What follows belongs to an exercise in optimizing a design on an open flow for small area, a short achievable clock period and few clock cycles per item; a production flow would make more cautious choices. At most, simulation tests tie the RTL to the original design; equivalence was not proved. The series may have gaps, and a smaller design here may also do less where the tests do not look. Only the layout flow was run in runs 2 and 3; the RTL was not checked for function there.

### design.v
module cordic_magphase #(
    parameter integer INPUT_WIDTH      = 16,
    parameter integer INT_WIDTH        = 32,
    parameter integer ITERATIONS       = 32,
    parameter integer GAIN_FRAC_BITS   = 28,
    parameter integer OUTPUT_FRAC_BITS = 14
) (
    input  wire                          clk,
    input  wire                          rst_n,
    input  wire                          start,
    input  wire signed [INPUT_WIDTH-1:0] x_in,
    input  wire signed [INPUT_WIDTH-1:0] y_in,
    output reg                           busy,
    output reg                           done,
    output reg  signed [INT_WIDTH-1:0]   magnitude,
    output reg  signed [INT_WIDTH-1:0]   phase
);
    localparam IDLE         = 2'd0;
    localparam ITERATE      = 2'd1;
    localparam POST_PROCESS = 2'd2;
    localparam DONE_STATE   = 2'd3;
    reg [1:0] state, state_next;
    reg signed [INT_WIDTH-1:0] x_reg, y_reg, x_next, y_next;
    reg signed [INT_WIDTH-1:0] z_reg, z_next;
    reg [5:0]                  iter_cnt, iter_cnt_next;
    reg signed [1:0] pi_correction, pi_correction_next;  
    localparam [31:0] PI_CONST32    = 32'h3243F6A8;  
    localparam [31:0] TWOPI_CONST32 = 32'h6487ED51;  
    localparam [31:0] K_INV32       = 32'd162600000;
    localparam signed [INT_WIDTH-1:0] PI_CONST    = {{(INT_WIDTH-32){PI_CONST32[31]}}, PI_CONST32};
    localparam signed [INT_WIDTH-1:0] TWOPI_CONST = {{(INT_WIDTH-32){TWOPI_CONST32[31]}}, TWOPI_CONST32};
    localparam signed [INT_WIDTH-1:0] K_INV       = {{(INT_WIDTH-32){K_INV32[31]}}, K_INV32};
    function signed [31:0] atan_lut;
        input [4:0] idx;
        begin
            case (idx)
                4'd0:  atan_lut = 32'sh0C90FDAA;
                4'd1:  atan_lut = 32'sh076B19C1;
                4'd2:  atan_lut = 32'sh03EB6EBF;
                4'd3:  atan_lut = 32'sh01FD5BA9;
                4'd4:  atan_lut = 32'sh00FFAAE0;
                4'd5:  atan_lut = 32'sh007FF55B;
                4'd6:  atan_lut = 32'sh003FFEA8;
                4'd7:  atan_lut = 32'sh001FFFDA;
                4'd8:  atan_lut = 32'sh000FFFEF;
                4'd9:  atan_lut = 32'sh0007FFFF;
                4'd10: atan_lut = 32'sh0003FFFF;
                4'd11: atan_lut = 32'sh0001FFFF;
                4'd12: atan_lut = 32'sh0000FFFF;
                4'd13: atan_lut = 32'sh00007FFF;
                4'd14: atan_lut = 32'sh00003FFF;
                4'd15: atan_lut = 32'sh00001FFF;  
                5'd16: atan_lut = 32'sh00000FFF;  
                5'd17: atan_lut = 32'sh000007FF;  
                5'd18: atan_lut = 32'sh000003FF;  
                5'd19: atan_lut = 32'sh000001FF;  
                5'd20: atan_lut = 32'sh000000FF;  
                5'd21: atan_lut = 32'sh0000007F;  
                5'd22: atan_lut = 32'sh0000003F;  
                5'd23: atan_lut = 32'sh0000001F;  
                5'd24: atan_lut = 32'sh0000000F;  
                5'd25: atan_lut = 32'sh00000007;  
                5'd26: atan_lut = 32'sh00000003;  
                5'd27: atan_lut = 32'sh00000001;  
                default: atan_lut = 32'sh00000000;  
            endcase
        end
    endfunction
    wire signed [47:0] mag_prod = x_reg * K_INV;  
    wire signed [INT_WIDTH-1:0] mag_corr = mag_prod >>> GAIN_FRAC_BITS;
    reg  signed [INT_WIDTH-1:0] phase_tmp;
    always @(posedge clk or negedge rst_n) begin
        if (!rst_n) begin
            state     <= IDLE;
            busy      <= 1'b0;
            done      <= 1'b0;
            x_reg     <= 0;
            y_reg     <= 0;
            z_reg     <= 0;
            iter_cnt  <= 0;
            magnitude <= 0;
            phase     <= 0;
            pi_correction <= 2'sd0;
        end else begin
            state    <= state_next;
            x_reg    <= x_next;
            y_reg    <= y_next;
            z_reg    <= z_next;
            iter_cnt <= iter_cnt_next;
            pi_correction <= pi_correction_next;
            busy     <= (state_next != IDLE) && (state_next != DONE_STATE);
            done     <= (state_next == DONE_STATE);
            if (state_next == DONE_STATE) begin
                magnitude <= ((mag_corr < 0) ? -mag_corr : mag_corr) << OUTPUT_FRAC_BITS;
                case (pi_correction)
                    -2'sd1: phase_tmp = z_next - PI_CONST;
                    2'sd0:  phase_tmp = z_next;
                    default: phase_tmp = z_next + PI_CONST;
                endcase
                if (phase_tmp > PI_CONST)
                    phase_tmp = phase_tmp - TWOPI_CONST;
                else if (phase_tmp < -PI_CONST)
                    phase_tmp = phase_tmp + TWOPI_CONST;
                phase <= phase_tmp;
            end
        end
    end
    always @* begin
        state_next          = state;
        x_next              = x_reg;
        y_next              = y_reg;
        z_next              = z_reg;
        iter_cnt_next       = iter_cnt;
        pi_correction_next  = pi_correction;
        case (state)
            IDLE, DONE_STATE: begin
                if (start) begin
                    x_next = {{(INT_WIDTH-INPUT_WIDTH){x_in[INPUT_WIDTH-1]}}, x_in};
                    y_next = {{(INT_WIDTH-INPUT_WIDTH){y_in[INPUT_WIDTH-1]}}, y_in};
                    if (x_next < 0) begin
                        x_next = -x_next;
                        y_next = -y_next;
                        pi_correction_next = (y_next >= 0) ? 2'sd1 : -2'sd1;
                    end else begin
                        pi_correction_next = 2'sd0;
                    end
                    z_next        = 0;
                    iter_cnt_next = 0;
                    state_next    = ITERATE;
                end else begin
                    state_next    = IDLE;
                end
            end
            ITERATE: begin
                if (iter_cnt < ITERATIONS) begin
                    if (y_reg >= 0) begin
                        x_next = x_reg + (y_reg >>> iter_cnt);
                        y_next = y_reg - (x_reg >>> iter_cnt);
                        z_next = z_reg + atan_lut(iter_cnt[4:0]);
                    end else begin
                        x_next = x_reg - (y_reg >>> iter_cnt);
                        y_next = y_reg + (x_reg >>> iter_cnt);
                        z_next = z_reg - atan_lut(iter_cnt[4:0]);
                    end
                    iter_cnt_next = iter_cnt + 1'b1;
                    if (iter_cnt == ITERATIONS-1)
                        state_next = POST_PROCESS;
                end else begin
                    state_next = POST_PROCESS;
                end
            end
            POST_PROCESS: begin
                state_next = DONE_STATE;
            end
            default: state_next = IDLE;
        endcase
    end
endmodule
### run.sh
#!/bin/bash
# synth_recipe.tcl (not shown) runs the flow's synth.tcl, then flattens the netlist and writes it again
# the make line also repeats each setting of config.mk as NAME=value (left out here)
make -C /OpenROAD-flow-scripts/flow DESIGN_CONFIG=/design/flow/config.mk WORK_HOME=/design/flow/orfs CLKGATE_MAP_FILE= SYNTH_SCRIPT=/design/flow/synth_recipe.tcl finish
### config.mk
export PLATFORM = sky130hd
export DESIGN_NAME = cordic_magphase
export DESIGN_NICKNAME = cordic_magphase
export VERILOG_FILES = /design/flow/design.v
export SDC_FILE = /design/flow/constraint.sdc
export NUM_CORES = 4
export LEC_CHECK = 0
export CAP_MARGIN = 20
export CORE_MARGIN = 2
export CORE_UTILIZATION = 40
export SLEW_MARGIN = 20
### constraint.sdc
create_clock -name core_clock -period 20.0 [get_ports {clk}]
set_input_delay 4.0000 -clock core_clock [delete_from_list [all_inputs] [get_ports {clk}]]
set_output_delay 4.0000 -clock core_clock [all_outputs]
set_load 0.01 [all_outputs]
run_1/critical_path.png
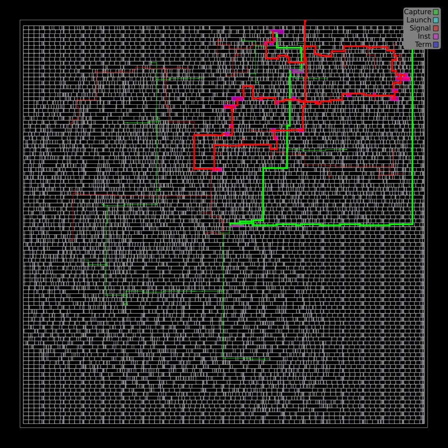
TNS Setup: 0 ps
Final Util: 0.436
final worst slack: 9680 ps

run_1/sizing.png
Scale: 2 px per um.
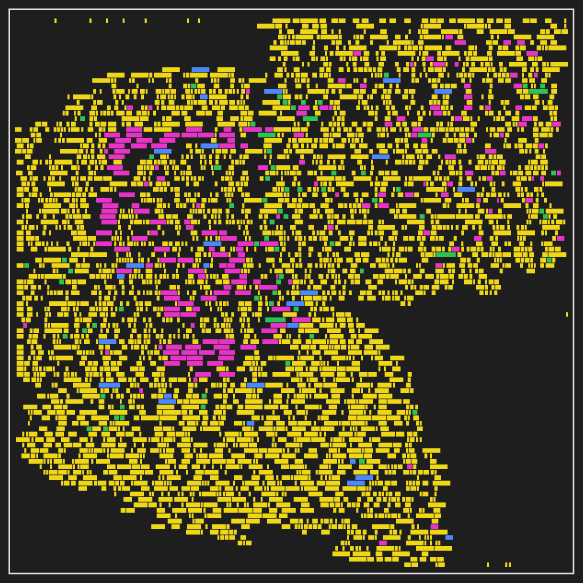
| size | color | cells | share |
|---|---|---|---|
| x6 and larger | blue | 26 | 0.69% |
| x1 and smaller | yellow | 3506 | 93% |
| x2 | magenta | 186 | 4.9% |
| x3 and x4 | green | 70 | 1.8% |

run_1/ff_map.png
Scale: 2 px per um. Other sequential cells in the stronger gray, the rest of the logic in the fainter gray.
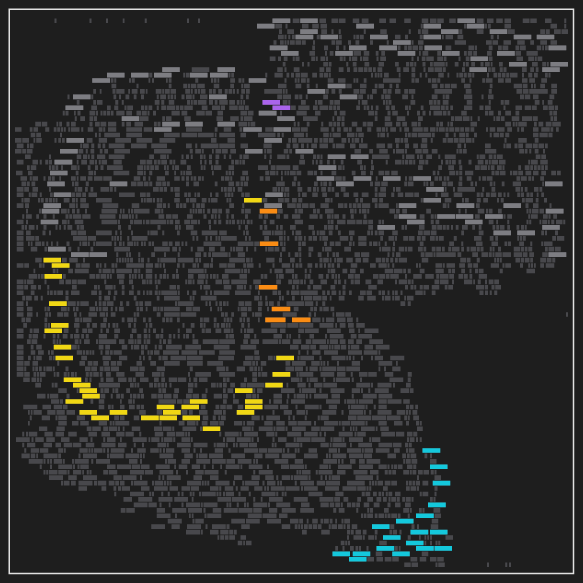
| netlist name | color | placed flops |
|---|---|---|
| iter_cnt | orange | 6 |
| pi_correction | purple | 2 |
| magnitude | cyan | 18 |
| x_reg | yellow | 32 |

==> impl_results.md, run 1 <==
* Final Non-Filler Cells at 4818
* CTS max path bufs at 2
* Mean post-synth cell area at a little over 8 sq um
* Vias at between 20000 and 30000
* Top sig layer: met4
* #FFs+latches synth at about 160
* Critical path fanouts, max at 38
* Most frequent cells in the layout: inv_1, nand2_1, ha_1, nor2_1, a21oi_1
* Largest area contributor in the netlist: ha_1
* Die Area at approximately 80000 sq um
* DRT iter0 DRCs at 2506
* Met2 GRT Util at 0.371
* P&R area growth vs syn at 7.62%
* Fillers at 7793
* TritonRoute pass-1 iters at 6
* Vias per cell at 5.78
* Period utilisation layout at 0.516
* Synth cell count leaders: inv_1, nand2_1, ha_1
* Crit start category: input port
* Routing usage on met3 at 0.0244
* Status: timing/DRC/antenna clean
* Worst slew margin relative to its limit at 0.327
* Initial antenna violation count at 0
* Worst hold path class: reg2reg
* Max Cap Violations at 0
* Post-synthesis xor/xnor area fraction at 0.0693
* Ant. Diodes at 0
* RePlAce Congestion at 0.924
* GRT Util Overall at 0.232
* CTS buffer count at 17
* Gr busiest metal: met2
* Post-cts resize count at 0
* DP HPWL at 70500 um
* First-pass GRT wire length at 147000 um
Testbench counts for the RTL of run 1, summed over its fixed seeds: cycles 108,800, ops 3,200.
==> run 1: per-stage QoR <==
| step | cell area [sq um] | worst slack [ps] |
|---|---|---|
| final | 33100 | 9680 |
| after global routing | 33100 | 8900 |
| after CTS | 33100 | 9790 |
| after detailed placement | 32600 | 9260 |
| after global placement | 32600 | 9380 |
| after floorplan | 30800 | 10770 |
==> run 1: worst max-delay path, delay by kind of cell <==
family | cells | cell delay, ps
AOI/OAI and AO/OA | 11 | 2710
adders and majority gates | 1 | 320
buffers and inverters | 4 | 1550
muxes | 1 | 410
and+or+nand+nor | 7 | 1700
==> run 1: area by class of cell <==
cell class	instances	area share
clock buffers	19	0.0131
clock inverters	13	0.00453
inverters	396	0.0449
multi-input cells	3059	0.740
flip-flops and latches	158	0.120
well taps	1030	0.0389
repair buffers	143	0.0389
==> run 1: worst paths after layout <==
path	end	start	slack, ps	depth (start not counted)
hold / removal	magnitude[16]	magnitude[16]	520	2
setup / recovery	phase[9]	start	9680	24
max in group asynchronous	phase[16]	rst_n	14600	3
hold reg to reg	magnitude[16]	magnitude[16]	520	2
setup reg to reg	phase[9]	iter_cnt[1]	9880	36
min in group asynchronous	magnitude[17]	rst_n	3420	1
run_1/port_trees.png
Scale: 1.5 px per um.
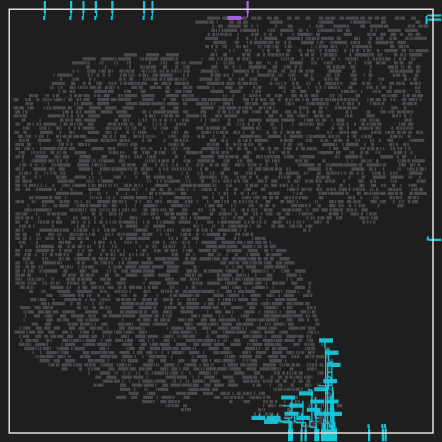

==> inputs of run 2 (changes only) <==
==> design.v (replaced) <==
module cordic_magphase (
    input  wire        clk,
    input  wire        rst_n,
    input  wire        start,
    input  wire signed [15:0] x_in,
    input  wire signed [15:0] y_in,
    output reg         busy,
    output reg         done,
    output wire [31:0] magnitude,
    output wire [31:0] phase
);
    reg [3:0] cnt;
    reg [16:0] xr;               
    reg signed [16:0] yr;
    reg signed [29:0] zr;
    reg cneg, cpos;              
    reg [15:0] mag_r;
    reg [30:0] ph_r;
    assign magnitude = {2'b00, mag_r, 14'b0};
    assign phase = {ph_r[30], ph_r};
    wire xneg = x_in[15];
    wire [16:0] xa = xneg ? -{x_in[15], x_in} : {x_in[15], x_in};
    wire signed [16:0] ya = xneg ? -{y_in[15], y_in} : {y_in[15], y_in};
    wire [16:0] xs0;
    wire signed [16:0] ys0;
    reg  [16:0] xsh0;
    reg  signed [16:0] ysh0;
    reg  [29:0] at0;
    always @* begin
        case (cnt)
        0: begin xsh0 = xr >> 0; ysh0 = yr >>> 0; at0 = 30'd210828714; end
        1: begin xsh0 = xr >> 2; ysh0 = yr >>> 2; at0 = 30'd65760959; end
        2: begin xsh0 = xr >> 4; ysh0 = yr >>> 4; at0 = 30'd16755424; end
        3: begin xsh0 = xr >> 6; ysh0 = yr >>> 6; at0 = 30'd4193960; end
        4: begin xsh0 = xr >> 8; ysh0 = yr >>> 8; at0 = 30'd1048559; end
        5: begin xsh0 = xr >> 10; ysh0 = {17{yr[16]}}; at0 = 30'd262143; end
        6: begin xsh0 = xr >> 12; ysh0 = {17{yr[16]}}; at0 = 30'd65535; end
        7: begin xsh0 = xr >> 14; ysh0 = {17{yr[16]}}; at0 = 30'd16383; end
        8: begin xsh0 = xr >> 16; ysh0 = {17{yr[16]}}; at0 = 30'd4095; end
        default: begin xsh0 = 17'bx; ysh0 = 17'bx; at0 = 30'bx; end
        endcase
    end
    wire d0 = ~yr[16];    
    assign xs0 = d0 ? xr + ysh0 : xr - ysh0;
    assign ys0 = d0 ? yr - xsh0 : yr + xsh0;
    wire [16:0] xs1;
    wire signed [16:0] ys1;
    reg  [16:0] xsh1;
    reg  signed [16:0] ysh1;
    reg  [29:0] at1;
    always @* begin
        case (cnt)
        0: begin xsh1 = xs0 >> 1; ysh1 = ys0 >>> 1; at1 = 30'd124459457; end
        1: begin xsh1 = xs0 >> 3; ysh1 = ys0 >>> 3; at1 = 30'd33381289; end
        2: begin xsh1 = xs0 >> 5; ysh1 = ys0 >>> 5; at1 = 30'd8385883; end
        3: begin xsh1 = xs0 >> 7; ysh1 = ys0 >>> 7; at1 = 30'd2097114; end
        4: begin xsh1 = xs0 >> 9; ysh1 = {17{ys0[16]}}; at1 = 30'd524287; end
        5: begin xsh1 = xs0 >> 11; ysh1 = {17{ys0[16]}}; at1 = 30'd131071; end
        6: begin xsh1 = xs0 >> 13; ysh1 = {17{ys0[16]}}; at1 = 30'd32767; end
        7: begin xsh1 = xs0 >> 15; ysh1 = {17{ys0[16]}}; at1 = 30'd8191; end
        8: begin xsh1 = xs0 >> 17; ysh1 = {17{ys0[16]}}; at1 = 30'd2047; end
        default: begin xsh1 = 17'bx; ysh1 = 17'bx; at1 = 30'bx; end
        endcase
    end
    wire d1 = ~ys0[16];    
    assign xs1 = d1 ? xs0 + ysh1 : xs0 - ysh1;
    assign ys1 = d1 ? ys0 - xsh1 : ys0 + xsh1;
    wire signed [29:0] zb = (cnt == 0) ? 30'sd0 : zr;
    wire signed [29:0] zs = zb + (d0 ? at0 : -at0) + (d1 ? at1 : -at1);
    wire tneg = yr[16];
    wire [16:0] xf = xr + (tneg ? 17'd14 : 17'd0);
    wire [39:0] prod = xf * 22'd2540625;
    wire signed [29:0] zf = tneg ? zr - 30'sd2036 : zr + 30'sd2036;
    wire signed [31:0] zfx = {{2{zf[29]}}, zf};
    reg signed [31:0] pt;
    always @* begin
        pt = cpos ? zfx + 32'sh3243F6A8 : cneg ? zfx - 32'sh3243F6A8 : zfx;
        if (pt > 32'sh3243F6A8) pt = pt - 32'sh6487ED51;
        else if (pt < -32'sh3243F6A8) pt = pt + 32'sh6487ED51;
    end
    always @(posedge clk or negedge rst_n) begin
        if (!rst_n) begin
            busy <= 1'b0;
            done <= 1'b0;
            cnt  <= 0;
        end else if (!busy) begin
            busy <= start;
            done <= 1'b0;
            cnt  <= 0;
        end else begin
            cnt  <= cnt + 1'b1;
            busy <= (cnt != 9);
            done <= (cnt == 9);
        end
    end
    always @(posedge clk) begin
        if (!busy) begin
            xr   <= xa;
            yr   <= ya;
            cneg <= xneg & ya[16];
            cpos <= xneg & ~ya[16];
        end else if (cnt != 9) begin
            xr <= xs1;
            yr <= ys1;
            zr <= zs;
        end
        if (busy && cnt == 9) begin
            mag_r <= prod[37:22];
            ph_r  <= pt[30:0];
        end
    end
endmodule
run_2/port_trees.png
Scale: 1.5 px per um.
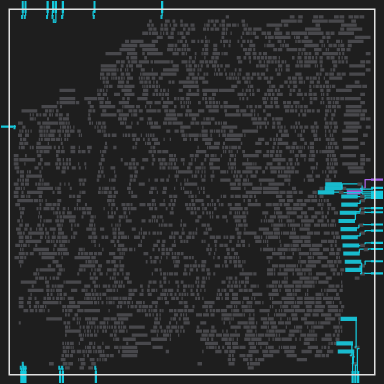
| port | color | bits | direction | edge | end cells | buffers | wire |
|---|---|---|---|---|---|---|---|
| done | purple | 1 | output | right | 1 | 1 | 14.9 um |
| magnitude | cyan | 32 | output | 13 right, 10 bottom, 8 top, 1 left | 32 | 16 | 321 um |
IO Pins: 101
Port Buffers: 84

run_2/critical_path.png
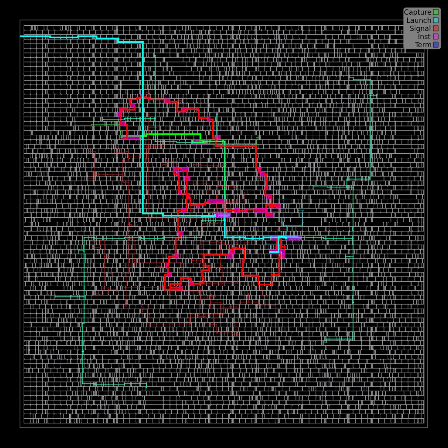
final worst slack: 8610 ps
Final Non-Filler Cells: 3515
Tmin final: 11390 ps
Final Util: 0.441

run_2/clock_wires.png
Scale: 3 px per um.
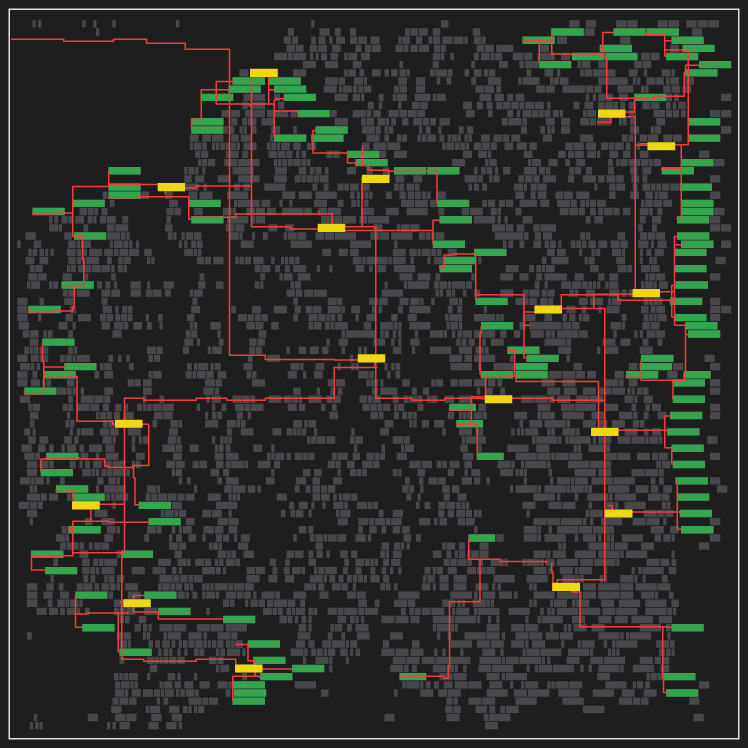
[clock-net drivers] yellow | count: 17
[clock wires] red | length: 2690 um
[flip-flops] green | count: 119
flops lie: spread over the die

==> impl_results.md, run 2 <==
* Status: timing/DRC/antenna clean
* Worst Skew at approximately 24 ps
* RePlAce Congestion at 0.936 (+1.4%)
* R2r startpoint: cnt[0]
* Initial antenna violation count at 0 (unchanged)
* Vias at 20500 (-26%)
* #FFs+latches synth at 119 (-25%)
* Max Cap Violations at 0 (unchanged)
* Place WS at 8810 ps (-454 ps)
* Hold wc startpoint: cnt[0]
* Die Area at 58900 sq um (-26%)
* Mean post-synth cell area at 8.34 sq um (+2.8%)
* R2R depth at 39 (+8.3%)
* Largest area contributor in the netlist: ha_1
* Synth cell count leaders: ha_1, inv_1, nor2_1
* Critical path class: reg2reg
* GRT Util Overall at 0.240 (+0.00864)
* Worst slew margin relative to its limit at 0.225 (-0.102)
* Post-cts resize count at 0 (unchanged)
* First-pass GRT wire length at 112000 um (-24%)
* Post-synthesis xor/xnor area fraction at 0.112 (+0.0423)
* DP Area at 24300 sq um (-25%)
* TNS Setup at 0 ps (unchanged)
* TritonRoute pass-1 iters at 9 (+3)
* Most frequent cells in the layout: ha_1, inv_1, nor2_1, nand2_1, xnor2_1
* Period utilisation layout at 0.570 (+0.0536)
* Critical path fanouts, max at 39 (+2.6%)
* Worst setup path startpoint: cnt[0]
* Vias per cell at 5.83 (+0.87%)
* Depth of the worst hold-timing path at 1 (-1)
* CTS buffer count at 17 (unchanged)
* DP HPWL at 55700 um (-21%)
* P&R area growth vs syn at 9.24%
* Crit start category: register
* Ant. Diodes at 0 (unchanged)
* Layout cells sized above 1 at 0.0471
* Fin area at 24900 sq um (-25%)
## run 2: final cells by class
type	instances	area, sq um
fillers	5639	31500
well taps	756	946
repair buffers	114	1070
multi-input cells	2242	17800
flip-flops and latches	119	3540
clock buffers	20	457
inverters	252	947
clock inverters	12	119
## run 2: critical path: cells and delay by family (launching register included)
family | cells | cell delay, ps
compound gates | 19 | 5450
buf+inv | 5 | 1110
xor+xnor | 4 | 1130
simple gates | 7 | 1610
flops | 1 | 420
fa+ha+maj | 4 | 1360
## run 2: routing by layer
layer / vias to the layer above / wire length, um / track usage / part of all wire
met2: 657 / 31800 / 0.386 / 0.45
met4: 0 / 2450 / 0.0942 / 0.035
met5: - / 0 / 0 / 0
met3: 121 / 4100 / 0.0365 / 0.058
met1: 9860 / 32200 / 0.325 / 0.46
li1: 9867 / - / - / -
run_2/sizing.png
Scale: 3 px per um.
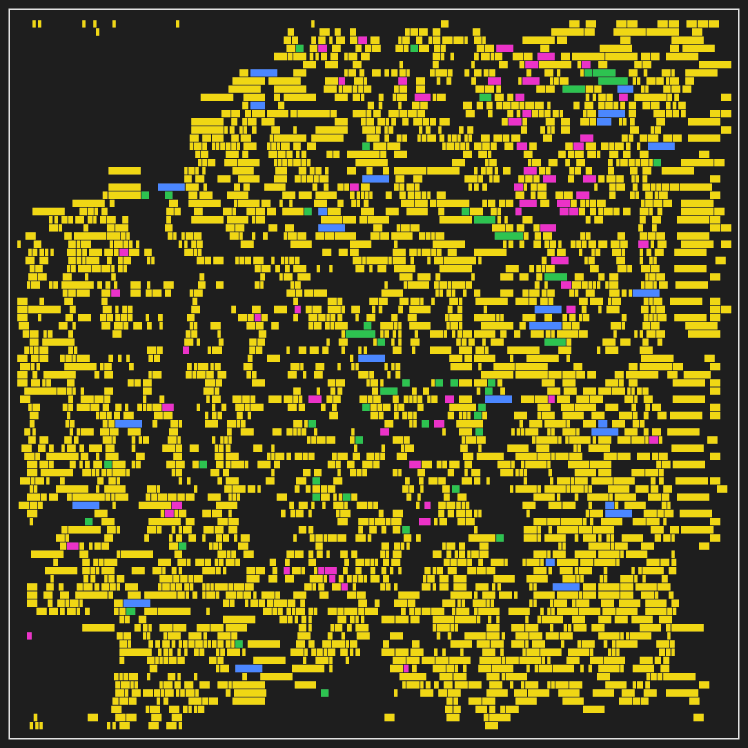

--- run 3 (changed files replaced; the others as in run 2) ---
==> design.v <==
module cordic_magphase (
    input  wire        clk,
    input  wire        rst_n,
    input  wire        start,
    input  wire [15:0] x_in,
    input  wire [15:0] y_in,
    output reg         busy,
    output reg         done,
    output wire [31:0] magnitude,
    output wire [31:0] phase
);
    reg [3:0] cnt;
    reg [16:0] xr;                   
    reg signed [16:0] yr;
    reg signed [31:0] zr;            
    reg cneg, cpos;                  
    reg [15:0] mag_r;
    reg [30:0] ph_r;
    assign magnitude = {2'b00, mag_r, 14'b0};
    assign phase = {ph_r[30], ph_r};
    wire xneg = x_in[15];
    wire [16:0] xa = xneg ? -{x_in[15], x_in} : {x_in[15], x_in};
    wire signed [16:0] ya = xneg ? -{y_in[15], y_in} : {y_in[15], y_in};
    wire last = (cnt == 7);
    wire post = (cnt == 8);
    wire [16:0] xs0;
    wire signed [16:0] ys0;
    reg  [16:0] xsh0;
    reg  signed [16:0] ysh0;
    always @* begin
        case (cnt)
        0: begin xsh0 = xr >> 0; ysh0 = yr >>> 0; end
        1: begin xsh0 = xr >> 2; ysh0 = yr >>> 2; end
        2: begin xsh0 = xr >> 4; ysh0 = yr >>> 4; end
        3: begin xsh0 = xr >> 6; ysh0 = yr >>> 6; end
        4: begin xsh0 = xr >> 8; ysh0 = yr >>> 8; end
        5: begin xsh0 = xr >> 10; ysh0 = {17{yr[16]}}; end
        6: begin xsh0 = xr >> 12; ysh0 = {17{yr[16]}}; end
        7: begin xsh0 = xr >> 14; ysh0 = {17{yr[16]}}; end
        default: begin xsh0 = 17'bx; ysh0 = 17'bx; end
        endcase
    end
    wire d0 = ~yr[16];    
    assign xs0 = d0 ? xr + ysh0 : xr - ysh0;
    assign ys0 = d0 ? yr - xsh0 : yr + xsh0;
    wire [16:0] xs1;
    wire signed [16:0] ys1;
    reg  [16:0] xsh1;
    reg  signed [16:0] ysh1;
    always @* begin
        case (cnt)
        0: begin xsh1 = xs0 >> 1; ysh1 = ys0 >>> 1; end
        1: begin xsh1 = xs0 >> 3; ysh1 = ys0 >>> 3; end
        2: begin xsh1 = xs0 >> 5; ysh1 = ys0 >>> 5; end
        3: begin xsh1 = xs0 >> 7; ysh1 = ys0 >>> 7; end
        4: begin xsh1 = xs0 >> 9; ysh1 = {17{ys0[16]}}; end
        5: begin xsh1 = xs0 >> 11; ysh1 = {17{ys0[16]}}; end
        6: begin xsh1 = xs0 >> 13; ysh1 = {17{ys0[16]}}; end
        7: begin xsh1 = xs0 >> 15; ysh1 = {17{ys0[16]}}; end
        default: begin xsh1 = 17'bx; ysh1 = 17'bx; end
        endcase
    end
    wire d1 = ~ys0[16];    
    wire [16:0] xadd1 = last ? {12'd0, xtail} : ysh1;
    assign xs1 = (d1 | last) ? xs0 + xadd1 : xs0 - ysh1;
    assign ys1 = d1 ? ys0 - xsh1 : ys0 + xsh1;
    wire [16:0] nx14 = xr;
    wire signed [7:0] ny14 = yr[7:0];
    wire nn14 = ny14[7];
    wire [16:0] nxs14 = nx14 >> 14;
    wire signed [7:0] ny15 = nn14 ? ny14 + $signed({1'b0, nxs14[6:0]}) : ny14 - $signed({1'b0, nxs14[6:0]});
    wire [16:0] nx15 = nx14 + nn14;
    wire nn15 = ny15[7];
    wire [16:0] nxs15 = nx15 >> 15;
    wire signed [7:0] ny16 = nn15 ? ny15 + $signed({1'b0, nxs15[6:0]}) : ny15 - $signed({1'b0, nxs15[6:0]});
    wire [16:0] nx16 = nx15 + nn15;
    wire nn16 = ny16[7];
    wire [16:0] nxs16 = nx16 >> 16;
    wire signed [7:0] ny17 = nn16 ? ny16 + $signed({1'b0, nxs16[6:0]}) : ny16 - $signed({1'b0, nxs16[6:0]});
    wire [16:0] nx17 = nx16 + nn16;
    wire nn17 = ny17[7];
    wire [4:0] xtail = {4'd0, nn15} + {4'd0, nn16} + (nn17 ? 5'd15 : 5'd0);
    reg signed [31:0] zt;
    always @* begin
        zt = 32'sd0;
        case (cnt)
        0: case ({cneg, cpos, d0, d1})
            4'd0: zt = 32'hEC03E895;
            4'd1: zt = 32'hFADA1C17;
            4'd2: zt = 32'h0525E3E9;
            4'd3: zt = 32'h13FC176B;
            4'd4: zt = 32'h1E47DF3D;
            4'd5: zt = 32'h2D1E12BF;
            4'd6: zt = 32'h3769DA91;
            4'd7: zt = 32'h46400E13;
            4'd8: zt = 32'hB9BFF1ED;
            4'd9: zt = 32'hC896256F;
            4'd10: zt = 32'hD2E1ED41;
            4'd11: zt = 32'hE1B820C3;
            default: zt = 32'bx;
            endcase
        1: case ({d0, d1})
            2'd0: zt = 32'hFA173598;
            2'd1: zt = 32'hFE11ECEA;
            2'd2: zt = 32'h01EE1316;
            2'd3: zt = 32'h05E8CA68;
            default: zt = 32'bx;
            endcase
        2: case ({d0, d1})
            2'd0: zt = 32'hFE805FC5;
            2'd1: zt = 32'hFF804A7B;
            2'd2: zt = 32'h007FB585;
            2'd3: zt = 32'h017FA03B;
            default: zt = 32'bx;
            endcase
        3: case ({d0, d1})
            2'd0: zt = 32'hFFA0017E;
            2'd1: zt = 32'hFFE00132;
            2'd2: zt = 32'h001FFECE;
            2'd3: zt = 32'h005FFE82;
            default: zt = 32'bx;
            endcase
        4: case ({d0, d1})
            2'd0: zt = 32'hFFE80012;
            2'd1: zt = 32'hFFF80010;
            2'd2: zt = 32'h0007FFF0;
            2'd3: zt = 32'h0017FFEE;
            default: zt = 32'bx;
            endcase
        5: case ({d0, d1})
            2'd0: zt = 32'hFFFA0002;
            2'd1: zt = 32'hFFFE0000;
            2'd2: zt = 32'h00020000;
            2'd3: zt = 32'h0005FFFE;
            default: zt = 32'bx;
            endcase
        6: case ({d0, d1})
            2'd0: zt = 32'hFFFE8002;
            2'd1: zt = 32'hFFFF8000;
            2'd2: zt = 32'h00008000;
            2'd3: zt = 32'h00017FFE;
            default: zt = 32'bx;
            endcase
        7: case ({d0, d1, ~nn16, ~nn17})
            4'd0: zt = 32'hFFFF8010;
            4'd1: zt = 32'hFFFF9FF6;
            4'd2: zt = 32'hFFFFA00E;
            4'd3: zt = 32'hFFFFBFF4;
            4'd4: zt = 32'hFFFFC00E;
            4'd5: zt = 32'hFFFFDFF4;
            4'd6: zt = 32'hFFFFE00C;
            4'd7: zt = 32'hFFFFFFF2;
            4'd8: zt = 32'h0000000E;
            4'd9: zt = 32'h00001FF4;
            4'd10: zt = 32'h0000200C;
            4'd11: zt = 32'h00003FF2;
            4'd12: zt = 32'h0000400C;
            4'd13: zt = 32'h00005FF2;
            4'd14: zt = 32'h0000600A;
            4'd15: zt = 32'h00007FF0;
            default: zt = 32'bx;
            endcase
        default: begin
            if (zr > 32'sh3243F6A8) zt = 32'h9B7812AF;
            else if (zr < -32'sh3243F6A8) zt = 32'h6487ED51;
            else zt = 32'd0;
        end
        endcase
    end
    wire signed [31:0] zb = (cnt == 0) ? 32'sd0 : zr;
    wire signed [31:0] zs = zb + zt;
    wire [39:0] prod = xr * 22'd2540625;
    always @(posedge clk or negedge rst_n) begin
        if (!rst_n) begin
            busy <= 1'b0;
            done <= 1'b0;
            cnt  <= 0;
        end else if (!busy) begin
            busy <= start;
            done <= 1'b0;
            cnt  <= 0;
        end else begin
            cnt  <= cnt + 1'b1;
            busy <= !post;
            done <= post;
        end
    end
    always @(posedge clk) begin
        if (!busy) begin
            xr   <= xa;
            yr   <= ya;
            cneg <= xneg & ya[16];
            cpos <= xneg & ~ya[16];
        end else begin
            xr <= xs1;
            yr <= ys1;
        end
        zr <= zs;
        if (busy && post) begin
            mag_r <= prod[37:22];
            ph_r  <= zs[30:0];
        end
    end
endmodule
run_3/sizing.png
Scale: 3 px per um.
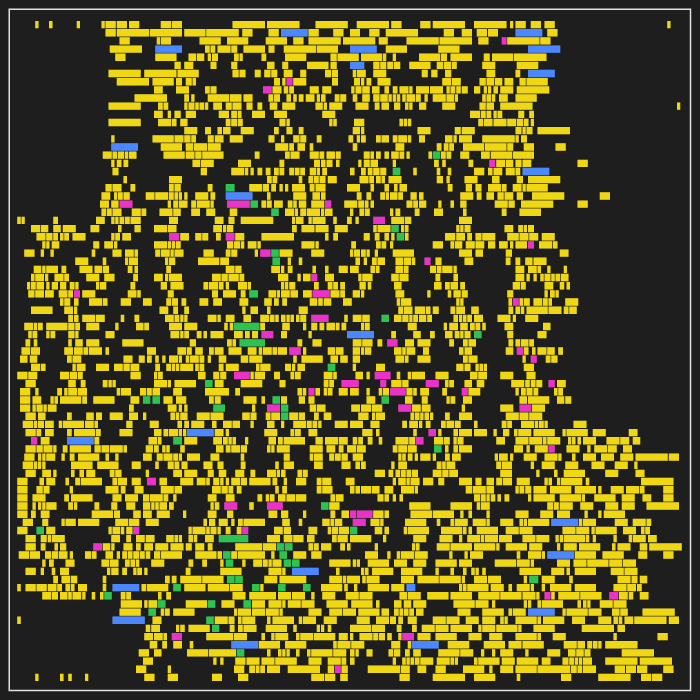
| size | color | cells | share |
|---|---|---|---|
| x3 and x4 | green | 51 | 2.1% |
| x6 and larger | blue | 22 | 0.89% |
| x1 and smaller | yellow | 2358 | 95% |
| x2 | magenta | 53 | 2.1% |
P&R area growth vs syn: 10.6%
count of non-CTS buffers in the layout: 126
final worst slack: 8030 ps

run_3/critical_path.png
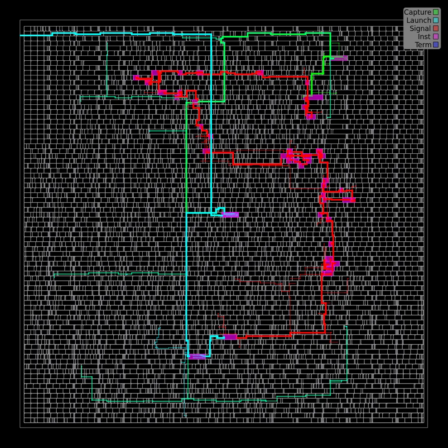
Tmin final: 11970 ps
Final Util: 0.448
Final Non-Filler Cells: 3148

run_3/ff_map.png
Scale: 2 px per um. Other sequential cells in the stronger gray, the rest of the logic in the fainter gray.
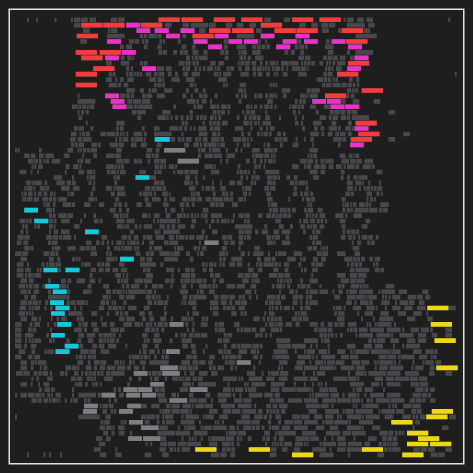
| netlist name | color | placed flops |
|---|---|---|
| ph_r | red | 31 |
| zr | magenta | 32 |
| mag_r | yellow | 16 |
| yr | cyan | 17 |
not colored: 25

==> impl_results.md, run 3 <==
* Status: timing/DRC/antenna clean
* CTS buffer count at 17 (unchanged)
* GRT Util Overall at 0.260 (+0.0200)
* Layout cells sized above 1 at 0.0507 (+0.00361)
* Vias per cell at 5.96 (+2.2%)
* Critical path fanouts, max at 17 (-56%)
* IO Pins at 101 (unchanged)
* Vias at 18800 (-8.5%)
* Fin area at 21900 sq um (-12%)
* First-pass GRT wire length at 103000 um (-8.4%)
* Die Area at 51300 sq um (-13%)
* Critical path class: reg2reg
* R2R depth at 45 (+15%)
* Most frequent cells in the layout: ha_1, inv_1, nor2_1, a21oi_1, nand2_1
* Synth cell count leaders: ha_1, inv_1, nor2_1
* Mean post-synth cell area at 8.15 sq um (-2.3%)
* DP Area at 21300 sq um (-12%)
* Worst setup path startpoint: xr[14]
* TritonRoute pass-1 iters at 9 (unchanged)
* Sequential cell area at 2940 sq um (-17%)
* RePlAce Congestion at 0.983 (+4.9%)
* TNS Setup at 0 ps (unchanged)
* DP HPWL at 51700 um (-7.1%)
* Largest area contributor in the netlist: ha_1
* Crit start category: register
* Worst slew margin relative to its limit at 0.343 (+0.118)
run 3: cell types whose count changed after synthesis, sizes merged, moves of 45 or more:
cell,change
inv,-45
edfxtp,-64
dfxtp,+66
xnor2,-62
xor2,-50
run 3: final cells by class:
type                            instances  share of cell area
Clock buffer                           22              0.0217
Clock inverter                         10             0.00525
Inverter                              207              0.0355
Multi-Input combinational cell       1998               0.713
Sequential cell                       121               0.134
Tap cell                              664              0.0379
Timing Repair Buffer                  126              0.0528
run 3: layer usage:
metal,share of wire,track usage
met1,0.45,0.351
met2,0.44,0.409
met3,0.073,0.0498
met4,0.035,0.105
met5,0,0
run 3: worst max-delay path: cells and delay by family (launching register included):
family	cells	cell delay [ps]
mux	1	280
xor+xnor	1	90
flops	1	850
fa+ha+maj	7	1860
simple gates	10	2170
compound gates	24	5750
buf+inv	2	670
run 3: cells by family (layout without fill, tap and decap cells):
kind of cell | after synthesis | after routing | synth area share
mux | 10 | 10 | 0.00524
other cells | 1 | 16 | 0.000189
xor+xnor | 175 | 175 | 0.0781
fa+ha+maj | 390 | 390 | 0.280
flops | 121 | 121 | 0.149
simple gates | 708 | 708 | 0.181
buf+inv | 328 | 365 | 0.0675
compound gates | 699 | 699 | 0.240
run_3/clock_wires.png
Scale: 3 px per um.
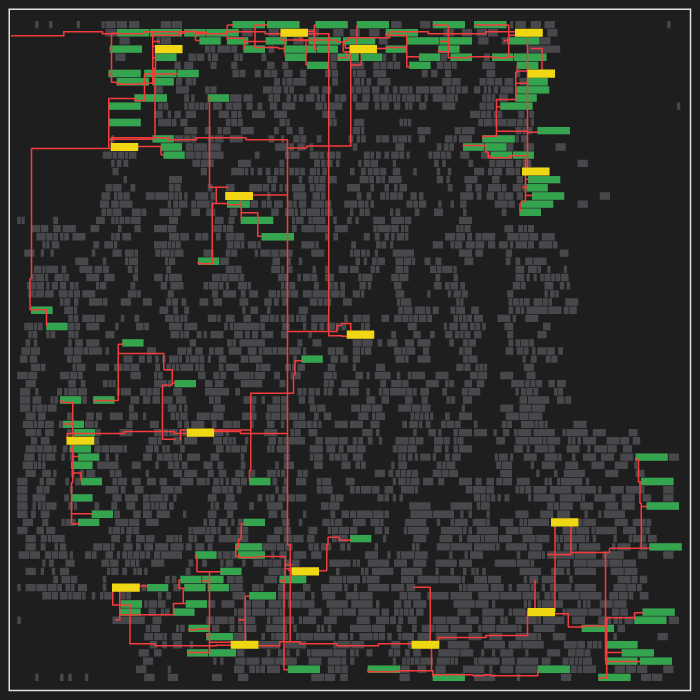

==> run 4: a larger rewrite; changed files in full <==
==> design.v <==
module cordic_magphase (
    input  wire        clk,
    input  wire        rst_n,
    input  wire        start,
    input  wire [15:0] x_in,
    input  wire [15:0] y_in,
    output reg         busy,
    output reg         done,
    output wire [31:0] magnitude,
    output wire [31:0] phase
);
    reg [4:0] cnt;
    reg [16:0] xr;                   
    reg signed [16:0] yr;
    reg signed [31:0] zr;
    reg cneg, cpos;                  
    reg [15:0] mag_r;
    reg [30:0] ph_r;
    assign magnitude = {2'b00, mag_r, 14'b0};
    assign phase = {ph_r[30], ph_r};
    wire xneg = x_in[15];
    wire [16:0] xa = xneg ? -{x_in[15], x_in} : {x_in[15], x_in};
    wire signed [16:0] ya = xneg ? -{y_in[15], y_in} : {y_in[15], y_in};
    wire last = (cnt == 5'd15);
    reg  post;                       
    reg  idle;                       
    wire d = ~yr[16];                
    reg  [16:0] xsh;
    reg  signed [16:0] ysh;
    wire signed [16:0] yfill = {17{yr[16]}};
    always @* begin
        xsh = xr >> cnt[3:0];
        ysh = (cnt[3] & (cnt[2:0] != 3'd0)) ? yfill : (yr >>> cnt[3:0]);
    end
    wire m14 = yr[16];
    wire signed [5:0] v14 = yr[5:0];
    wire signed [5:0] u14 = {3'b0, xr[16:14]};
    wire signed [5:0] v15 = m14 ? v14 + u14 : v14 - u14;
    wire m15 = v15[5];
    wire [16:0] w15 = xr + m14;
    wire signed [5:0] u15 = {4'b0, w15[16:15]};
    wire signed [5:0] v16 = m15 ? v15 + u15 : v15 - u15;
    wire m16 = v16[5];
    wire w16b = w15[16] | (&w15[15:0] & m15);    
    wire signed [5:0] u16 = {5'b0, w16b};
    wire signed [5:0] v17 = m16 ? v16 + u16 : v16 - u16;
    wire m17 = v17[5];
    reg n16, n17;
    always @(posedge clk) begin
        n16 <= m16;
        n17 <= m17;
    end
    wire n15 = yr[16];
    wire [4:0] xtail = {4'd0, n15} + {4'd0, n16} + (n17 ? 5'd15 : 5'd0);
    wire [16:0] xadd = last ? {12'd0, xtail} : ysh;
    wire [16:0] xs = (d | last) ? xr + xadd : xr - ysh;
    wire signed [16:0] ys = d ? yr - xsh : yr + xsh;
    reg [31:0] zt;
    always @* begin
        case (cnt)
        5'd0: case ({cneg, cpos, d})
            3'b000: zt = 32'hE41B7F96;
            3'b001: zt = 32'hFD3D7AEA;
            3'b010: zt = 32'h165F763E;
            3'b011: zt = 32'h2F817192;
            3'b100: zt = 32'hB1D788EE;
            3'b101: zt = 32'hCAF98442;
            default: zt = 32'bx;
            endcase
        5'd1: zt = d ? 32'h0ED63382 : 32'd0;
        5'd2: zt = d ? 32'h07D6DD7E : 32'd0;
        5'd3: zt = d ? 32'h03FAB752 : 32'd0;
        5'd4: zt = d ? 32'h01FF55C0 : 32'd0;
        5'd5: zt = d ? 32'h00FFEAB6 : 32'd0;
        5'd6: zt = d ? 32'h007FFD50 : 32'd0;
        5'd7: zt = d ? 32'h003FFFB4 : 32'd0;
        5'd8: zt = d ? 32'h001FFFDE : 32'd0;
        5'd9: zt = d ? 32'h000FFFFE : 32'd0;
        5'd10: zt = d ? 32'h0007FFFE : 32'd0;
        5'd11: zt = d ? 32'h0003FFFE : 32'd0;
        5'd12: zt = d ? 32'h0001FFFE : 32'd0;
        5'd13: zt = d ? 32'h0000FFFE : 32'd0;
        5'd14: zt = d ? 32'h00007FFE : 32'd0;
        5'd15: case ({d, n16, n17})
            3'd0: zt = 32'h00003FE4;
            3'd1: zt = 32'h00001FFE;
            3'd2: zt = 32'h00001FE6;
            3'd3: zt = 32'h00000000;
            3'd4: zt = 32'h00007FE2;
            3'd5: zt = 32'h00005FFC;
            3'd6: zt = 32'h00005FE4;
            3'd7: zt = 32'h00003FFE;
            endcase
        default: begin
            if (zr > 32'sh3243F6A8) zt = 32'h9B7812AF;
            else if (zr < -32'sh3243F6A8) zt = 32'h6487ED51;
            else zt = 32'd0;
        end
        endcase
    end
    wire [31:0] zs = zr + zt;
    function [79:0] csa(input [39:0] a, input [39:0] b, input [39:0] c);
        csa = {a ^ b ^ c, ((a & b) | (a & c) | (b & c)) << 1};
    endfunction
    wire [39:0] X = {23'd0, xr};
    wire [39:0] s0, c0, s1, c1, s2, c2, s3, c3, s4, c4, s5, c5, s6, c6;
    assign {s0, c0} = csa(X, X << 4, X << 6);
    assign {s1, c1} = csa(X << 10, X << 14, X << 15);
    assign {s2, c2} = csa(X << 17, X << 18, X << 21);
    assign {s3, c3} = csa(s0, c0, s1);
    assign {s4, c4} = csa(c1, s2, c2);
    assign {s5, c5} = csa(s3, c3, s4);
    assign {s6, c6} = csa(s5, c5, c4);
    wire [39:0] prod = s6 + c6;
    always @(posedge clk or negedge rst_n) begin
        if (!rst_n) begin
            busy <= 1'b0;
            idle <= 1'b1;
            done <= 1'b0;
            post <= 1'b0;
            cnt  <= 5'd0;
        end else if (idle) begin
            busy <= start;
            idle <= !start;
            done <= 1'b0;
            post <= 1'b0;
            cnt  <= 5'd0;
        end else begin
            cnt  <= cnt + 1'b1;
            busy <= !post;
            idle <= post;
            done <= post;
            post <= last;
        end
    end
    always @(posedge clk) begin
        if (idle) begin
            xr   <= xa;
            yr   <= ya;
            cneg <= xneg & ya[16];
            cpos <= xneg & ~ya[16];
        end else begin
            xr <= xs;
            yr <= ys;
        end
        zr <= idle ? 32'd0 : zs;
        if (post) begin
            mag_r <= prod[37:22];
            ph_r  <= zs[30:0];
        end
    end
endmodule
run_4/clock_wires.png
Scale: 4 px per um.
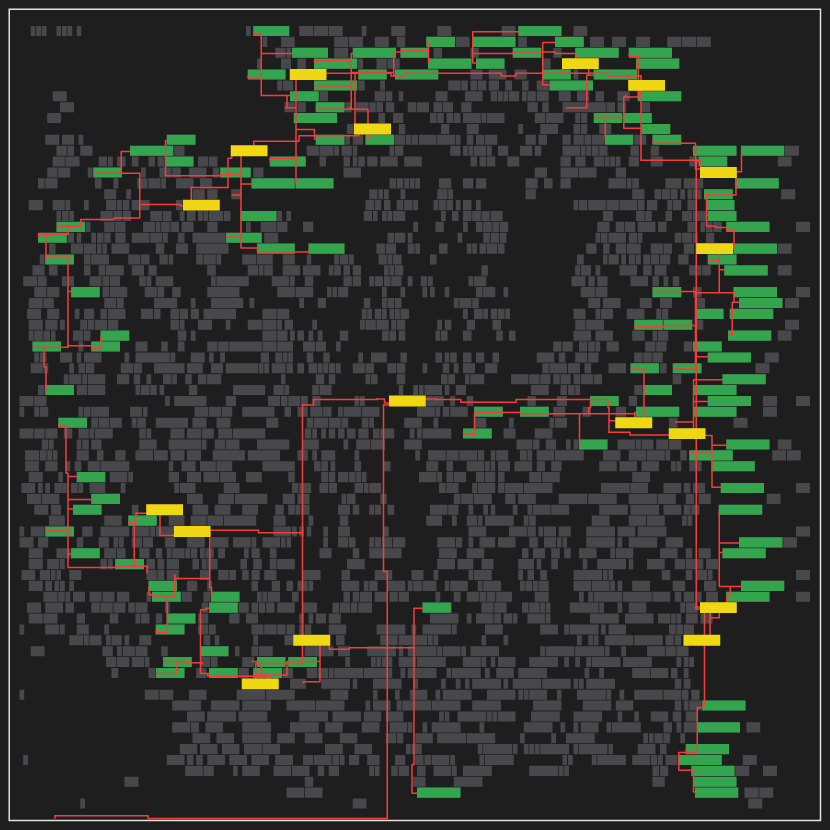
[clock-net drivers] yellow | count: 17
[flip-flops] green | count: 126
[clock wires] red | length: 2060 um
flops lie: spread over the die
routed clock nets: 18
clk latency of the worst-skew pair: 470 ps
Worst Skew: 22.1 ps

run_4/sizing.png
Scale: 3 px per um.
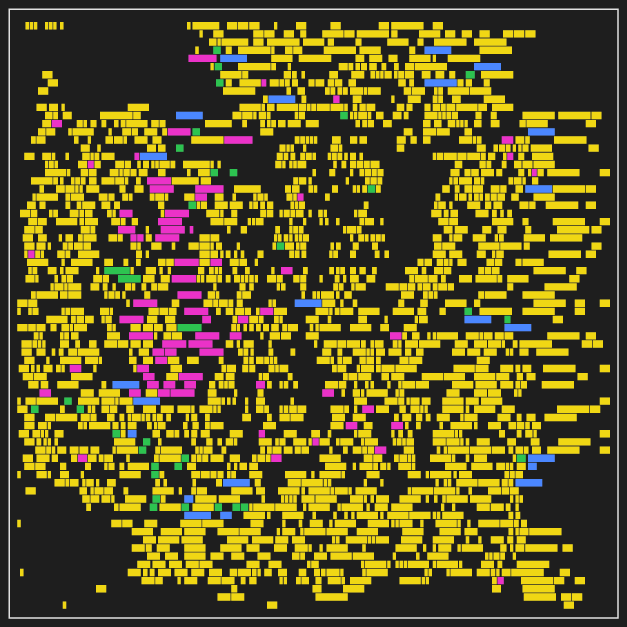
| size | color | cells | share |
|---|---|---|---|
| x3 and x4 | green | 34 | 1.8% |
| x1 and smaller | yellow | 1745 | 93% |
| x2 | magenta | 69 | 3.7% |
| x6 and larger | blue | 22 | 1.2% |

==> impl_results.md, run 4 <==
* Status: timing/DRC/antenna clean
* RePlAce Congestion at 0.919 (-6.5%)
* Fraction of area in multi-input gates at 0.668 (-0.0444)
* Final Util at 0.456 (+0.00799)
* TritonRoute pass-1 iters at 6 (-3)
* Die Area at 41000 sq um (-20%)
* IO Pins at 101 (unchanged)
* Non-clk buf share at 0.0579 (+0.00509)
* Most frequent cells in the layout: ha_1, inv_1, nor2_1, nand2_1, a21oi_1
* P&R area growth vs syn at 12.0%
* GRT Util Overall at 0.211 (-0.0491)
* CLK BUF at 17 (-23%)
* Vias per cell at 5.56 (-6.6%)
* Synth Area in Compound Gates at 0.181 (-0.0585)
* Fin area at 17600 sq um (-19%)
* Post-synthesis xor/xnor area fraction at 0.0701 (-0.00801)
* CTS buffer count at 17 (unchanged)
* Vias at 13300 (-29%)
* Logic inverters at 150 (-28%)
* Sequential cell area at 3060 sq um (+4.0%)
* Count of non-CTS buffers in the layout at 108 (-14%)
* DP HPWL at 32800 um (-37%)
* Synth cell count leaders: ha_1, inv_1, nor2_1
* Comb_multi_in at 1454 (-27%)
* Worst path bufs/invs at 0 (-2)
* Critical path class: reg2reg
* Seq/total area at 0.174 (+0.0392)
* Multiplexer share of the synthesized area at 0.0676 (+0.0623)
* Critical path fanouts, max at 46 (+29)
* Taps Inserted at 518 (-22%)
* Clock network area share at 0.0318 (+0.00488)
* Layout cells sized above 1 at 0.0668 (+0.0161)
* Final Non-Filler Cells at 2388 (-24%)
* Mean post-synth cell area at 8.79 sq um (+7.9%)
* Largest class: multi-input gates
* Worst path top cell family by delay: compound AO/OA/AOI/OAI gates
* Tmin final at 6430 ps (-5540 ps)
* Post-synthesis simple-gate area fraction at 0.159 (-0.0220)
* First-pass GRT wire length at 68700 um (-33%)
* Crit start category: register
* Largest area contributor in the netlist: ha_1
* FF+latch count at 126 (+4.1%)
* TNS Setup at 0 ps (unchanged)
Testbench counts for the RTL of run 4, summed over its fixed seeds: cycles 57,600, ops 3,200.
run_4/port_trees.png
Scale: 2 px per um.
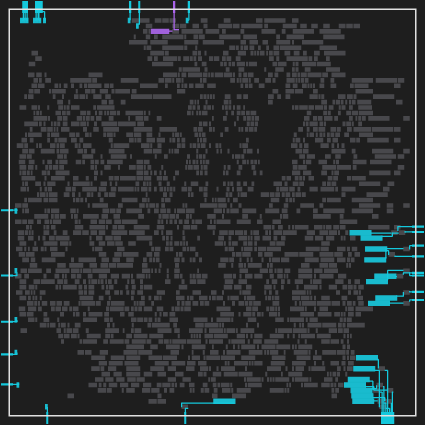
| port | color | bits | direction | edge | end cells | buffers | wire |
|---|---|---|---|---|---|---|---|
| magnitude | cyan | 32 | output | 10 top, 9 bottom, 8 right, 5 left | 32 | 16 | 358 um |
| done | purple | 1 | output | top | 1 | 1 | 14.2 um |

[run 4: changes by cell type after synthesis, moves of 19 or more]
cell,change
nand2_1,-24
inv_1,-57
a221oi_1,-21
nor3_1,-33
o21ai_0,-52
ha_1,-111
a21oi_1,-55
mux2i_1,+24
xnor2_1,-44
nor2_1,-38
clkbuf_1,-32
mux4_2,+19
[run 4: final timing paths]
path / start / end / slack, ps / depth (start not counted)
setup reg to reg: cnt[1] / ph_r[29] / 13570 / 15
setup / recovery: cnt[1] / ph_r[29] / 13570 / 15
hold reg to reg: zr[0] / ph_r[0] / 680 / 1
max in group asynchronous: rst_n / idle / 15820 / 1
min in group asynchronous: rst_n / done / 3850 / 1
hold / removal: zr[0] / ph_r[0] / 680 / 1
[run 4: routing by layer]
metal	wire (um)	GRT usage
met5	0	0
met1	20200	0.291
met2	19200	0.342
met4	742	0.0649
met3	2070	0.0318
run_4/critical_path.png
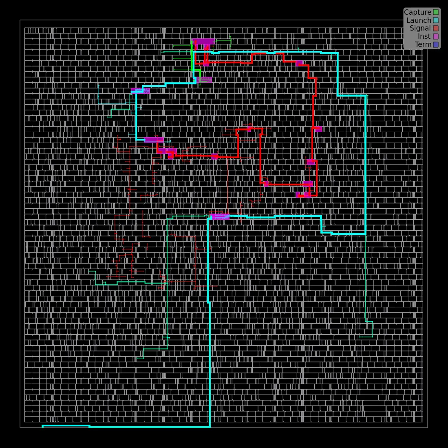

==> inputs of run 5 (changes only) <==
--- a/design.v
+++ b/design.v
@@ -21,4 +21,6 @@
     wire xneg = x_in[15];
-    wire [16:0] xa = xneg ? -{x_in[15], x_in} : {x_in[15], x_in};
-    wire signed [16:0] ya = xneg ? -{y_in[15], y_in} : {y_in[15], y_in};
+    wire [16:0] xa;
+    wire signed [16:0] ya;
+    cordic_magphase_negif negx (.v(x_in), .n(xneg), .r(xa));
+    cordic_magphase_negif negy (.v(y_in), .n(xneg), .r(ya));
     wire last = (cnt == 5'd15);
@@ -152 +154,17 @@
 endmodule
+module cordic_magphase_negif (
+    input  wire [15:0] v,
+    input  wire        n,
+    output wire [16:0] r
+);
+    wire [15:0] lo;                  
+    assign lo[0] = 1'b0;
+    genvar k;
+    generate
+        for (k = 1; k < 16; k = k + 1) begin : g
+            assign lo[k] = |v[k-1:0];
+        end
+    endgenerate
+    assign r[15:0] = v ^ ({16{n}} & lo);
+    assign r[16] = v[15] ^ (n & (|v));
+endmodule
==> flow/run.sh (new file) <==
#!/bin/bash
# Layout flow: the standard flow (standard.sh: the standard synthesis
# script and ORFS steps, unchanged), with two settings added to config.mk:
#  - SYNTH_HIERARCHICAL 1: each module is mapped by ABC on its own, so the
#    small input-conditioning module is mapped for speed;
set -o pipefail
cp config.mk config_orig.txt
{
  echo "export SYNTH_HIERARCHICAL = 1"
  echo "export SETUP_SLACK_MARGIN = 15"
  echo "export CTS_BUF_LIST = sky130_fd_sc_hd__clkbuf_8"
  echo "export CTS_CLUSTER_SIZE = 30"
} >> config.mk
bash standard.sh > standard.log 2>&1
==> standard.sh (new file) <==
#!/bin/bash
# synth_recipe.tcl (not shown) runs the flow's synth.tcl, then flattens the netlist and writes it again
# the make line also repeats each setting of config.mk as NAME=value (left out here)
make -C /OpenROAD-flow-scripts/flow DESIGN_CONFIG=/design/flow/config.mk WORK_HOME=/design/flow/orfs CLKGATE_MAP_FILE= SYNTH_SCRIPT=/design/flow/synth_recipe.tcl "${@:-finish}"
--- a/config.mk
+++ b/config.mk
@@ -11 +11,5 @@
 export SLEW_MARGIN = 20
+export SYNTH_HIERARCHICAL = 1
+export SETUP_SLACK_MARGIN = 15
+export CTS_BUF_LIST = sky130_fd_sc_hd__clkbuf_8
+export CTS_CLUSTER_SIZE = 30
removed: run.sh
run_5/critical_path.png
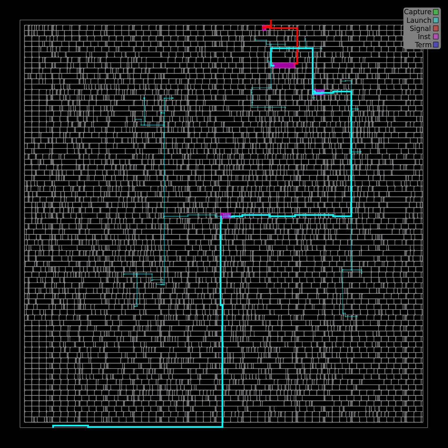
Tmin final: 5060 ps
Final Util: 0.472

run_5/sizing.png
Scale: 3 px per um.
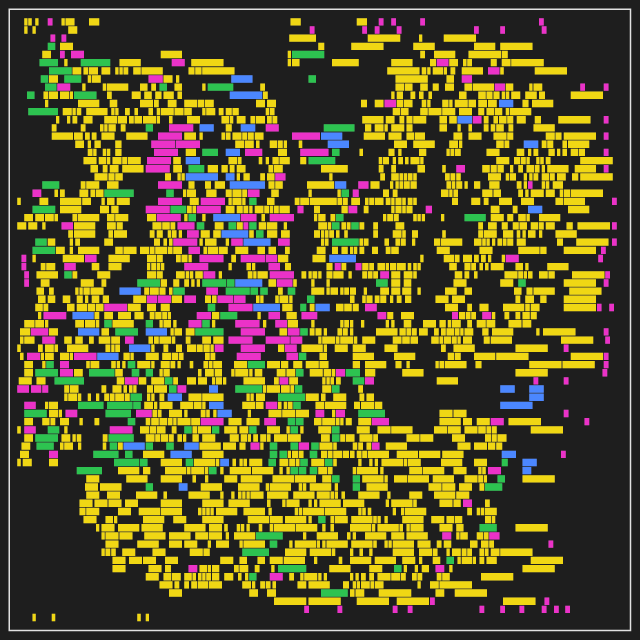
| size | color | cells | share |
|---|---|---|---|
| x2 | magenta | 186 | 9.4% |
| x1 and smaller | yellow | 1610 | 81% |
| x6 and larger | blue | 45 | 2.3% |
| x3 and x4 | green | 138 | 7.0% |
P&R area growth vs syn: 16.9%
fin area: 19200 sq um
final worst slack: 14940 ps
count of non-CTS buffers in the layout: 174

run_5/clock_wires.png
Scale: 4 px per um.
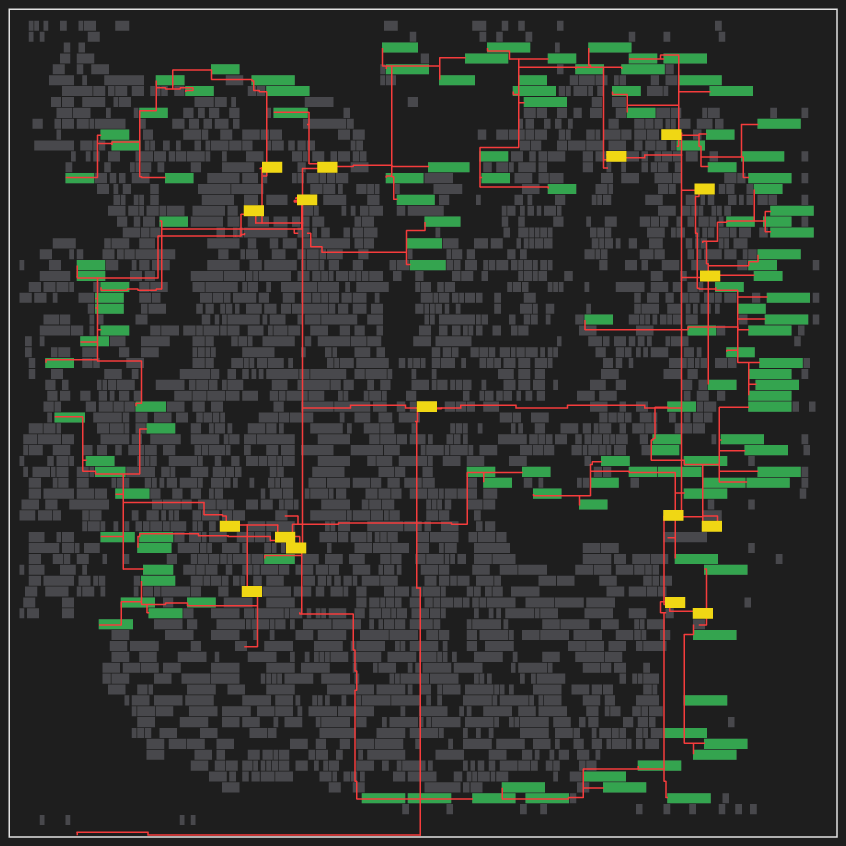
[clock-net drivers] yellow | count: 17
[flip-flops] green | count: 126
[clock wires] red | length: 2440 um
flops lie: spread over the die
routed clock nets: 18

==> impl_results.md, run 5 <==
* Mean post-synth cell area at 8.90 sq um (+1.3%)
* Critical path class: reg2out
* Vias at 14300 (+7.9%)
* Met2 GRT Util at 0.349 (+0.00669)
* RePlAce Congestion at 0.918 (-0.11%)
* Taps Inserted at 532 (+2.7%)
* Post-synthesis xor/xnor area fraction at 0.0667 (-0.00336)
* Logic inverters at 157 (+4.7%)
* FF+latch count at 126 (unchanged)
* Post-synthesis simple-gate area fraction at 0.161 (+0.00204)
* Worst path top cell family by delay: flip-flops
* CLK BUF at 18 (+1)
* Layout cells sized above 1 at 0.186 (+0.120)
* Non-clk buf share at 0.0774 (+0.0196)
* Met1 Use GR at 0.304 (+0.0125)
* DP HPWL at 33400 um (+1.8%)
* Sequential cell area at 3110 sq um (+1.5%)
* Synth Area in Compound Gates at 0.197 (+0.0152)
* Clk latency of the worst-skew pair at 500 ps (+30 ps)
* Vias per cell at 5.71 (+2.6%)
* Routing usage on met3 at 0.0292 (-0.00258)
* WL met3 at 2960 um (+43%)
* Synth cell count leaders: ha_1, inv_1, nand2_1
* First-pass GRT wire length at 73100 um (+6.3%)
* Gr busiest metal: met2
* Critical path fanouts, max at 2 (-96%)
* Most frequent cells in the layout: ha_1, inv_1, nand2_1, nor2_1, a21oi_1
* Worst Skew at 21.0 ps (-1.06 ps)
* TritonRoute pass-1 iters at 7 (+1)
* Worst path bufs/invs at 1 (+1)
* IO Pins at 101 (unchanged)
* Comb_multi_in at 1490 (+2.5%)
* GRT Util Overall at 0.217 (+0.00538)
* Multiplexer share of the synthesized area at 0.0723 (+0.00466)
* Largest area contributor in the netlist: ha_1
* Die Area at 42700 sq um (+4.1%)
* TNS Setup at 0 ps (unchanged)
* M1 WL at 21400 um (+5.9%)
* Fraction of area in multi-input gates at 0.672 (+0.00405)
* WL met2 at 21700 um (+13%)
* Top sig layer: met4
* Status: timing/DRC/antenna clean
Testbench counts for the RTL of run 5, summed over its fixed seeds: cycles 57,600, ops 3,200.
run 5: cell count changes after synthesis, moves of 11 or more:
cell     delta
o21a_1     +12
nand2_1    +12
nor2b_1    +23
mux2i_1    -12
and2_1     -23
nor3_1     +19
nand3_1    -11
nor2_1     -20
run 5: modules after synthesis (local to each module, per instance):
module / cells / times used / flip-flops and latches / area, sq um
cordic_magphase: 1763 / 1 / 126 / 15700
cordic_magphase_negif: 41 / 2 / 0 / 365
run 5: through the flow:
stage | cell area [sq um] | util | instances
after detailed placement | 17700 | 0.435 | 2402
after CTS | 18300 | 0.451 | 2459
after global routing | 19200 | 0.472 | 2511
after global placement | 17700 | 0.435 | 2402
after floorplan | 16500 | - | 1860
final | 19200 | 0.472 | 2511
run 5: worst paths after layout:
path | cells past startpoint | from | to | slack, ps
worst min-delay path | 1 | zr[0] | ph_r[0] | 670
worst max register to register | 18 | xr[4] | mag_r[15] | 15140
min in group asynchronous | 1 | rst_n | cnt[4] | 3800
worst min register to register | 1 | zr[0] | ph_r[0] | 670
worst max-delay path | 1 | ph_r[30] | phase[30] | 14940
max in group asynchronous | 1 | rst_n | post | 15840
run_5/port_trees.png
Scale: 2 px per um.
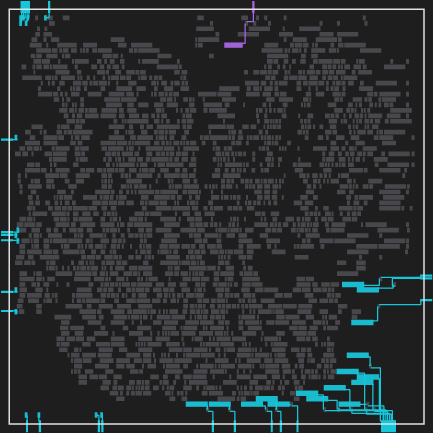

==> inputs of run 6 (changes only) <==
--- a/flow/run.sh
+++ b/flow/run.sh
@@ -10,4 +10,2 @@
   echo "export SETUP_SLACK_MARGIN = 15"
-  echo "export CTS_BUF_LIST = sky130_fd_sc_hd__clkbuf_8"
-  echo "export CTS_CLUSTER_SIZE = 30"
 } >> config.mk
--- a/config.mk
+++ b/config.mk
@@ -13,3 +13 @@
 export SETUP_SLACK_MARGIN = 15
-export CTS_BUF_LIST = sky130_fd_sc_hd__clkbuf_8
-export CTS_CLUSTER_SIZE = 30
run_6/port_trees.png
Scale: 2 px per um.
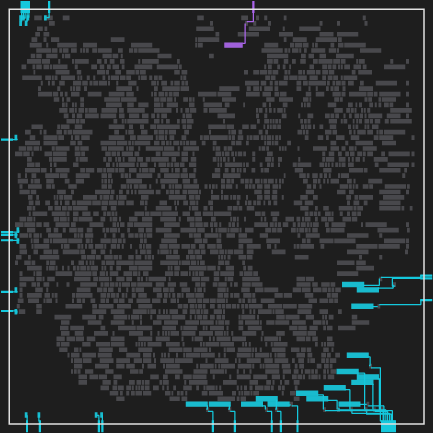
| port | color | bits | direction | edge | end cells | buffers | wire |
|---|---|---|---|---|---|---|---|
| magnitude | cyan | 32 | output | 17 bottom, 6 left, 6 top, 3 right | 32 | 16 | 492 um |
| done | purple | 1 | output | top | 1 | 1 | 20.1 um |

run_6/ff_map.png
Scale: 3 px per um. Other sequential cells in the stronger gray, the rest of the logic in the fainter gray.
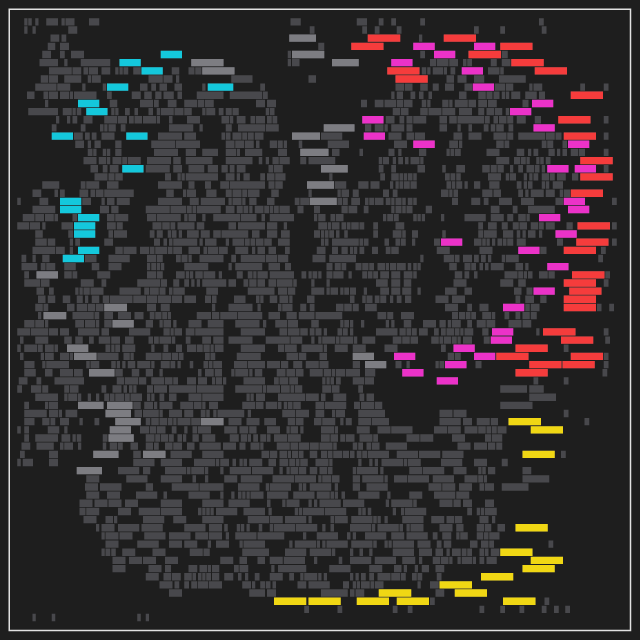
| netlist name | color | placed flops |
|---|---|---|
| yr | cyan | 17 |
| zr | magenta | 32 |
| ph_r | red | 31 |
| mag_r | yellow | 16 |
not colored: 30

==> impl_results.md, run 6 <==
* DP Area at 17700 sq um (unchanged)
* CTS max path bufs at 2
* Most frequent cells in the layout: ha_1, inv_1, nand2_1, nor2_1, a21oi_1
* Met1 Use GR at 0.301 (-0.00234)
* Synth cell count leaders: ha_1, inv_1, nand2_1
* Final Non-Filler Cells at 2505 (-0.24%)
* P&R area growth vs syn at 17.8%
* #FFs+latches synth at 126
* Worst path top cell family by delay: flip-flops
* DIE HEIGHT at 207 um
* Vias per cell at 5.73 (+0.31%)
* Hold wc startpoint: zr[0]
* DP HPWL at 33400 um (unchanged)
* Worst path bufs/invs at 1 (unchanged)
* Critical path fanouts, max at 2 (unchanged)
* Met2 GRT Util at 0.350 (+0.00143)
* Routing usage on met3 at 0.0325 (+0.00330)
* R2r startpoint: xr[16]
* Post-Place Cells at 2402 (unchanged)
* Final setup viols at 0
* Worst setup path startpoint: ph_r[30]
* RePlAce Congestion at 0.918 (unchanged)
* Mean post-synth cell area at 8.90 sq um (unchanged)
* GRT Util Overall at 0.218 (+0.00125)
* Gr busiest metal: met2
* Top sig layer: met4
* Clk latency of the worst-skew pair at 460 ps (-40 ps)
* TNS Setup at 0 ps (unchanged)
* WL/cell at 18.8 um
* Worst Skew at 14.0 ps (-6.99 ps)
* Layout cells sized above 1 at 0.188 (+0.00107)
* WL met2 at 21400 um (-1.1%)
* M1 WL at 21300 um (-0.44%)
* Setup repair after global routing missed its margin: yes
* Final worst slack at 14990 ps (+49.5 ps)
* WL met3 at 2910 um (-1.5%)
* Register area share after synthesis at 0.186
* First-pass GRT wire length at 73400 um (+0.51%)
* Largest area contributor in the netlist: ha_1
* R2r setup slk at 15130 ps (about the same)
* Period utilisation layout at 0.251
* Die Area at 42700 sq um (unchanged)
* Status: timing/DRC/antenna clean
* Place WS at 14060 ps
* Vias at 14300 (+0.070%)
* Fin area at 19300 sq um (+0.79%)
* Critical path class: reg2out
* TritonRoute pass-1 iters at 6 (-1)
* IO Pins at 101 (unchanged)
run_6/critical_path.png
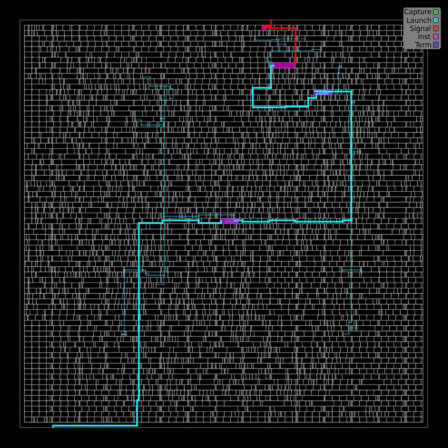
Final Util: 0.476
Tmin final: 5010 ps

==> run 6: cell counts after synthesis <==
Identical to the previous run, type by type.
==> run 6: path summary, 6_finish.rpt <==
check / to / depth (start not counted)
min in group asynchronous: cnt[4] / 1
min reg2reg: ph_r[0] / 1
max reg2reg: mag_r[9] / 18
max: phase[30] / 1
min: ph_r[0] / 1
max in group asynchronous: post / 1
==> run 6: what timing repair did <==
| action | CTS | global route |
|---|---|---|
| buffers inserted | 26 | 36 |
| gates resized for setup | 347 | 87 |
| pin swaps | 21 | 32 |
| endpoints found under the setup margin | 132 | 59 |
| cloned | 2 | 7 |
==> run 6: cells by family after synthesis <==
group                      Yosys count  synth area share
AOI/OAI and AO/OA                  475             0.197
xor gates and xnor gates           125            0.0667
adders and majority gates          279             0.254
buffers and inverters              244            0.0626
DFF                                126             0.186
muxes                               79            0.0723
other                                1          0.000228
and+or+nand+nor                    516             0.161
==> run 6: final cells by class <==
type / instances / area (sq um)
clock inverter: 12 / 156
sequential: 126 / 3110
timing repair inverter: 2 / 12.5
inverter: 155 / 603
clock buffer: 20 / 447
multi-input combinational: 1490 / 12900
timing repair buffer: 168 / 1440
tap: 532 / 666
fill: 3857 / 21300
run_6/clock_wires.png
Scale: 4 px per um.
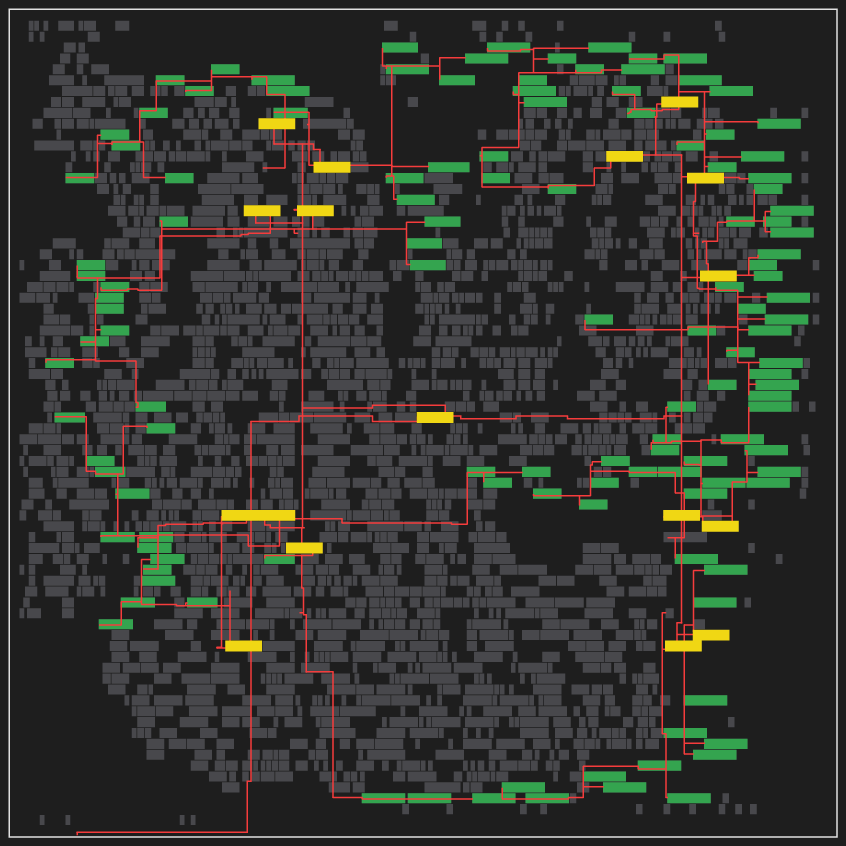

==> inputs of run 7 (changes only) <==
--- a/config.mk
+++ b/config.mk
@@ -9,3 +9,3 @@
 export CORE_MARGIN = 2
-export CORE_UTILIZATION = 40
+export CORE_UTILIZATION = 60
 export SLEW_MARGIN = 20
run_7/clock_wires.png
Scale: 4 px per um.
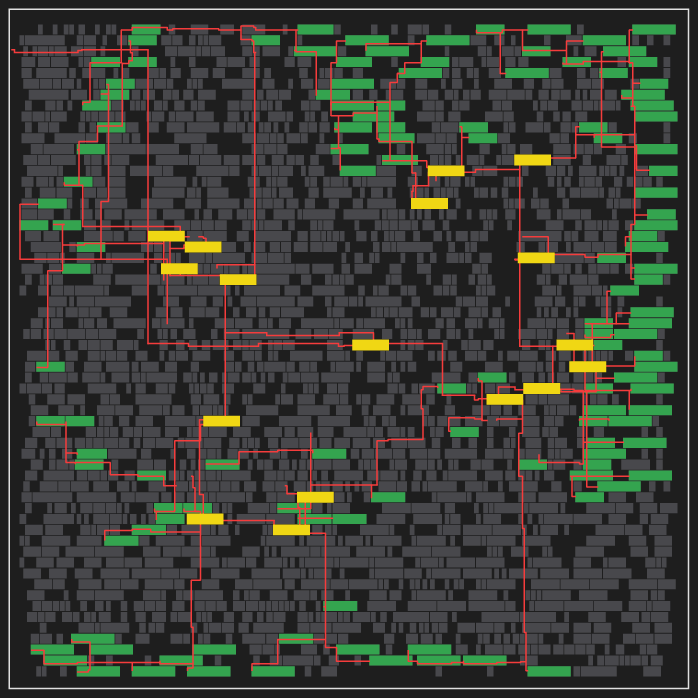
[clock wires] red | length: 2310 um
[clock-net drivers] yellow | count: 17
[flip-flops] green | count: 126
routed clock nets: 18
flops lie: spread over the die
clk latency of the worst-skew pair: 440 ps
Worst Skew: 12.3 ps

run_7/port_trees.png
Scale: 2 px per um.
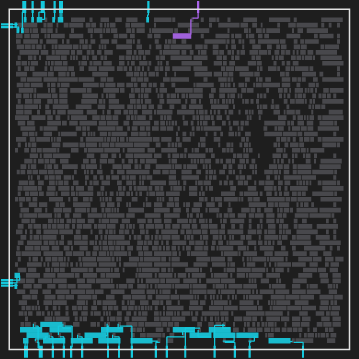
| port | color | bits | direction | edge | end cells | buffers | wire |
|---|---|---|---|---|---|---|---|
| done | purple | 1 | output | top | 1 | 1 | 13.8 um |
| magnitude | cyan | 32 | output | 18 bottom, 9 top, 5 left | 32 | 16 | 349 um |

run_7/ff_map.png
Scale: 3 px per um. Other sequential cells in the stronger gray, the rest of the logic in the fainter gray.
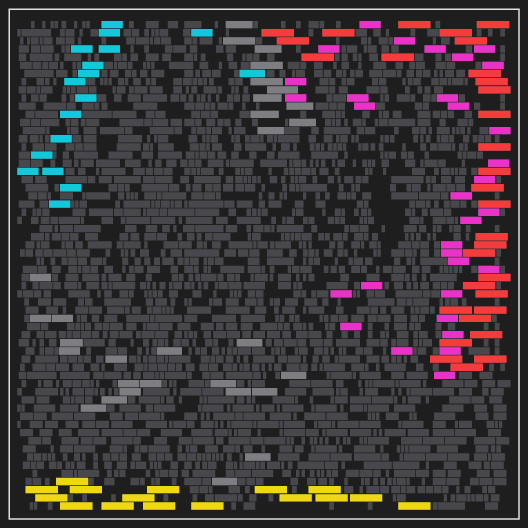
| netlist name | color | placed flops |
|---|---|---|
| yr | cyan | 17 |
| mag_r | yellow | 16 |
| zr | magenta | 32 |
| ph_r | red | 31 |
not colored: 30

==> impl_results.md, run 7 <==
* FF+latch count at 126 (unchanged)
* Synth Area in Compound Gates at 0.197 (unchanged)
* TritonRoute pass-1 iters at 5 (-1)
* R2R depth at 19 (+1)
* DP Area at 17400 sq um (-1.3%)
* Vias at 14500 (+1.3%)
* Post-cts resize count at 352 (+1.4%)
* Largest class: multi-input gates
* R2r setup slk at 15130 ps (about the same)
* RePlAce Congestion at 0.909 (-0.96%)
* P&R area growth vs syn at 16.1%
* Hold EP: ph_r[0]
* Status: timing/DRC/antenna clean
* Post-synthesis simple-gate area fraction at 0.161 (unchanged)
* CP endpoint: yr[9]
* DIE HEIGHT at 169 um (-18%)
* First-pass GRT wire length at 72300 um (-1.5%)
* Tmin final at 4980 ps (-30.1 ps)
* Fin area at 19100 sq um (-1.5%)
* Period utilisation layout at 0.249 (-0.00151)
* Count of non-CTS buffers in the layout at 168 (unchanged)
* Critical path fanouts, max at 3 (+1)
* Worst setup path startpoint: y_in[0]
* Fillers at 2183 (-43%)
* Post-synthesis xor/xnor area fraction at 0.0667 (unchanged)
[run 7: cell counts after synthesis]
Identical to the previous run, type by type.
[run 7: layer usage]
layer  vias to the layer above  GRT usage  routed length (um)
met5                         -          0                   0
met4                         0     0.0847                1110
met3                        96     0.0443                3080
met2                       548      0.524               21700
met1                      7014      0.434               20200
li1                       6870          -                   -
[run 7: modules after synthesis (local to each module, per instance)]
module                 times used  cell area, sq um  flops+latches
cordic_magphase_negif           2               365              0
cordic_magphase                 1             15700            126
[run 7: stage by stage]
| stage | setup WS [ps] | std cells |
|---|---|---|
| after floorplan | 14920 | 1860 |
| after global placement | 14110 | 2212 |
| after detailed placement | 14080 | 2212 |
| after CTS | 14980 | 2278 |
| after global routing | 14900 | 2314 |
| final | 15020 | 2314 |
[run 7: critical path, cell delays in order]
cell and delay [ps]:
buf_8 100, nor4_4 300, buf_4 180, nand2_4 70, buf_6 140, o31ai_4 240
xnor2_1 160, nand2_1 70, o21ai_1 90
run_7/sizing.png
Scale: 4 px per um.
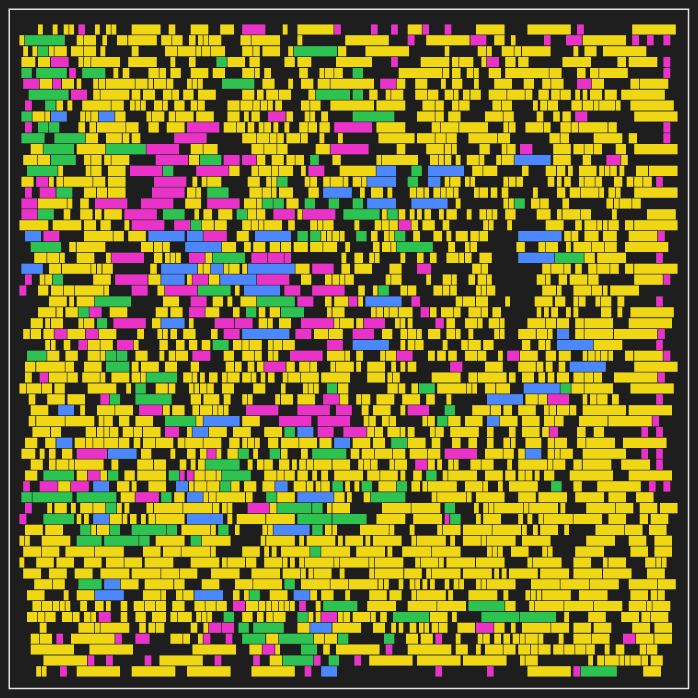

==> inputs of run 8 (changes only) <==
--- a/design.v
+++ b/design.v
@@ -15,3 +15,2 @@
     reg signed [31:0] zr;
-    reg cneg, cpos;                  
     reg [15:0] mag_r;
@@ -26,2 +25,3 @@
     wire last = (cnt == 5'd15);
+    wire [31:0] zinit = ~xneg ? 32'hE41B7F96 : ya[16] ? 32'hB1D788EE : 32'h165F763E;
     reg  post;                       
@@ -62,11 +62,3 @@
         case (cnt)
-        5'd0: case ({cneg, cpos, d})
-            3'b000: zt = 32'hE41B7F96;
-            3'b001: zt = 32'hFD3D7AEA;
-            3'b010: zt = 32'h165F763E;
-            3'b011: zt = 32'h2F817192;
-            3'b100: zt = 32'hB1D788EE;
-            3'b101: zt = 32'hCAF98442;
-            default: zt = 32'bx;
-            endcase
+        5'd0: zt = d ? 32'h1921FB54 : 32'd0;
         5'd1: zt = d ? 32'h0ED63382 : 32'd0;
@@ -107,6 +99,7 @@
     wire [39:0] X = {23'd0, xr};
+    wire [39:0] N = {23'd0, ~xr};
     wire [39:0] s0, c0, s1, c1, s2, c2, s3, c3, s4, c4, s5, c5, s6, c6;
     assign {s0, c0} = csa(X, X << 4, X << 6);
-    assign {s1, c1} = csa(X << 10, X << 14, X << 15);
-    assign {s2, c2} = csa(X << 17, X << 18, X << 21);
+    assign {s1, c1} = csa(X << 10, N << 14, N << 16);
+    assign {s2, c2} = csa(X << 19, X << 21, 40'hFD80014000);
     assign {s3, c3} = csa(s0, c0, s1);
@@ -115,3 +108,4 @@
     assign {s6, c6} = csa(s5, c5, c4);
-    wire [39:0] prod = s6 + c6;
+    wire [39:0] psum = s6 + c6;
+    wire [15:0] prod = psum[37:22];
     always @(posedge clk or negedge rst_n) begin
@@ -141,4 +135,2 @@
             yr   <= ya;
-            cneg <= xneg & ya[16];
-            cpos <= xneg & ~ya[16];
         end else begin
@@ -147,5 +139,5 @@
         end
-        zr <= idle ? 32'd0 : zs;
+        zr <= idle ? zinit : zs;
         if (post) begin
-            mag_r <= prod[37:22];
+            mag_r <= prod;
             ph_r  <= zs[30:0];
--- a/config.mk
+++ b/config.mk
@@ -9,3 +9,3 @@
 export CORE_MARGIN = 2
-export CORE_UTILIZATION = 60
+export CORE_UTILIZATION = 40
 export SLEW_MARGIN = 20
run_8/sizing.png
Scale: 3 px per um.
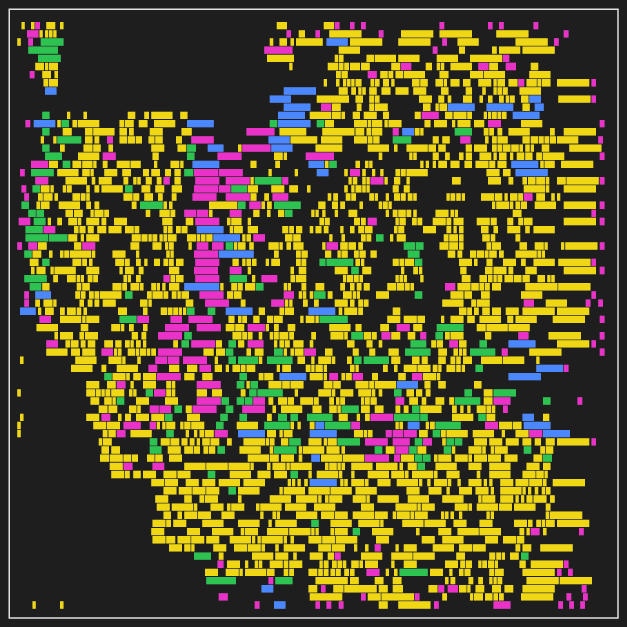
| size | color | cells | share |
|---|---|---|---|
| x2 | magenta | 198 | 10% |
| x6 and larger | blue | 47 | 2.5% |
| x3 and x4 | green | 136 | 7.1% |
| x1 and smaller | yellow | 1526 | 80% |
final worst slack: 15000 ps
P&R area growth vs syn: 17.7%
fin area: 18500 sq um

run_8/critical_path.png
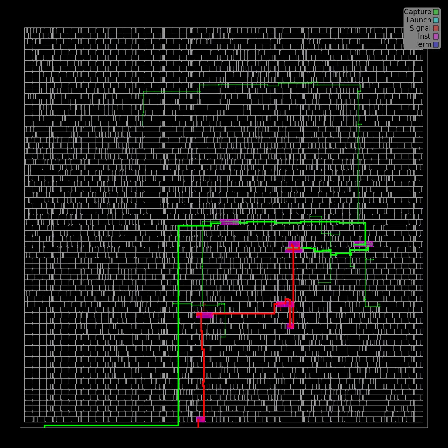
Tmin final: 5000 ps
Final Util: 0.479
Final Non-Filler Cells: 2425

run_8/port_trees.png
Scale: 2 px per um.
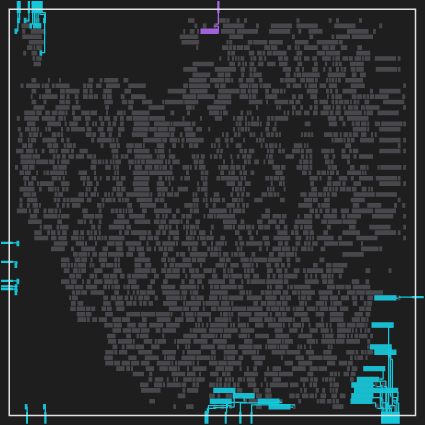
| port | color | bits | direction | edge | end cells | buffers | wire |
|---|---|---|---|---|---|---|---|
| magnitude | cyan | 32 | output | 17 bottom, 9 top, 5 left, 1 right | 32 | 16 | 484 um |
| done | purple | 1 | output | top | 1 | 1 | 13.2 um |

==> impl_results.md, run 8 <==
* Status: timing/DRC/antenna clean
* WL met3 at 2650 um (-14%)
* Clk latency of the worst-skew pair at 450 ps (about the same)
* RePlAce Congestion at 0.931 (+2.4%)
* Worst path bufs/invs at 1 (-2)
* Crit path depth at 6 (-3)
* Critical path fanouts, max at 3 (unchanged)
* DIE HEIGHT at 202 um (+19%)
* Gr busiest metal: met2
* TritonRoute pass-1 iters at 5 (unchanged)
* Worst path top cell family by delay: simple AND/OR/NAND/NOR gates
* Synth Instances at between 1500 and 2000
* Max incr delay on CP at 370 ps (+70 ps)
* Routing usage on met3 at 0.0356 (-0.00868)
* Met1 Use GR at 0.305 (-0.129)
* Hold EP: ph_r[0]
* Worst Skew at 14.9 ps (+2.56 ps)
* Place WS at 13480 ps (-603 ps)
* R2r setup slk at 15170 ps (+40 ps)
* M1 WL at 21300 um (+5.6%)
* DP Area at 17000 sq um (-2.6%)
* Worst setup path startpoint: x_in[3]
* Die width at 202 um
* Final Hold Viols at 0
* Hold_ws at 601 ps
* CTS tree: done
* CP endpoint: xr[13]
* Worst hold path class: reg2reg
* R2R depth at 18 (-1)
* Post-cts resize count at 395 (+12%)
* Top sig layer: met4
* Worst path cell trace: buf_6, nor4_4, nand3_2, o31ai_2, xnor2_1, mux2_4
* WL met2 at 22200 um (+2.1%)
* Biggest regs: zr (32), ph_r (31)
* Most frequent cells in the layout: ha_1, nand2_1, inv_1, nor2_1, a21oi_1
* Period utilisation layout at 0.250 (+0.000895)
* Worst path slowest cell: nor4_4
* Met2 GRT Util at 0.364 (-0.160)
* First-pass GRT wire length at 72100 um (-0.35%)
* Fin nets at 2206
* Largest area contributor in the netlist: ha_1
Testbench counts for the RTL of run 8, summed over its fixed seeds: cycles 57,600, ops 3,200.
[run 8: cell types whose count changed in the layout (fill, tap and decap cells not counted), moves of 9 or more]
cell,previous run,this run
inv_1,148,131
nor2b_1,45,17
o21ai_0,83,98
a211oi_1,13,22
a31oi_1,31,15
buf_2,57,66
ha_1,176,197
nand3_1,23,32
fa_1,90,73
[run 8: stage by stage]
stage | cells
finish | 2425
global route | 2425
CTS | 2388
detailed placement | 2325
global placement | 2325
floorplan | 1792
[run 8: area by class of cell]
class,instances,area (sq um)
fillers,3755,20200
multi-input cells,1440,12300
flip-flops and latches,124,3050
repair buffers,168,1360
well taps,518,648
inverters,143,583
clock buffers,19,433
clock inverters,13,190
[run 8: cells by family after synthesis]
kind of cell	after synthesis	share of synthesized area
and+or+nand+nor	489	0.158
AOI/OAI and AO/OA	466	0.197
adders and majority gates	277	0.255
buffers and inverters	228	0.0630
xor gates and xnor gates	124	0.0690
DFF	124	0.190
muxes	68	0.0667
other	1	0.000238
run_8/clock_wires.png
Scale: 4 px per um.
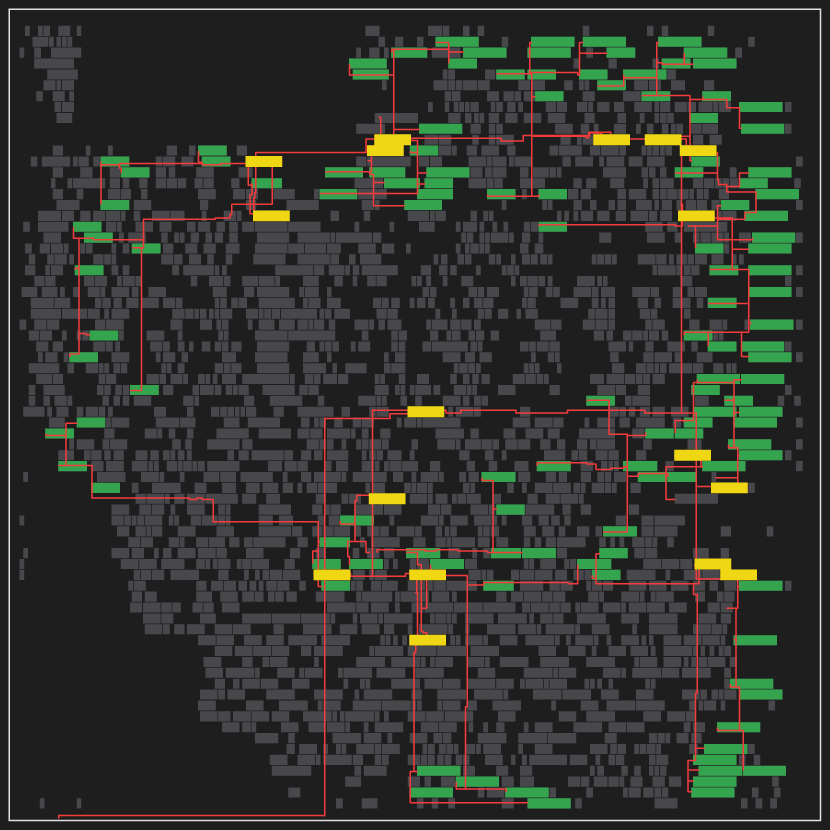

--- run 9 (changed files replaced; the others as in run 8) ---
==> design.v <==
module cordic_magphase (
    input  wire        clk,
    input  wire        rst_n,
    input  wire        start,
    input  wire [15:0] x_in,
    input  wire [15:0] y_in,
    output reg         busy,
    output reg         done,
    output wire [31:0] magnitude,
    output wire [31:0] phase
);
    reg [3:0] cnt;
    reg idle;                        
    reg post;                        
    reg wide;                        
    reg [16:0] xr;                   
    reg signed [16:0] yr;            
    reg signed [31:0] zr;
    reg [1:0] nr;                    
    reg [15:0] mag_r;
    reg [30:0] ph_r;
    assign magnitude = {2'b00, mag_r, 14'b0};
    assign phase = {ph_r[30], ph_r};
    wire xneg = x_in[15];
    wire [16:0] xa;
    wire signed [16:0] ya;
    cordic_magphase_negif negx (.v(x_in), .n(xneg), .r(xa));
    cordic_magphase_negif negy (.v(y_in), .n(xneg), .r(ya));
    wire [31:0] zinit = ~xneg ? 32'hE41B7F96 : ya[16] ? 32'hB1D788EE : 32'h165F763E;
    wire d = ~yr[16];                
    wire [16:0] xsh = xr >> cnt;
    wire signed [16:0] ysh = yr >>> cnt;
    wire signed [16:0] ys = d ? yr - xsh : yr + xsh;
    wire [1:0] o = {1'b0, nr[1]} + {1'b0, nr[0]};    
    wire n17 = yr[9];
    wire [4:0] ncnt = {3'd0, o} + ((cnt == 4'd13 && n17) ? 5'd15 : 5'd0);
    wire [16:0] xop = wide ? ysh : {12'd0, ncnt};
    wire xadd = ~wide | d;
    wire [16:0] xs = xadd ? xr + xop : xr - xop;
    wire m0, m1;
    wire [9:0] v2;
    cordic_magphase_narrow narrow (.x(xr), .k(cnt[1:0]), .o(o), .v0(yr[9:0]), .m({m0, m1}), .v2(v2));
    reg [31:0] zt;
    always @* begin
        case (cnt)
        4'd0: zt = d ? 32'h1921FB54 : 32'd0;
        4'd1: zt = d ? 32'h0ED63382 : 32'd0;
        4'd2: zt = d ? 32'h07D6DD7E : 32'd0;
        4'd3: zt = d ? 32'h03FAB752 : 32'd0;
        4'd4: zt = d ? 32'h01FF55C0 : 32'd0;
        4'd5: zt = d ? 32'h00FFEAB6 : 32'd0;
        4'd6: zt = d ? 32'h007FFD50 : 32'd0;
        4'd7: zt = d ? 32'h003FFFB4 : 32'd0;
        4'd8: zt = d ? 32'h001FFFDE : 32'd0;
        4'd9: zt = 32'd0;
        4'd10: case (nr)
            2'd0: zt = 32'h0017FFFC;
            2'd1: zt = 32'h000FFFFE;
            2'd2: zt = 32'h0007FFFE;
            2'd3: zt = 32'h00000000;
            endcase
        4'd11: case (nr)
            2'd0: zt = 32'h0005FFFC;
            2'd1: zt = 32'h0003FFFE;
            2'd2: zt = 32'h0001FFFE;
            2'd3: zt = 32'h00000000;
            endcase
        4'd12: case (nr)
            2'd0: zt = 32'h00017FFC;
            2'd1: zt = 32'h0000FFFE;
            2'd2: zt = 32'h00007FFE;
            2'd3: zt = 32'h00000000;
            endcase
        4'd13: case ({nr, n17})
            3'd0: zt = 32'h00007FE2;
            3'd1: zt = 32'h00005FFC;
            3'd2: zt = 32'h00005FE4;
            3'd3: zt = 32'h00003FFE;
            3'd4: zt = 32'h00003FE4;
            3'd5: zt = 32'h00001FFE;
            3'd6: zt = 32'h00001FE6;
            3'd7: zt = 32'h00000000;
            endcase
        default: begin
            if (zr > 32'sh3243F6A8) zt = 32'h9B7812AF;
            else if (zr < -32'sh3243F6A8) zt = 32'h6487ED51;
            else zt = 32'd0;
        end
        endcase
    end
    wire [31:0] zs = zr + zt;
    function [79:0] csa(input [39:0] a, input [39:0] b, input [39:0] c);
        csa = {a ^ b ^ c, ((a & b) | (a & c) | (b & c)) << 1};
    endfunction
    wire [39:0] X = {23'd0, xr};
    wire [39:0] N = {23'd0, ~xr};
    wire [39:0] s0, c0, s1, c1, s2, c2, s3, c3, s4, c4, s5, c5, s6, c6;
    assign {s0, c0} = csa(X, X << 4, X << 6);
    assign {s1, c1} = csa(X << 10, N << 14, N << 16);
    assign {s2, c2} = csa(X << 19, X << 21, 40'hFD80014000);
    assign {s3, c3} = csa(s0, c0, s1);
    assign {s4, c4} = csa(c1, s2, c2);
    assign {s5, c5} = csa(s3, c3, s4);
    assign {s6, c6} = csa(s5, c5, c4);
    wire [39:0] psum = s6 + c6;
    always @(posedge clk or negedge rst_n) begin
        if (!rst_n) begin
            busy <= 1'b0;
            idle <= 1'b1;
            done <= 1'b0;
            post <= 1'b0;
            wide <= 1'b1;
            cnt  <= 4'd0;
        end else if (idle) begin
            busy <= start;
            idle <= !start;
            done <= 1'b0;
            post <= 1'b0;
            wide <= 1'b1;
            cnt  <= 4'd0;
        end else begin
            cnt  <= cnt + 1'b1;
            busy <= !post;
            idle <= post;
            done <= post;
            post <= (cnt == 4'd13);
            wide <= (cnt < 4'd8);
        end
    end
    always @(posedge clk) begin
        if (idle) begin
            xr <= xa;
            yr <= ya;
        end else begin
            xr <= xs;
            if (wide) yr <= ys;
            else yr[9:0] <= v2;
        end
        nr <= wide ? 2'd0 : {m0, m1};
        zr <= idle ? zinit : zs;
        if (post) begin
            mag_r <= psum[37:22];
            ph_r  <= zs[30:0];
        end
    end
endmodule
module cordic_magphase_negif (
    input  wire [15:0] v,
    input  wire        n,
    output wire [16:0] r
);
    wire [15:0] lo;                  
    assign lo[0] = 1'b0;
    genvar k;
    generate
        for (k = 1; k < 16; k = k + 1) begin : g
            assign lo[k] = |v[k-1:0];
        end
    endgenerate
    assign r[15:0] = v ^ ({16{n}} & lo);
    assign r[16] = v[15] ^ (n & (|v));
endmodule
module cordic_magphase_narrow (
    input  wire [16:0] x,
    input  wire [1:0]  k,
    input  wire [1:0]  o,
    input  wire [9:0]  v0,
    output wire [1:0]  m,
    output wire [9:0]  v2
);
    reg [7:0] hi0;
    reg [6:0] hi1;
    reg lo0, lo1;
    always @* begin
        case (k)
        2'd1: begin hi0 = x[16:9];          hi1 = x[16:10];         lo0 = &x[8:3];  lo1 = &x[9:3];  end
        2'd2: begin hi0 = {2'd0, x[16:11]}; hi1 = {2'd0, x[16:12]}; lo0 = &x[10:3]; lo1 = &x[11:3]; end
        2'd3: begin hi0 = {4'd0, x[16:13]}; hi1 = {4'd0, x[16:14]}; lo0 = &x[12:3]; lo1 = &x[13:3]; end
        default: begin hi0 = {6'd0, x[16:15]}; hi1 = {6'd0, x[16]}; lo0 = &x[14:3]; lo1 = &x[15:3]; end
        endcase
    end
    wire [3:0] xo = {1'b0, x[2:0]} + {2'b0, o};
    wire g0 = xo[3];
    wire g1 = (xo >= 4'd7);
    assign m[1] = v0[9];
    wire cy0 = lo0 & g0;
    wire [10:0] s1 = {v0, 1'b1} + {m[1] ? {2'b0, hi0} : ~{2'b0, hi0}, m[1] ? cy0 : ~cy0};
    wire [9:0] v1 = s1[10:1];
    assign m[0] = v1[9];
    wire cy1 = lo1 & (m[1] ? g1 : g0);
    wire [10:0] s2 = {v1, 1'b1} + {m[0] ? {3'b0, hi1} : ~{3'b0, hi1}, m[0] ? cy1 : ~cy1};
    assign v2 = s2[10:1];
endmodule
==> flow/run.sh <==
#!/bin/bash
# Layout flow: the standard flow (standard.sh: the standard synthesis
# script and ORFS steps, unchanged), with two settings added to config.mk:
#  - SYNTH_HIERARCHICAL 1: each module is mapped by ABC on its own, so the
#    small input-conditioning module is mapped for speed;
set -o pipefail
cp config.mk config_orig.txt
{
  echo "export SYNTH_HIERARCHICAL = 1"
  echo "export SETUP_SLACK_MARGIN = 15"
  echo "export CTS_BUF_LIST = sky130_fd_sc_hd__clkbuf_8"
  echo "export CTS_CLUSTER_SIZE = 30"
} >> config.mk
bash standard.sh > standard.log 2>&1
==> config.mk <==
export PLATFORM = sky130hd
export DESIGN_NAME = cordic_magphase
export DESIGN_NICKNAME = cordic_magphase
export VERILOG_FILES = /design/flow/design.v
export SDC_FILE = /design/flow/constraint.sdc
export NUM_CORES = 4
export LEC_CHECK = 0
export CAP_MARGIN = 20
export CORE_MARGIN = 2
export CORE_UTILIZATION = 40
export SLEW_MARGIN = 20
export SYNTH_HIERARCHICAL = 1
export SETUP_SLACK_MARGIN = 15
export CTS_BUF_LIST = sky130_fd_sc_hd__clkbuf_8
export CTS_CLUSTER_SIZE = 30
run_9/clock_wires.png
Scale: 4 px per um.
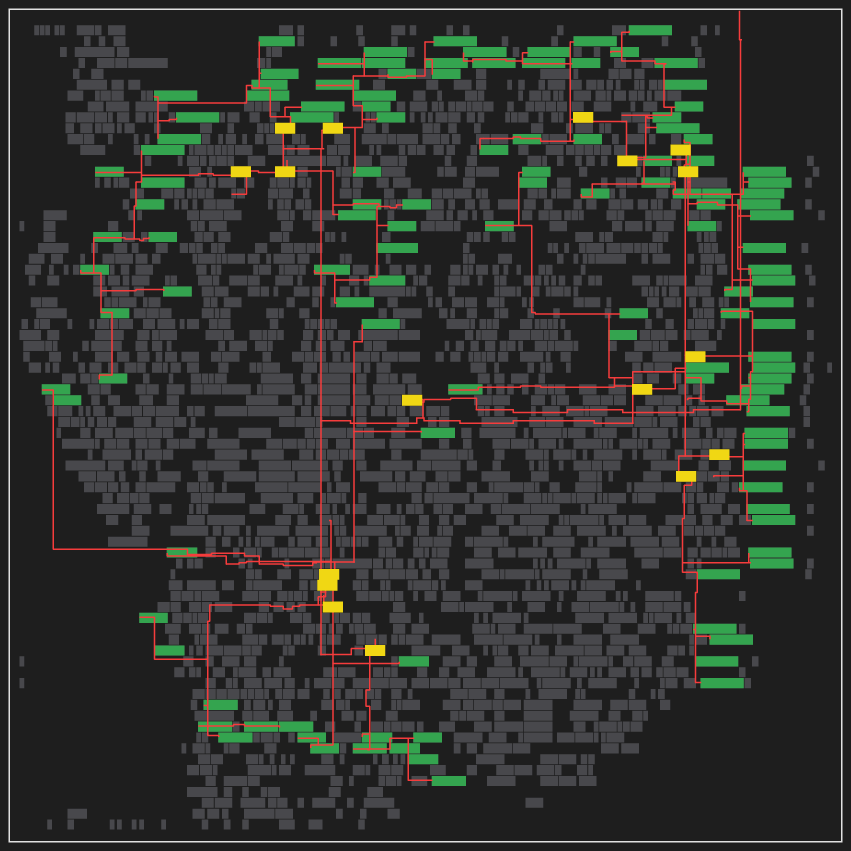
[clock-net drivers] yellow | count: 17
[clock wires] red | length: 2290 um
[flip-flops] green | count: 124
flops lie: spread over the die
routed clock nets: 18

run_9/sizing.png
Scale: 3 px per um.
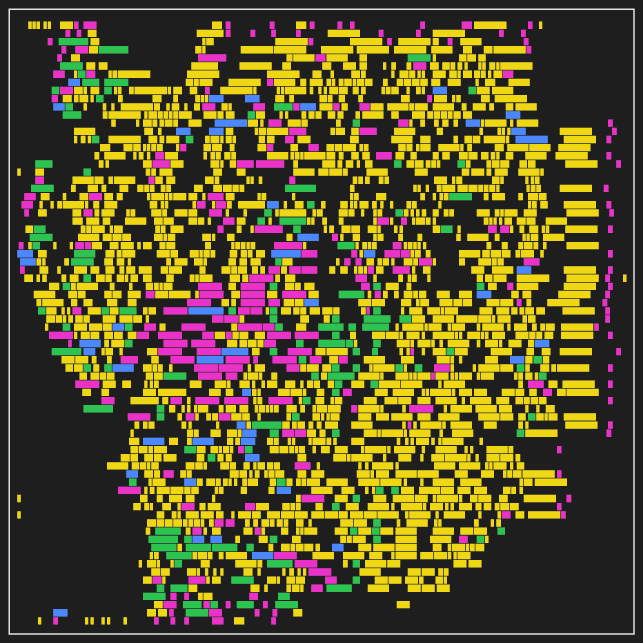
| size | color | cells | share |
|---|---|---|---|
| x1 and smaller | yellow | 1566 | 79% |
| x3 and x4 | green | 137 | 6.9% |
| x6 and larger | blue | 46 | 2.3% |
| x2 | magenta | 236 | 12% |
P&R area growth vs syn: 16.0%
fin area: 19300 sq um

==> impl_results.md, run 9 <==
* Worst path cell trace: buf_8, nor4_4, nand2_2, o21ai_4, mux2i_4, nand3_4, o41ai_2, a31o_2, a211oi_2
* Gr busiest metal: met2
* Area of the multi-input gates at 13100 sq um (+6.5%)
* Fin nets at 2287 (+3.7%)
* Vias per cell at 5.66
* Sequential cell area at 3120 sq um (+2.4%)
* Period utilisation layout at 0.253 (+0.00314)
* TNS Setup at 0 ps
* First-pass GRT wire length at 74000 um (+2.7%)
* Row count at 74
* Post-Place Cells at 2405 (+3.4%)
* Met2 GRT Util at 0.358 (-0.00616)
* Worst slew pin tran at 1090 ps
* Clk latency of the worst-skew pair at 500 ps (+50 ps)
* Final Hold Viols at 0 (unchanged)
* TritonRoute pass-1 iters at 8 (+3)
* CP endpoint: zr[19]
* Synth Instances at 1848 (+4.0%)
* Hold wc startpoint: zr[0]
* RePlAce Congestion at 0.918 (-1.3%)
* Adder-cell share of the synthesized area at 0.244 (-0.0108)
* CTS tree: done
* Max incr delay on CP at 340 ps (-30 ps)
* Met1 Use GR at 0.284 (-0.0210)
* WL met3 at 2640 um (-0.45%)
* Worst setup path startpoint: y_in[0]
* Multiplexer share of the synthesized area at 0.0819 (+0.0151)
* M1 WL at 21100 um (-0.99%)
* R2r setup slk at 15100 ps (-70 ps)
* Worst Skew at 35.2 ps (+20.3 ps)
* Fillers at 4001 (+6.6%)
* Synth Cell Area at 16600 sq um
* Final Max Slew Viols at 0
* Hold_ws at 684 ps (+83.0 ps)
* Main combinational cell family by area after synthesis: adder cells
* Antenna Nets Post-Route at 0
* Biggest regs: zr (32), ph_r (31)
* Hold EP: ph_r[0]
* Most frequent cells in the layout: ha_1, nand2_1, inv_1, xnor2_1, a21oi_1
* Worst path slowest cell: nor4_4
* Status: timing/DRC/antenna clean
* WL met2 at 22700 um (+2.2%)
* Die width at 208 um (+2.6%)
* Critical path fanouts, max at 6 (+3)
Testbench counts for the RTL of run 9, summed over its fixed seeds: cycles 51,200, ops 3,200.
run_9/critical_path.png
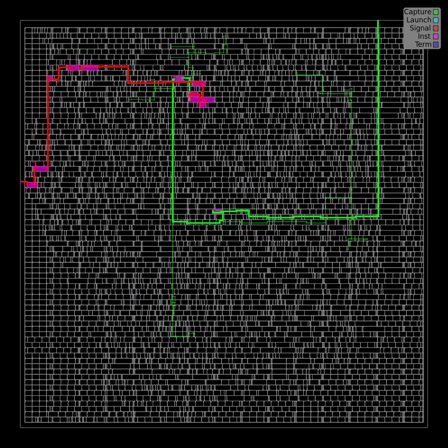
final worst slack: 14940 ps
Final Util: 0.471
Final Non-Filler Cells: 2517
Tmin final: 5060 ps

run 9: timing repair:
action / 4_1_cts / 5_1_grt
setup buffers: 23 / 53
cloned: 1 / 3
pin swaps: 30 / 51
setup endpoints to repair: 139 / 99
gates resized for setup: 370 / 101
run 9: worst max-delay path, delay by kind of cell:
family	cells	cell delay, ps
compound gates	4	630
buf+inv	1	110
mux	1	120
simple gates	3	620
run 9: area by class of cell:
class | instances | area share
Tap cell | 532 | 0.0346
Inverter | 145 | 0.0295
Clock buffer | 17 | 0.0121
Sequential cell | 124 | 0.162
Timing Repair inverter | 1 | 0.000260
Timing Repair Buffer | 182 | 0.0752
Clock inverter | 15 | 0.00766
Multi-Input combinational cell | 1501 | 0.679
run 9: per-stage QoR:
step	area, sq um	setup slack (ps)
2_1_floorplan	16700	14690
3_3_place_gp	17900	13450
3_5_place_dp	17900	13390
4_1_cts	18500	14910
5_1_grt	19300	14860
6_report	19300	14940
run_9/ff_map.png
Scale: 3 px per um. Other sequential cells in the stronger gray, the rest of the logic in the fainter gray.
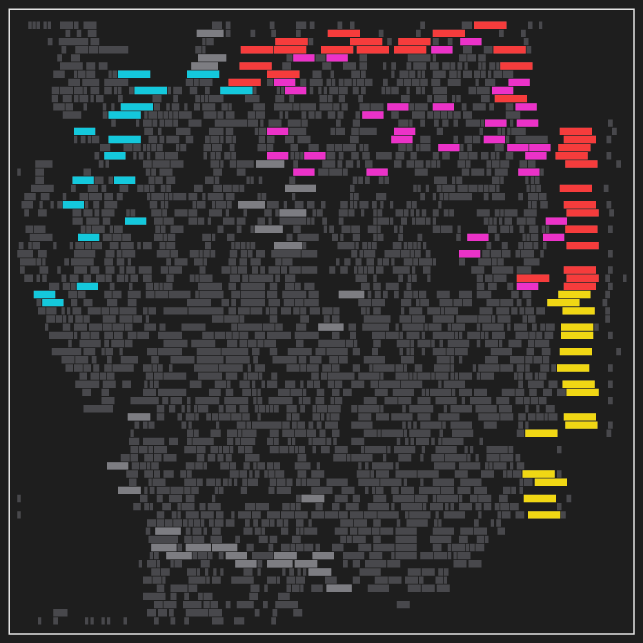

==> inputs of run 10 (changes only) <==
--- a/flow/run.sh
+++ b/flow/run.sh
@@ -10,4 +10,2 @@
   echo "export SETUP_SLACK_MARGIN = 15"
-  echo "export CTS_BUF_LIST = sky130_fd_sc_hd__clkbuf_8"
-  echo "export CTS_CLUSTER_SIZE = 30"
 } >> config.mk
--- a/config.mk
+++ b/config.mk
@@ -13,3 +13 @@
 export SETUP_SLACK_MARGIN = 15
-export CTS_BUF_LIST = sky130_fd_sc_hd__clkbuf_8
-export CTS_CLUSTER_SIZE = 30
run_10/ff_map.png
Scale: 3 px per um. Other sequential cells in the stronger gray, the rest of the logic in the fainter gray.
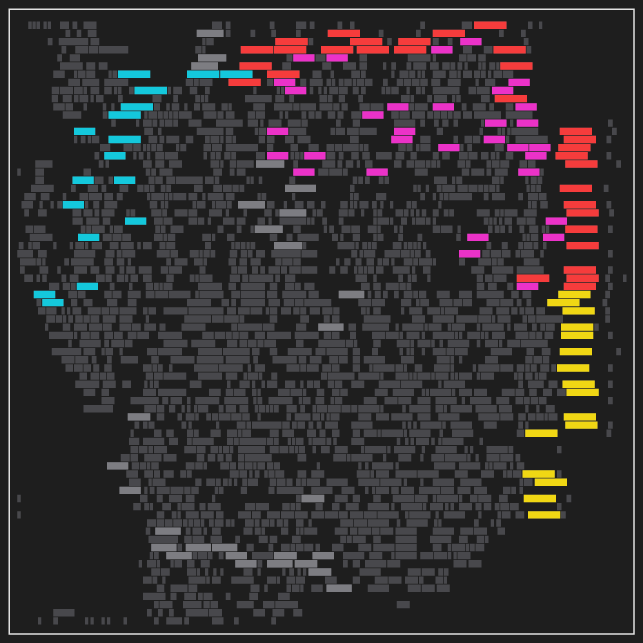
| netlist name | color | placed flops |
|---|---|---|
| yr | cyan | 17 |
| mag_r | yellow | 16 |
| zr | magenta | 32 |
| ph_r | red | 31 |
not colored: 28

run_10/sizing.png
Scale: 3 px per um.
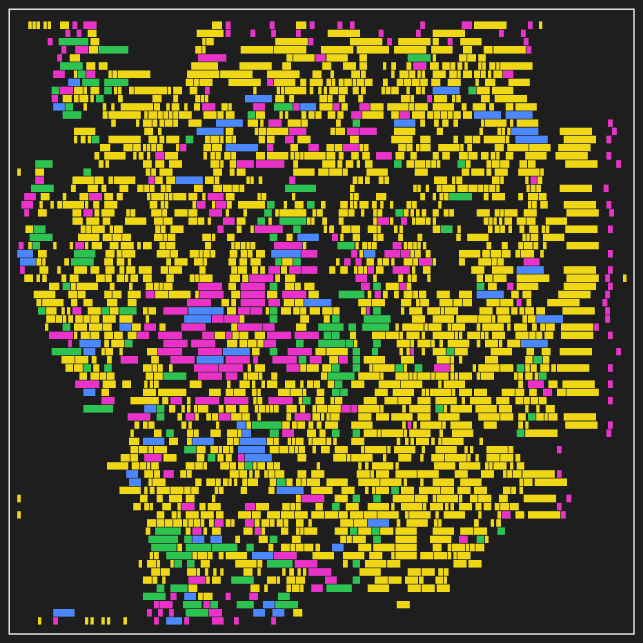
| size | color | cells | share |
|---|---|---|---|
| x3 and x4 | green | 137 | 6.9% |
| x6 and larger | blue | 54 | 2.7% |
| x1 and smaller | yellow | 1566 | 79% |
| x2 | magenta | 232 | 12% |

==> impl_results.md, run 10 <==
* Worst setup path startpoint: y_in[0]
* Final Max Slew Viols at 0 (unchanged)
* Crit path depth at 9 (unchanged)
* Worst slew margin relative to its limit at 0.255
* Worst path bufs/invs at 1 (unchanged)
* First-pass GRT wire length at 74100 um (+0.10%)
* Multiplexer share of the synthesized area at 0.0819 (unchanged)
* RePlAce Congestion at 0.918 (unchanged)
* Area of the multi-input gates at 13100 sq um (about the same)
* Fillers at 3962 (-0.97%)
* Post-Place Cells at 2405 (unchanged)
* Worst Skew at 18.5 ps (-16.7 ps)
* Critical path fanouts, max at 6 (unchanged)
* Sequential cell area at 3120 sq um (about the same)
* TNS Setup at 0 ps (unchanged)
* Max incr delay on CP at 340 ps (about the same)
* Synth Cell Area at 16600 sq um (unchanged)
* M1 WL at 21300 um (+1.1%)
* Synth Instances at 1848 (unchanged)
* Status: timing/DRC/antenna clean
* Worst path cell trace: buf_8, nor4_4, nand2_2, o21ai_4, mux2i_4, nand3_4, o41ai_2, a31o_2, a211oi_2
* Antenna Nets Post-Route at 0 (unchanged)
* TritonRoute pass-1 iters at 5 (-3)
* CTS tree: done
* Final Hold Viols at 0 (unchanged)
* WL met2 at 22800 um (+0.42%)
* Most frequent cells in the layout: ha_1, nand2_1, inv_1, xnor2_1, a21oi_1
* Vias per cell at 5.64 (-0.38%)
* Met1 Use GR at 0.284 (-0.000502)
* Yosys cell types at approximately 100
* Clk latency of the worst-skew pair at 450 ps (-50 ps)
* Fin area at 19500 sq um (+1.4%)
* Met2 GRT Util at 0.359 (+0.00172)
* Period utilisation layout at 0.255 (+0.00181)
* Adder-cell share of the synthesized area at 0.244 (unchanged)
* Critical Path End Type: register
* CP endpoint: zr[19]
* Synth Area in Compound Gates at 0.193
* Worst path top cell family by delay: compound AO/OA/AOI/OAI gates
* DP Area at 17900 sq um (unchanged)
* Biggest regs: zr (32), ph_r (31)
* Row count at 74 (unchanged)
* Hold_ws at 670 ps (-13.7 ps)
* WL met3 at 2450 um (-7.3%)
* Gr busiest metal: met2
* Die width at 208 um (unchanged)
run_10/critical_path.png
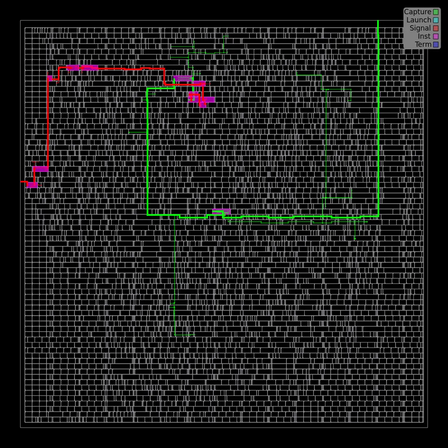
Tmin final: 5100 ps
final worst slack: 14900 ps
Final Non-Filler Cells: 2521
Final Util: 0.477

## run 10: worst min path at each step
| stage | startpoint | endpoint | slack [ps] | cells past startpoint |
|---|---|---|---|---|
| final | zr[0] | ph_r[0] | 670 | 1 |
| after floorplan | zr[0] | ph_r[0] | 550 | 1 |
| after global placement | zr[0] | ph_r[0] | 610 | 1 |
| after global routing | zr[0] | ph_r[0] | 700 | 1 |
| after CTS | zr[0] | ph_r[0] | 660 | 1 |
| after detailed placement | zr[0] | ph_r[0] | 630 | 1 |
## run 10: per-module statistics from Yosys (local to each module, per instance)
module                  cells inside  flops+latches  times used
cordic_magphase                 1617            124           1
cordic_magphase_negif             41              0           2
cordic_magphase_narrow           149              0           1
## run 10: timing repair
item	CTS	global route
hold endpoints to repair	0	0
setup endpoints to repair	139	59
cloned	1	4
pin swaps	28	46
resized for setup	385	108
hold buffers	0	0
setup buffers	23	56
## run 10: cell type report
type / instances / area share
sequential: 124 / 0.160
inverter: 145 / 0.0291
tap: 532 / 0.0341
clock inverter: 14 / 0.00737
clock buffer: 18 / 0.0220
timing repair buffer: 186 / 0.0786
timing repair inverter: 1 / 0.000256
multi-input combinational: 1501 / 0.669
run_10/clock_wires.png
Scale: 4 px per um.
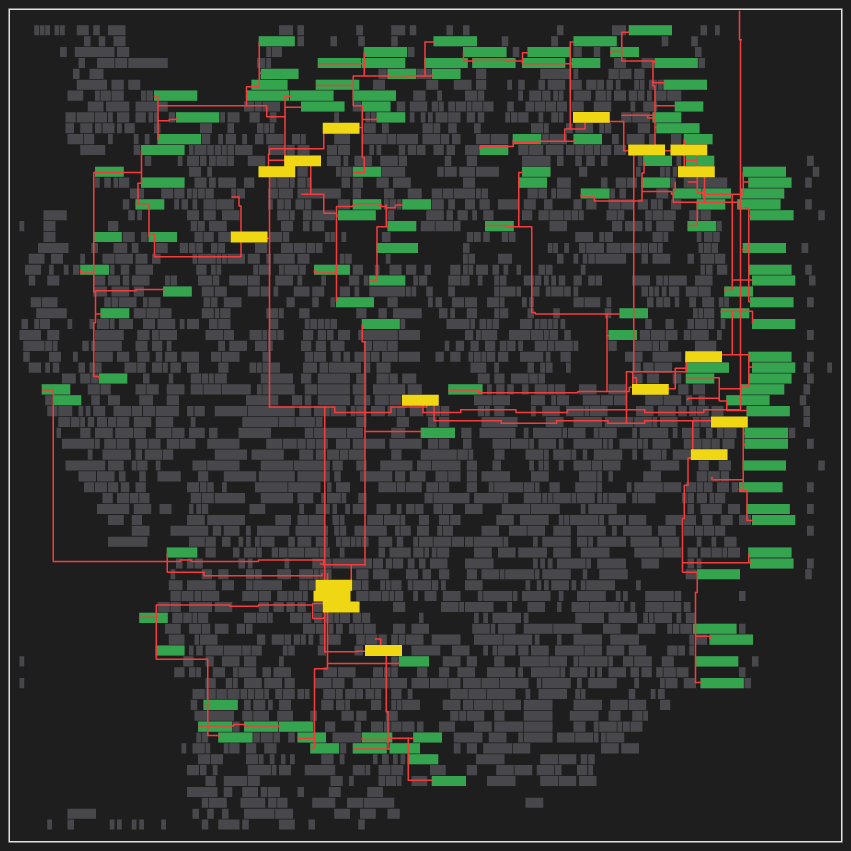

==> inputs of run 11 (changes only) <==
--- a/flow/run.sh
+++ b/flow/run.sh
@@ -9,3 +9,3 @@
   echo "export SYNTH_HIERARCHICAL = 1"
-  echo "export SETUP_SLACK_MARGIN = 15"
+  echo "export SETUP_SLACK_MARGIN = 14.85"
 } >> config.mk
--- a/config.mk
+++ b/config.mk
@@ -12,2 +12,2 @@
 export SYNTH_HIERARCHICAL = 1
-export SETUP_SLACK_MARGIN = 15
+export SETUP_SLACK_MARGIN = 14.85
run_11/clock_wires.png
Scale: 4 px per um.
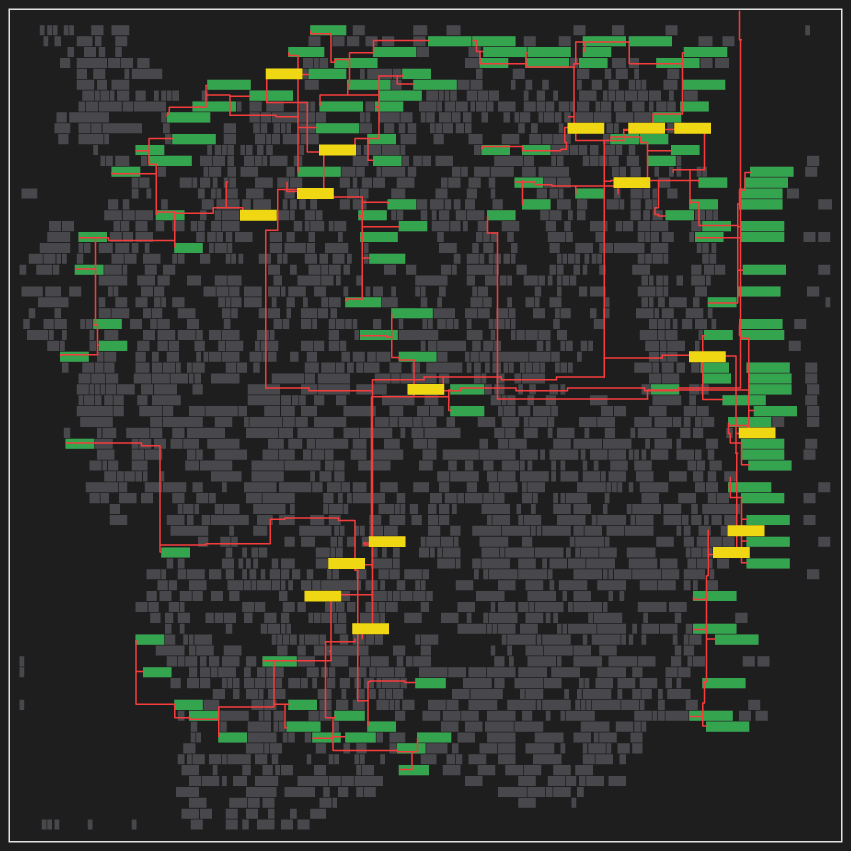
[clock-net drivers] yellow | count: 17
[flip-flops] green | count: 124
[clock wires] red | length: 2250 um
flops lie: spread over the die

run_11/port_trees.png
Scale: 2 px per um.
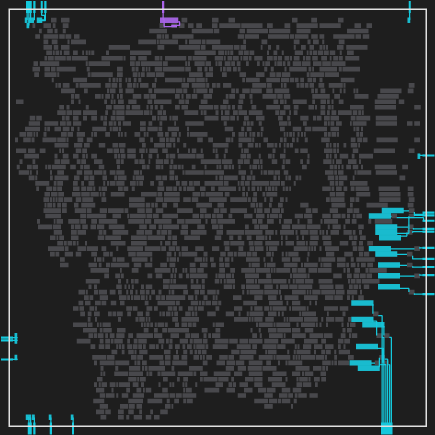
| port | color | bits | direction | edge | end cells | buffers | wire |
|---|---|---|---|---|---|---|---|
| done | purple | 1 | output | top | 1 | 1 | 21.7 um |
| magnitude | cyan | 32 | output | 11 bottom, 11 right, 7 top, 3 left | 32 | 16 | 482 um |

==> impl_results.md, run 11 <==
* Status: timing/DRC/antenna clean
* Max incr delay on CP at 290 ps (-50 ps)
* Worst path cell trace: dlygate4sd2_1, nor4_4, nand2_2, o21ai_4, mux2i_4, buf_4, buf_6, nor2_1, a31oi_1
* Synth Instances at 1848 (unchanged)
* Most frequent cells in the layout: ha_1, nand2_1, inv_1, xnor2_1, a21oi_1
* Yosys cell types at 102 (unchanged)
* Biggest regs: zr (32), ph_r (31)
* Final worst slack at 14780 ps (-123 ps)
* Vias per cell at 5.64 (about the same)
* Tmin final at 5220 ps (+123 ps)
* TritonRoute pass-1 iters at 5 (unchanged)
* Post-CTS Setup Inserts at 20 (-13%)
* Worst path bufs/invs at 3 (+2)
run_11/ff_map.png
Scale: 3 px per um. Other sequential cells in the stronger gray, the rest of the logic in the fainter gray.
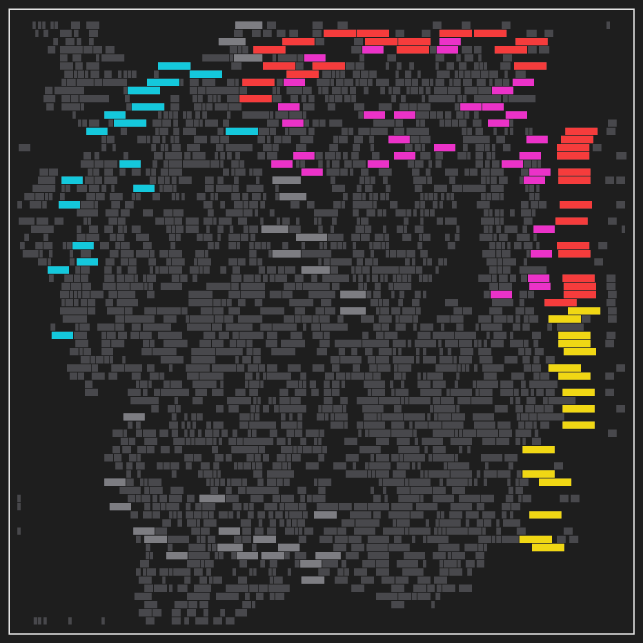
| netlist name | color | placed flops |
|---|---|---|
| ph_r | red | 31 |
| mag_r | yellow | 16 |
| zr | magenta | 32 |
| yr | cyan | 17 |
not colored: 28

run 11: cell count changes in the layout (fill, tap and decap cells not counted), sizes merged:
cell,delta
buf,-76
bufbuf,-1
clkbuf,-4
clkdlybuf4s15,+1
clkinvlp,-2
dlygate4sd2,+55
dlymetal6s2s,+5
inv,+1
run 11: layout make-up:
type,count,area [sq um]
Sequential cell,124,3100
Multi-Input combinational cell,1501,13000
Timing Repair Buffer,165,1520
Inverter,145,568
Clock inverter,13,143
Tap cell,532,666
Timing Repair inverter,1,7.51
Fill cell,3929,21400
Clock buffer,19,433
run 11: final timing paths:
check                            end  slack, ps  depth (start not counted)
min reg2reg                     done        580                          1
min in group asynchronous       done       3880                          1
max in group asynchronous       post      15760                          1
max                           yr[16]      14780                          9
max reg2reg                mag_r[10]      15030                         16
min                             done        580                          1

## Gallery

Register map, names as in the netlist.
panel A
Scale: 2 px per um. Other sequential cells in the stronger gray, the rest of the logic in the fainter gray.
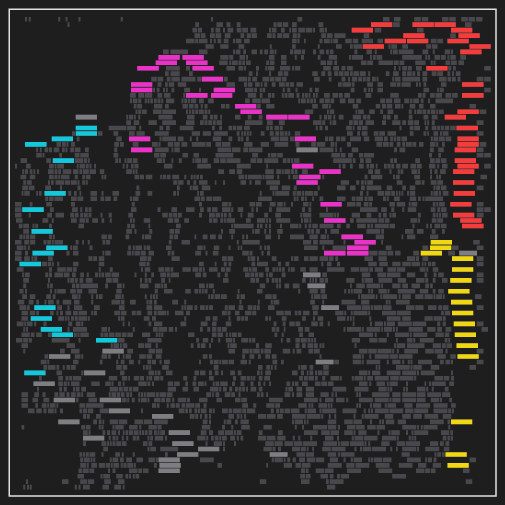
panel B
Scale: 3 px per um. Other sequential cells in the stronger gray, the rest of the logic in the fainter gray.
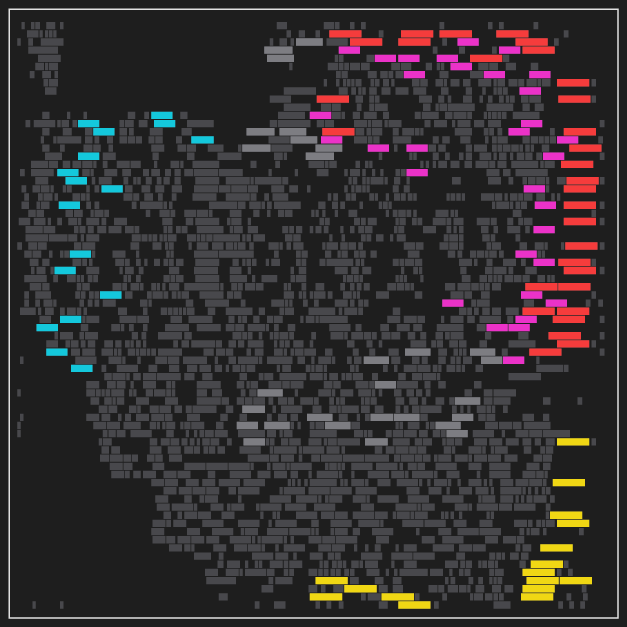
panel C
Scale: 3 px per um. Other sequential cells in the stronger gray, the rest of the logic in the fainter gray.
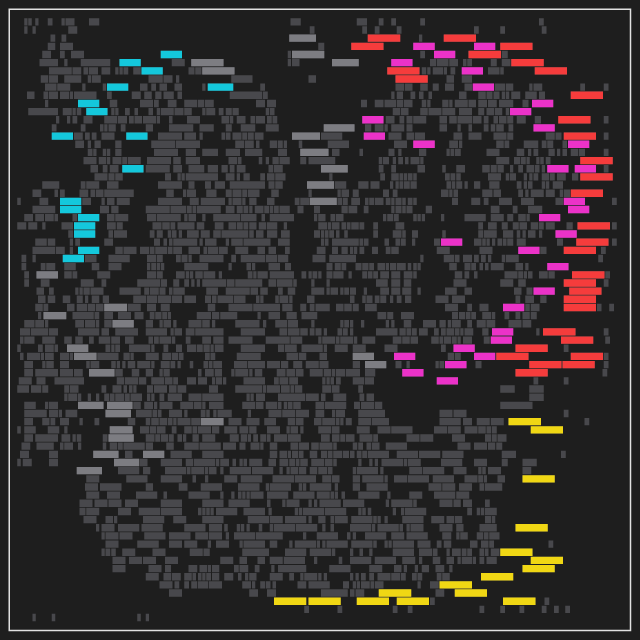
panel D
Scale: 3 px per um. Other sequential cells in the stronger gray, the rest of the logic in the fainter gray.
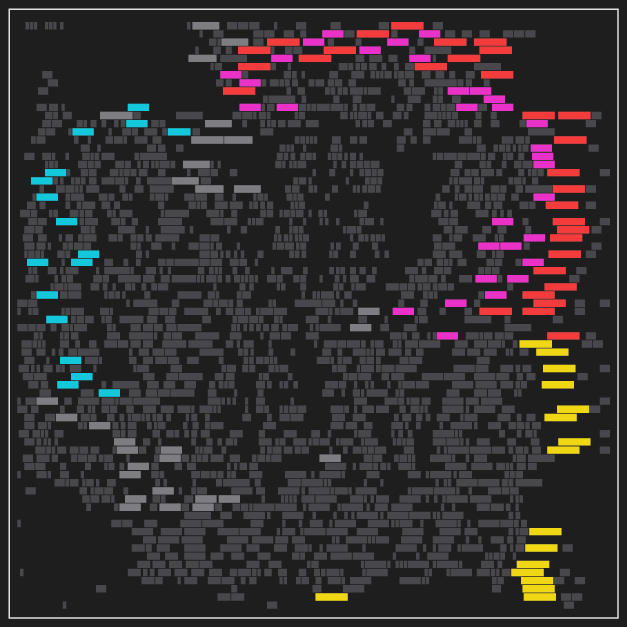
- run 4 = panel D
- run 5 = panel C
- run 2 = panel A
- run 8 = panel B
Of these, most cells: panel A

Key to panel D:
| netlist name | color | placed flops |
|---|---|---|
| yr | cyan | 17 |
| ph_r | red | 31 |
| mag_r | yellow | 16 |
| zr | magenta | 32 |


## Gallery

Nets reached from selected ports.
image #1
Scale: 2 px per um.
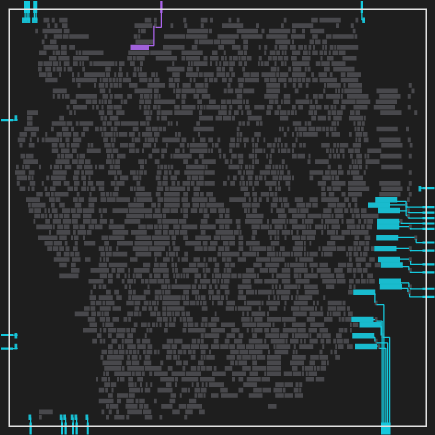
image #2
Scale: 1.5 px per um.
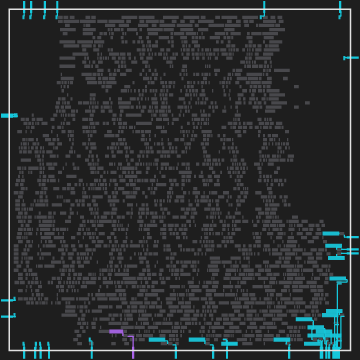
For run 10, see image #1.
For run 3, see image #2.
- most cells: image #2
- largest die: image #2

Key to image #1:
| port | color | bits | direction | edge | end cells | buffers | wire |
|---|---|---|---|---|---|---|---|
| done | purple | 1 | output | top | 1 | 1 | 23.8 um |
| magnitude | cyan | 32 | output | 12 right, 11 bottom, 6 top, 3 left | 32 | 16 | 488 um |

static timing again, ports no longer ideal:
How much do the figures lean on ideal ports? The routed layouts below were timed once more, with nothing changed but the port constraints. Step 1 (the two cells are an assumption about what drives the block):
set clk [get_ports {clk}]
set_driving_cell -lib_cell sky130_fd_sc_hd__clkbuf_16 $clk
set_driving_cell -lib_cell sky130_fd_sc_hd__buf_2 [delete_from_list [all_inputs] $clk]
Step 2 moves the port delays by t, midway between the first and last clock arrival at a register: inputs arrive t later, outputs are due t later. That takes back most of the time a late clock gives input paths. a / b / c = ideal ports / drivers / drivers and shift; a / b = the first two.
| run | t, ns | setup slack, ns | worst setup path after step 2 |
|---|---|---|---|
| run 1 | 0.568 | 9.679 / 9.667 / 9.099 | input to register |
| run 2 | 0.551 | 8.606 / 8.606 / 8.606 | register to register |
| run 3 | 0.552 | 8.031 / 8.031 / 8.031 | register to register |
| run 4 | 0.505 | 13.574 / 13.574 / 13.574 | register to register |
| run 5 | 0.534 | 14.938 / 14.890 / 14.545 | input to register |
| run 6 | 0.502 | 14.987 / 14.933 / 14.541 | input to register |
| run 7 | 0.488 | 15.017 / 14.982 / 14.544 | input to register |
| run 8 | 0.487 | 14.999 / 14.969 / 14.533 | input to register |
| run 9 | 0.533 | 14.937 / 14.919 / 14.414 | input to register |
| run 10 | 0.492 | 14.900 / 14.915 / 14.422 | input to register |
| run 11 | 0.494 | 14.777 / 14.810 / 14.316 | input to register |
After both steps every run listed still meets setup and hold. The setup slack of run 1, which loses most, moves by -0.012 ns with the drivers and by -0.580 ns with both steps.
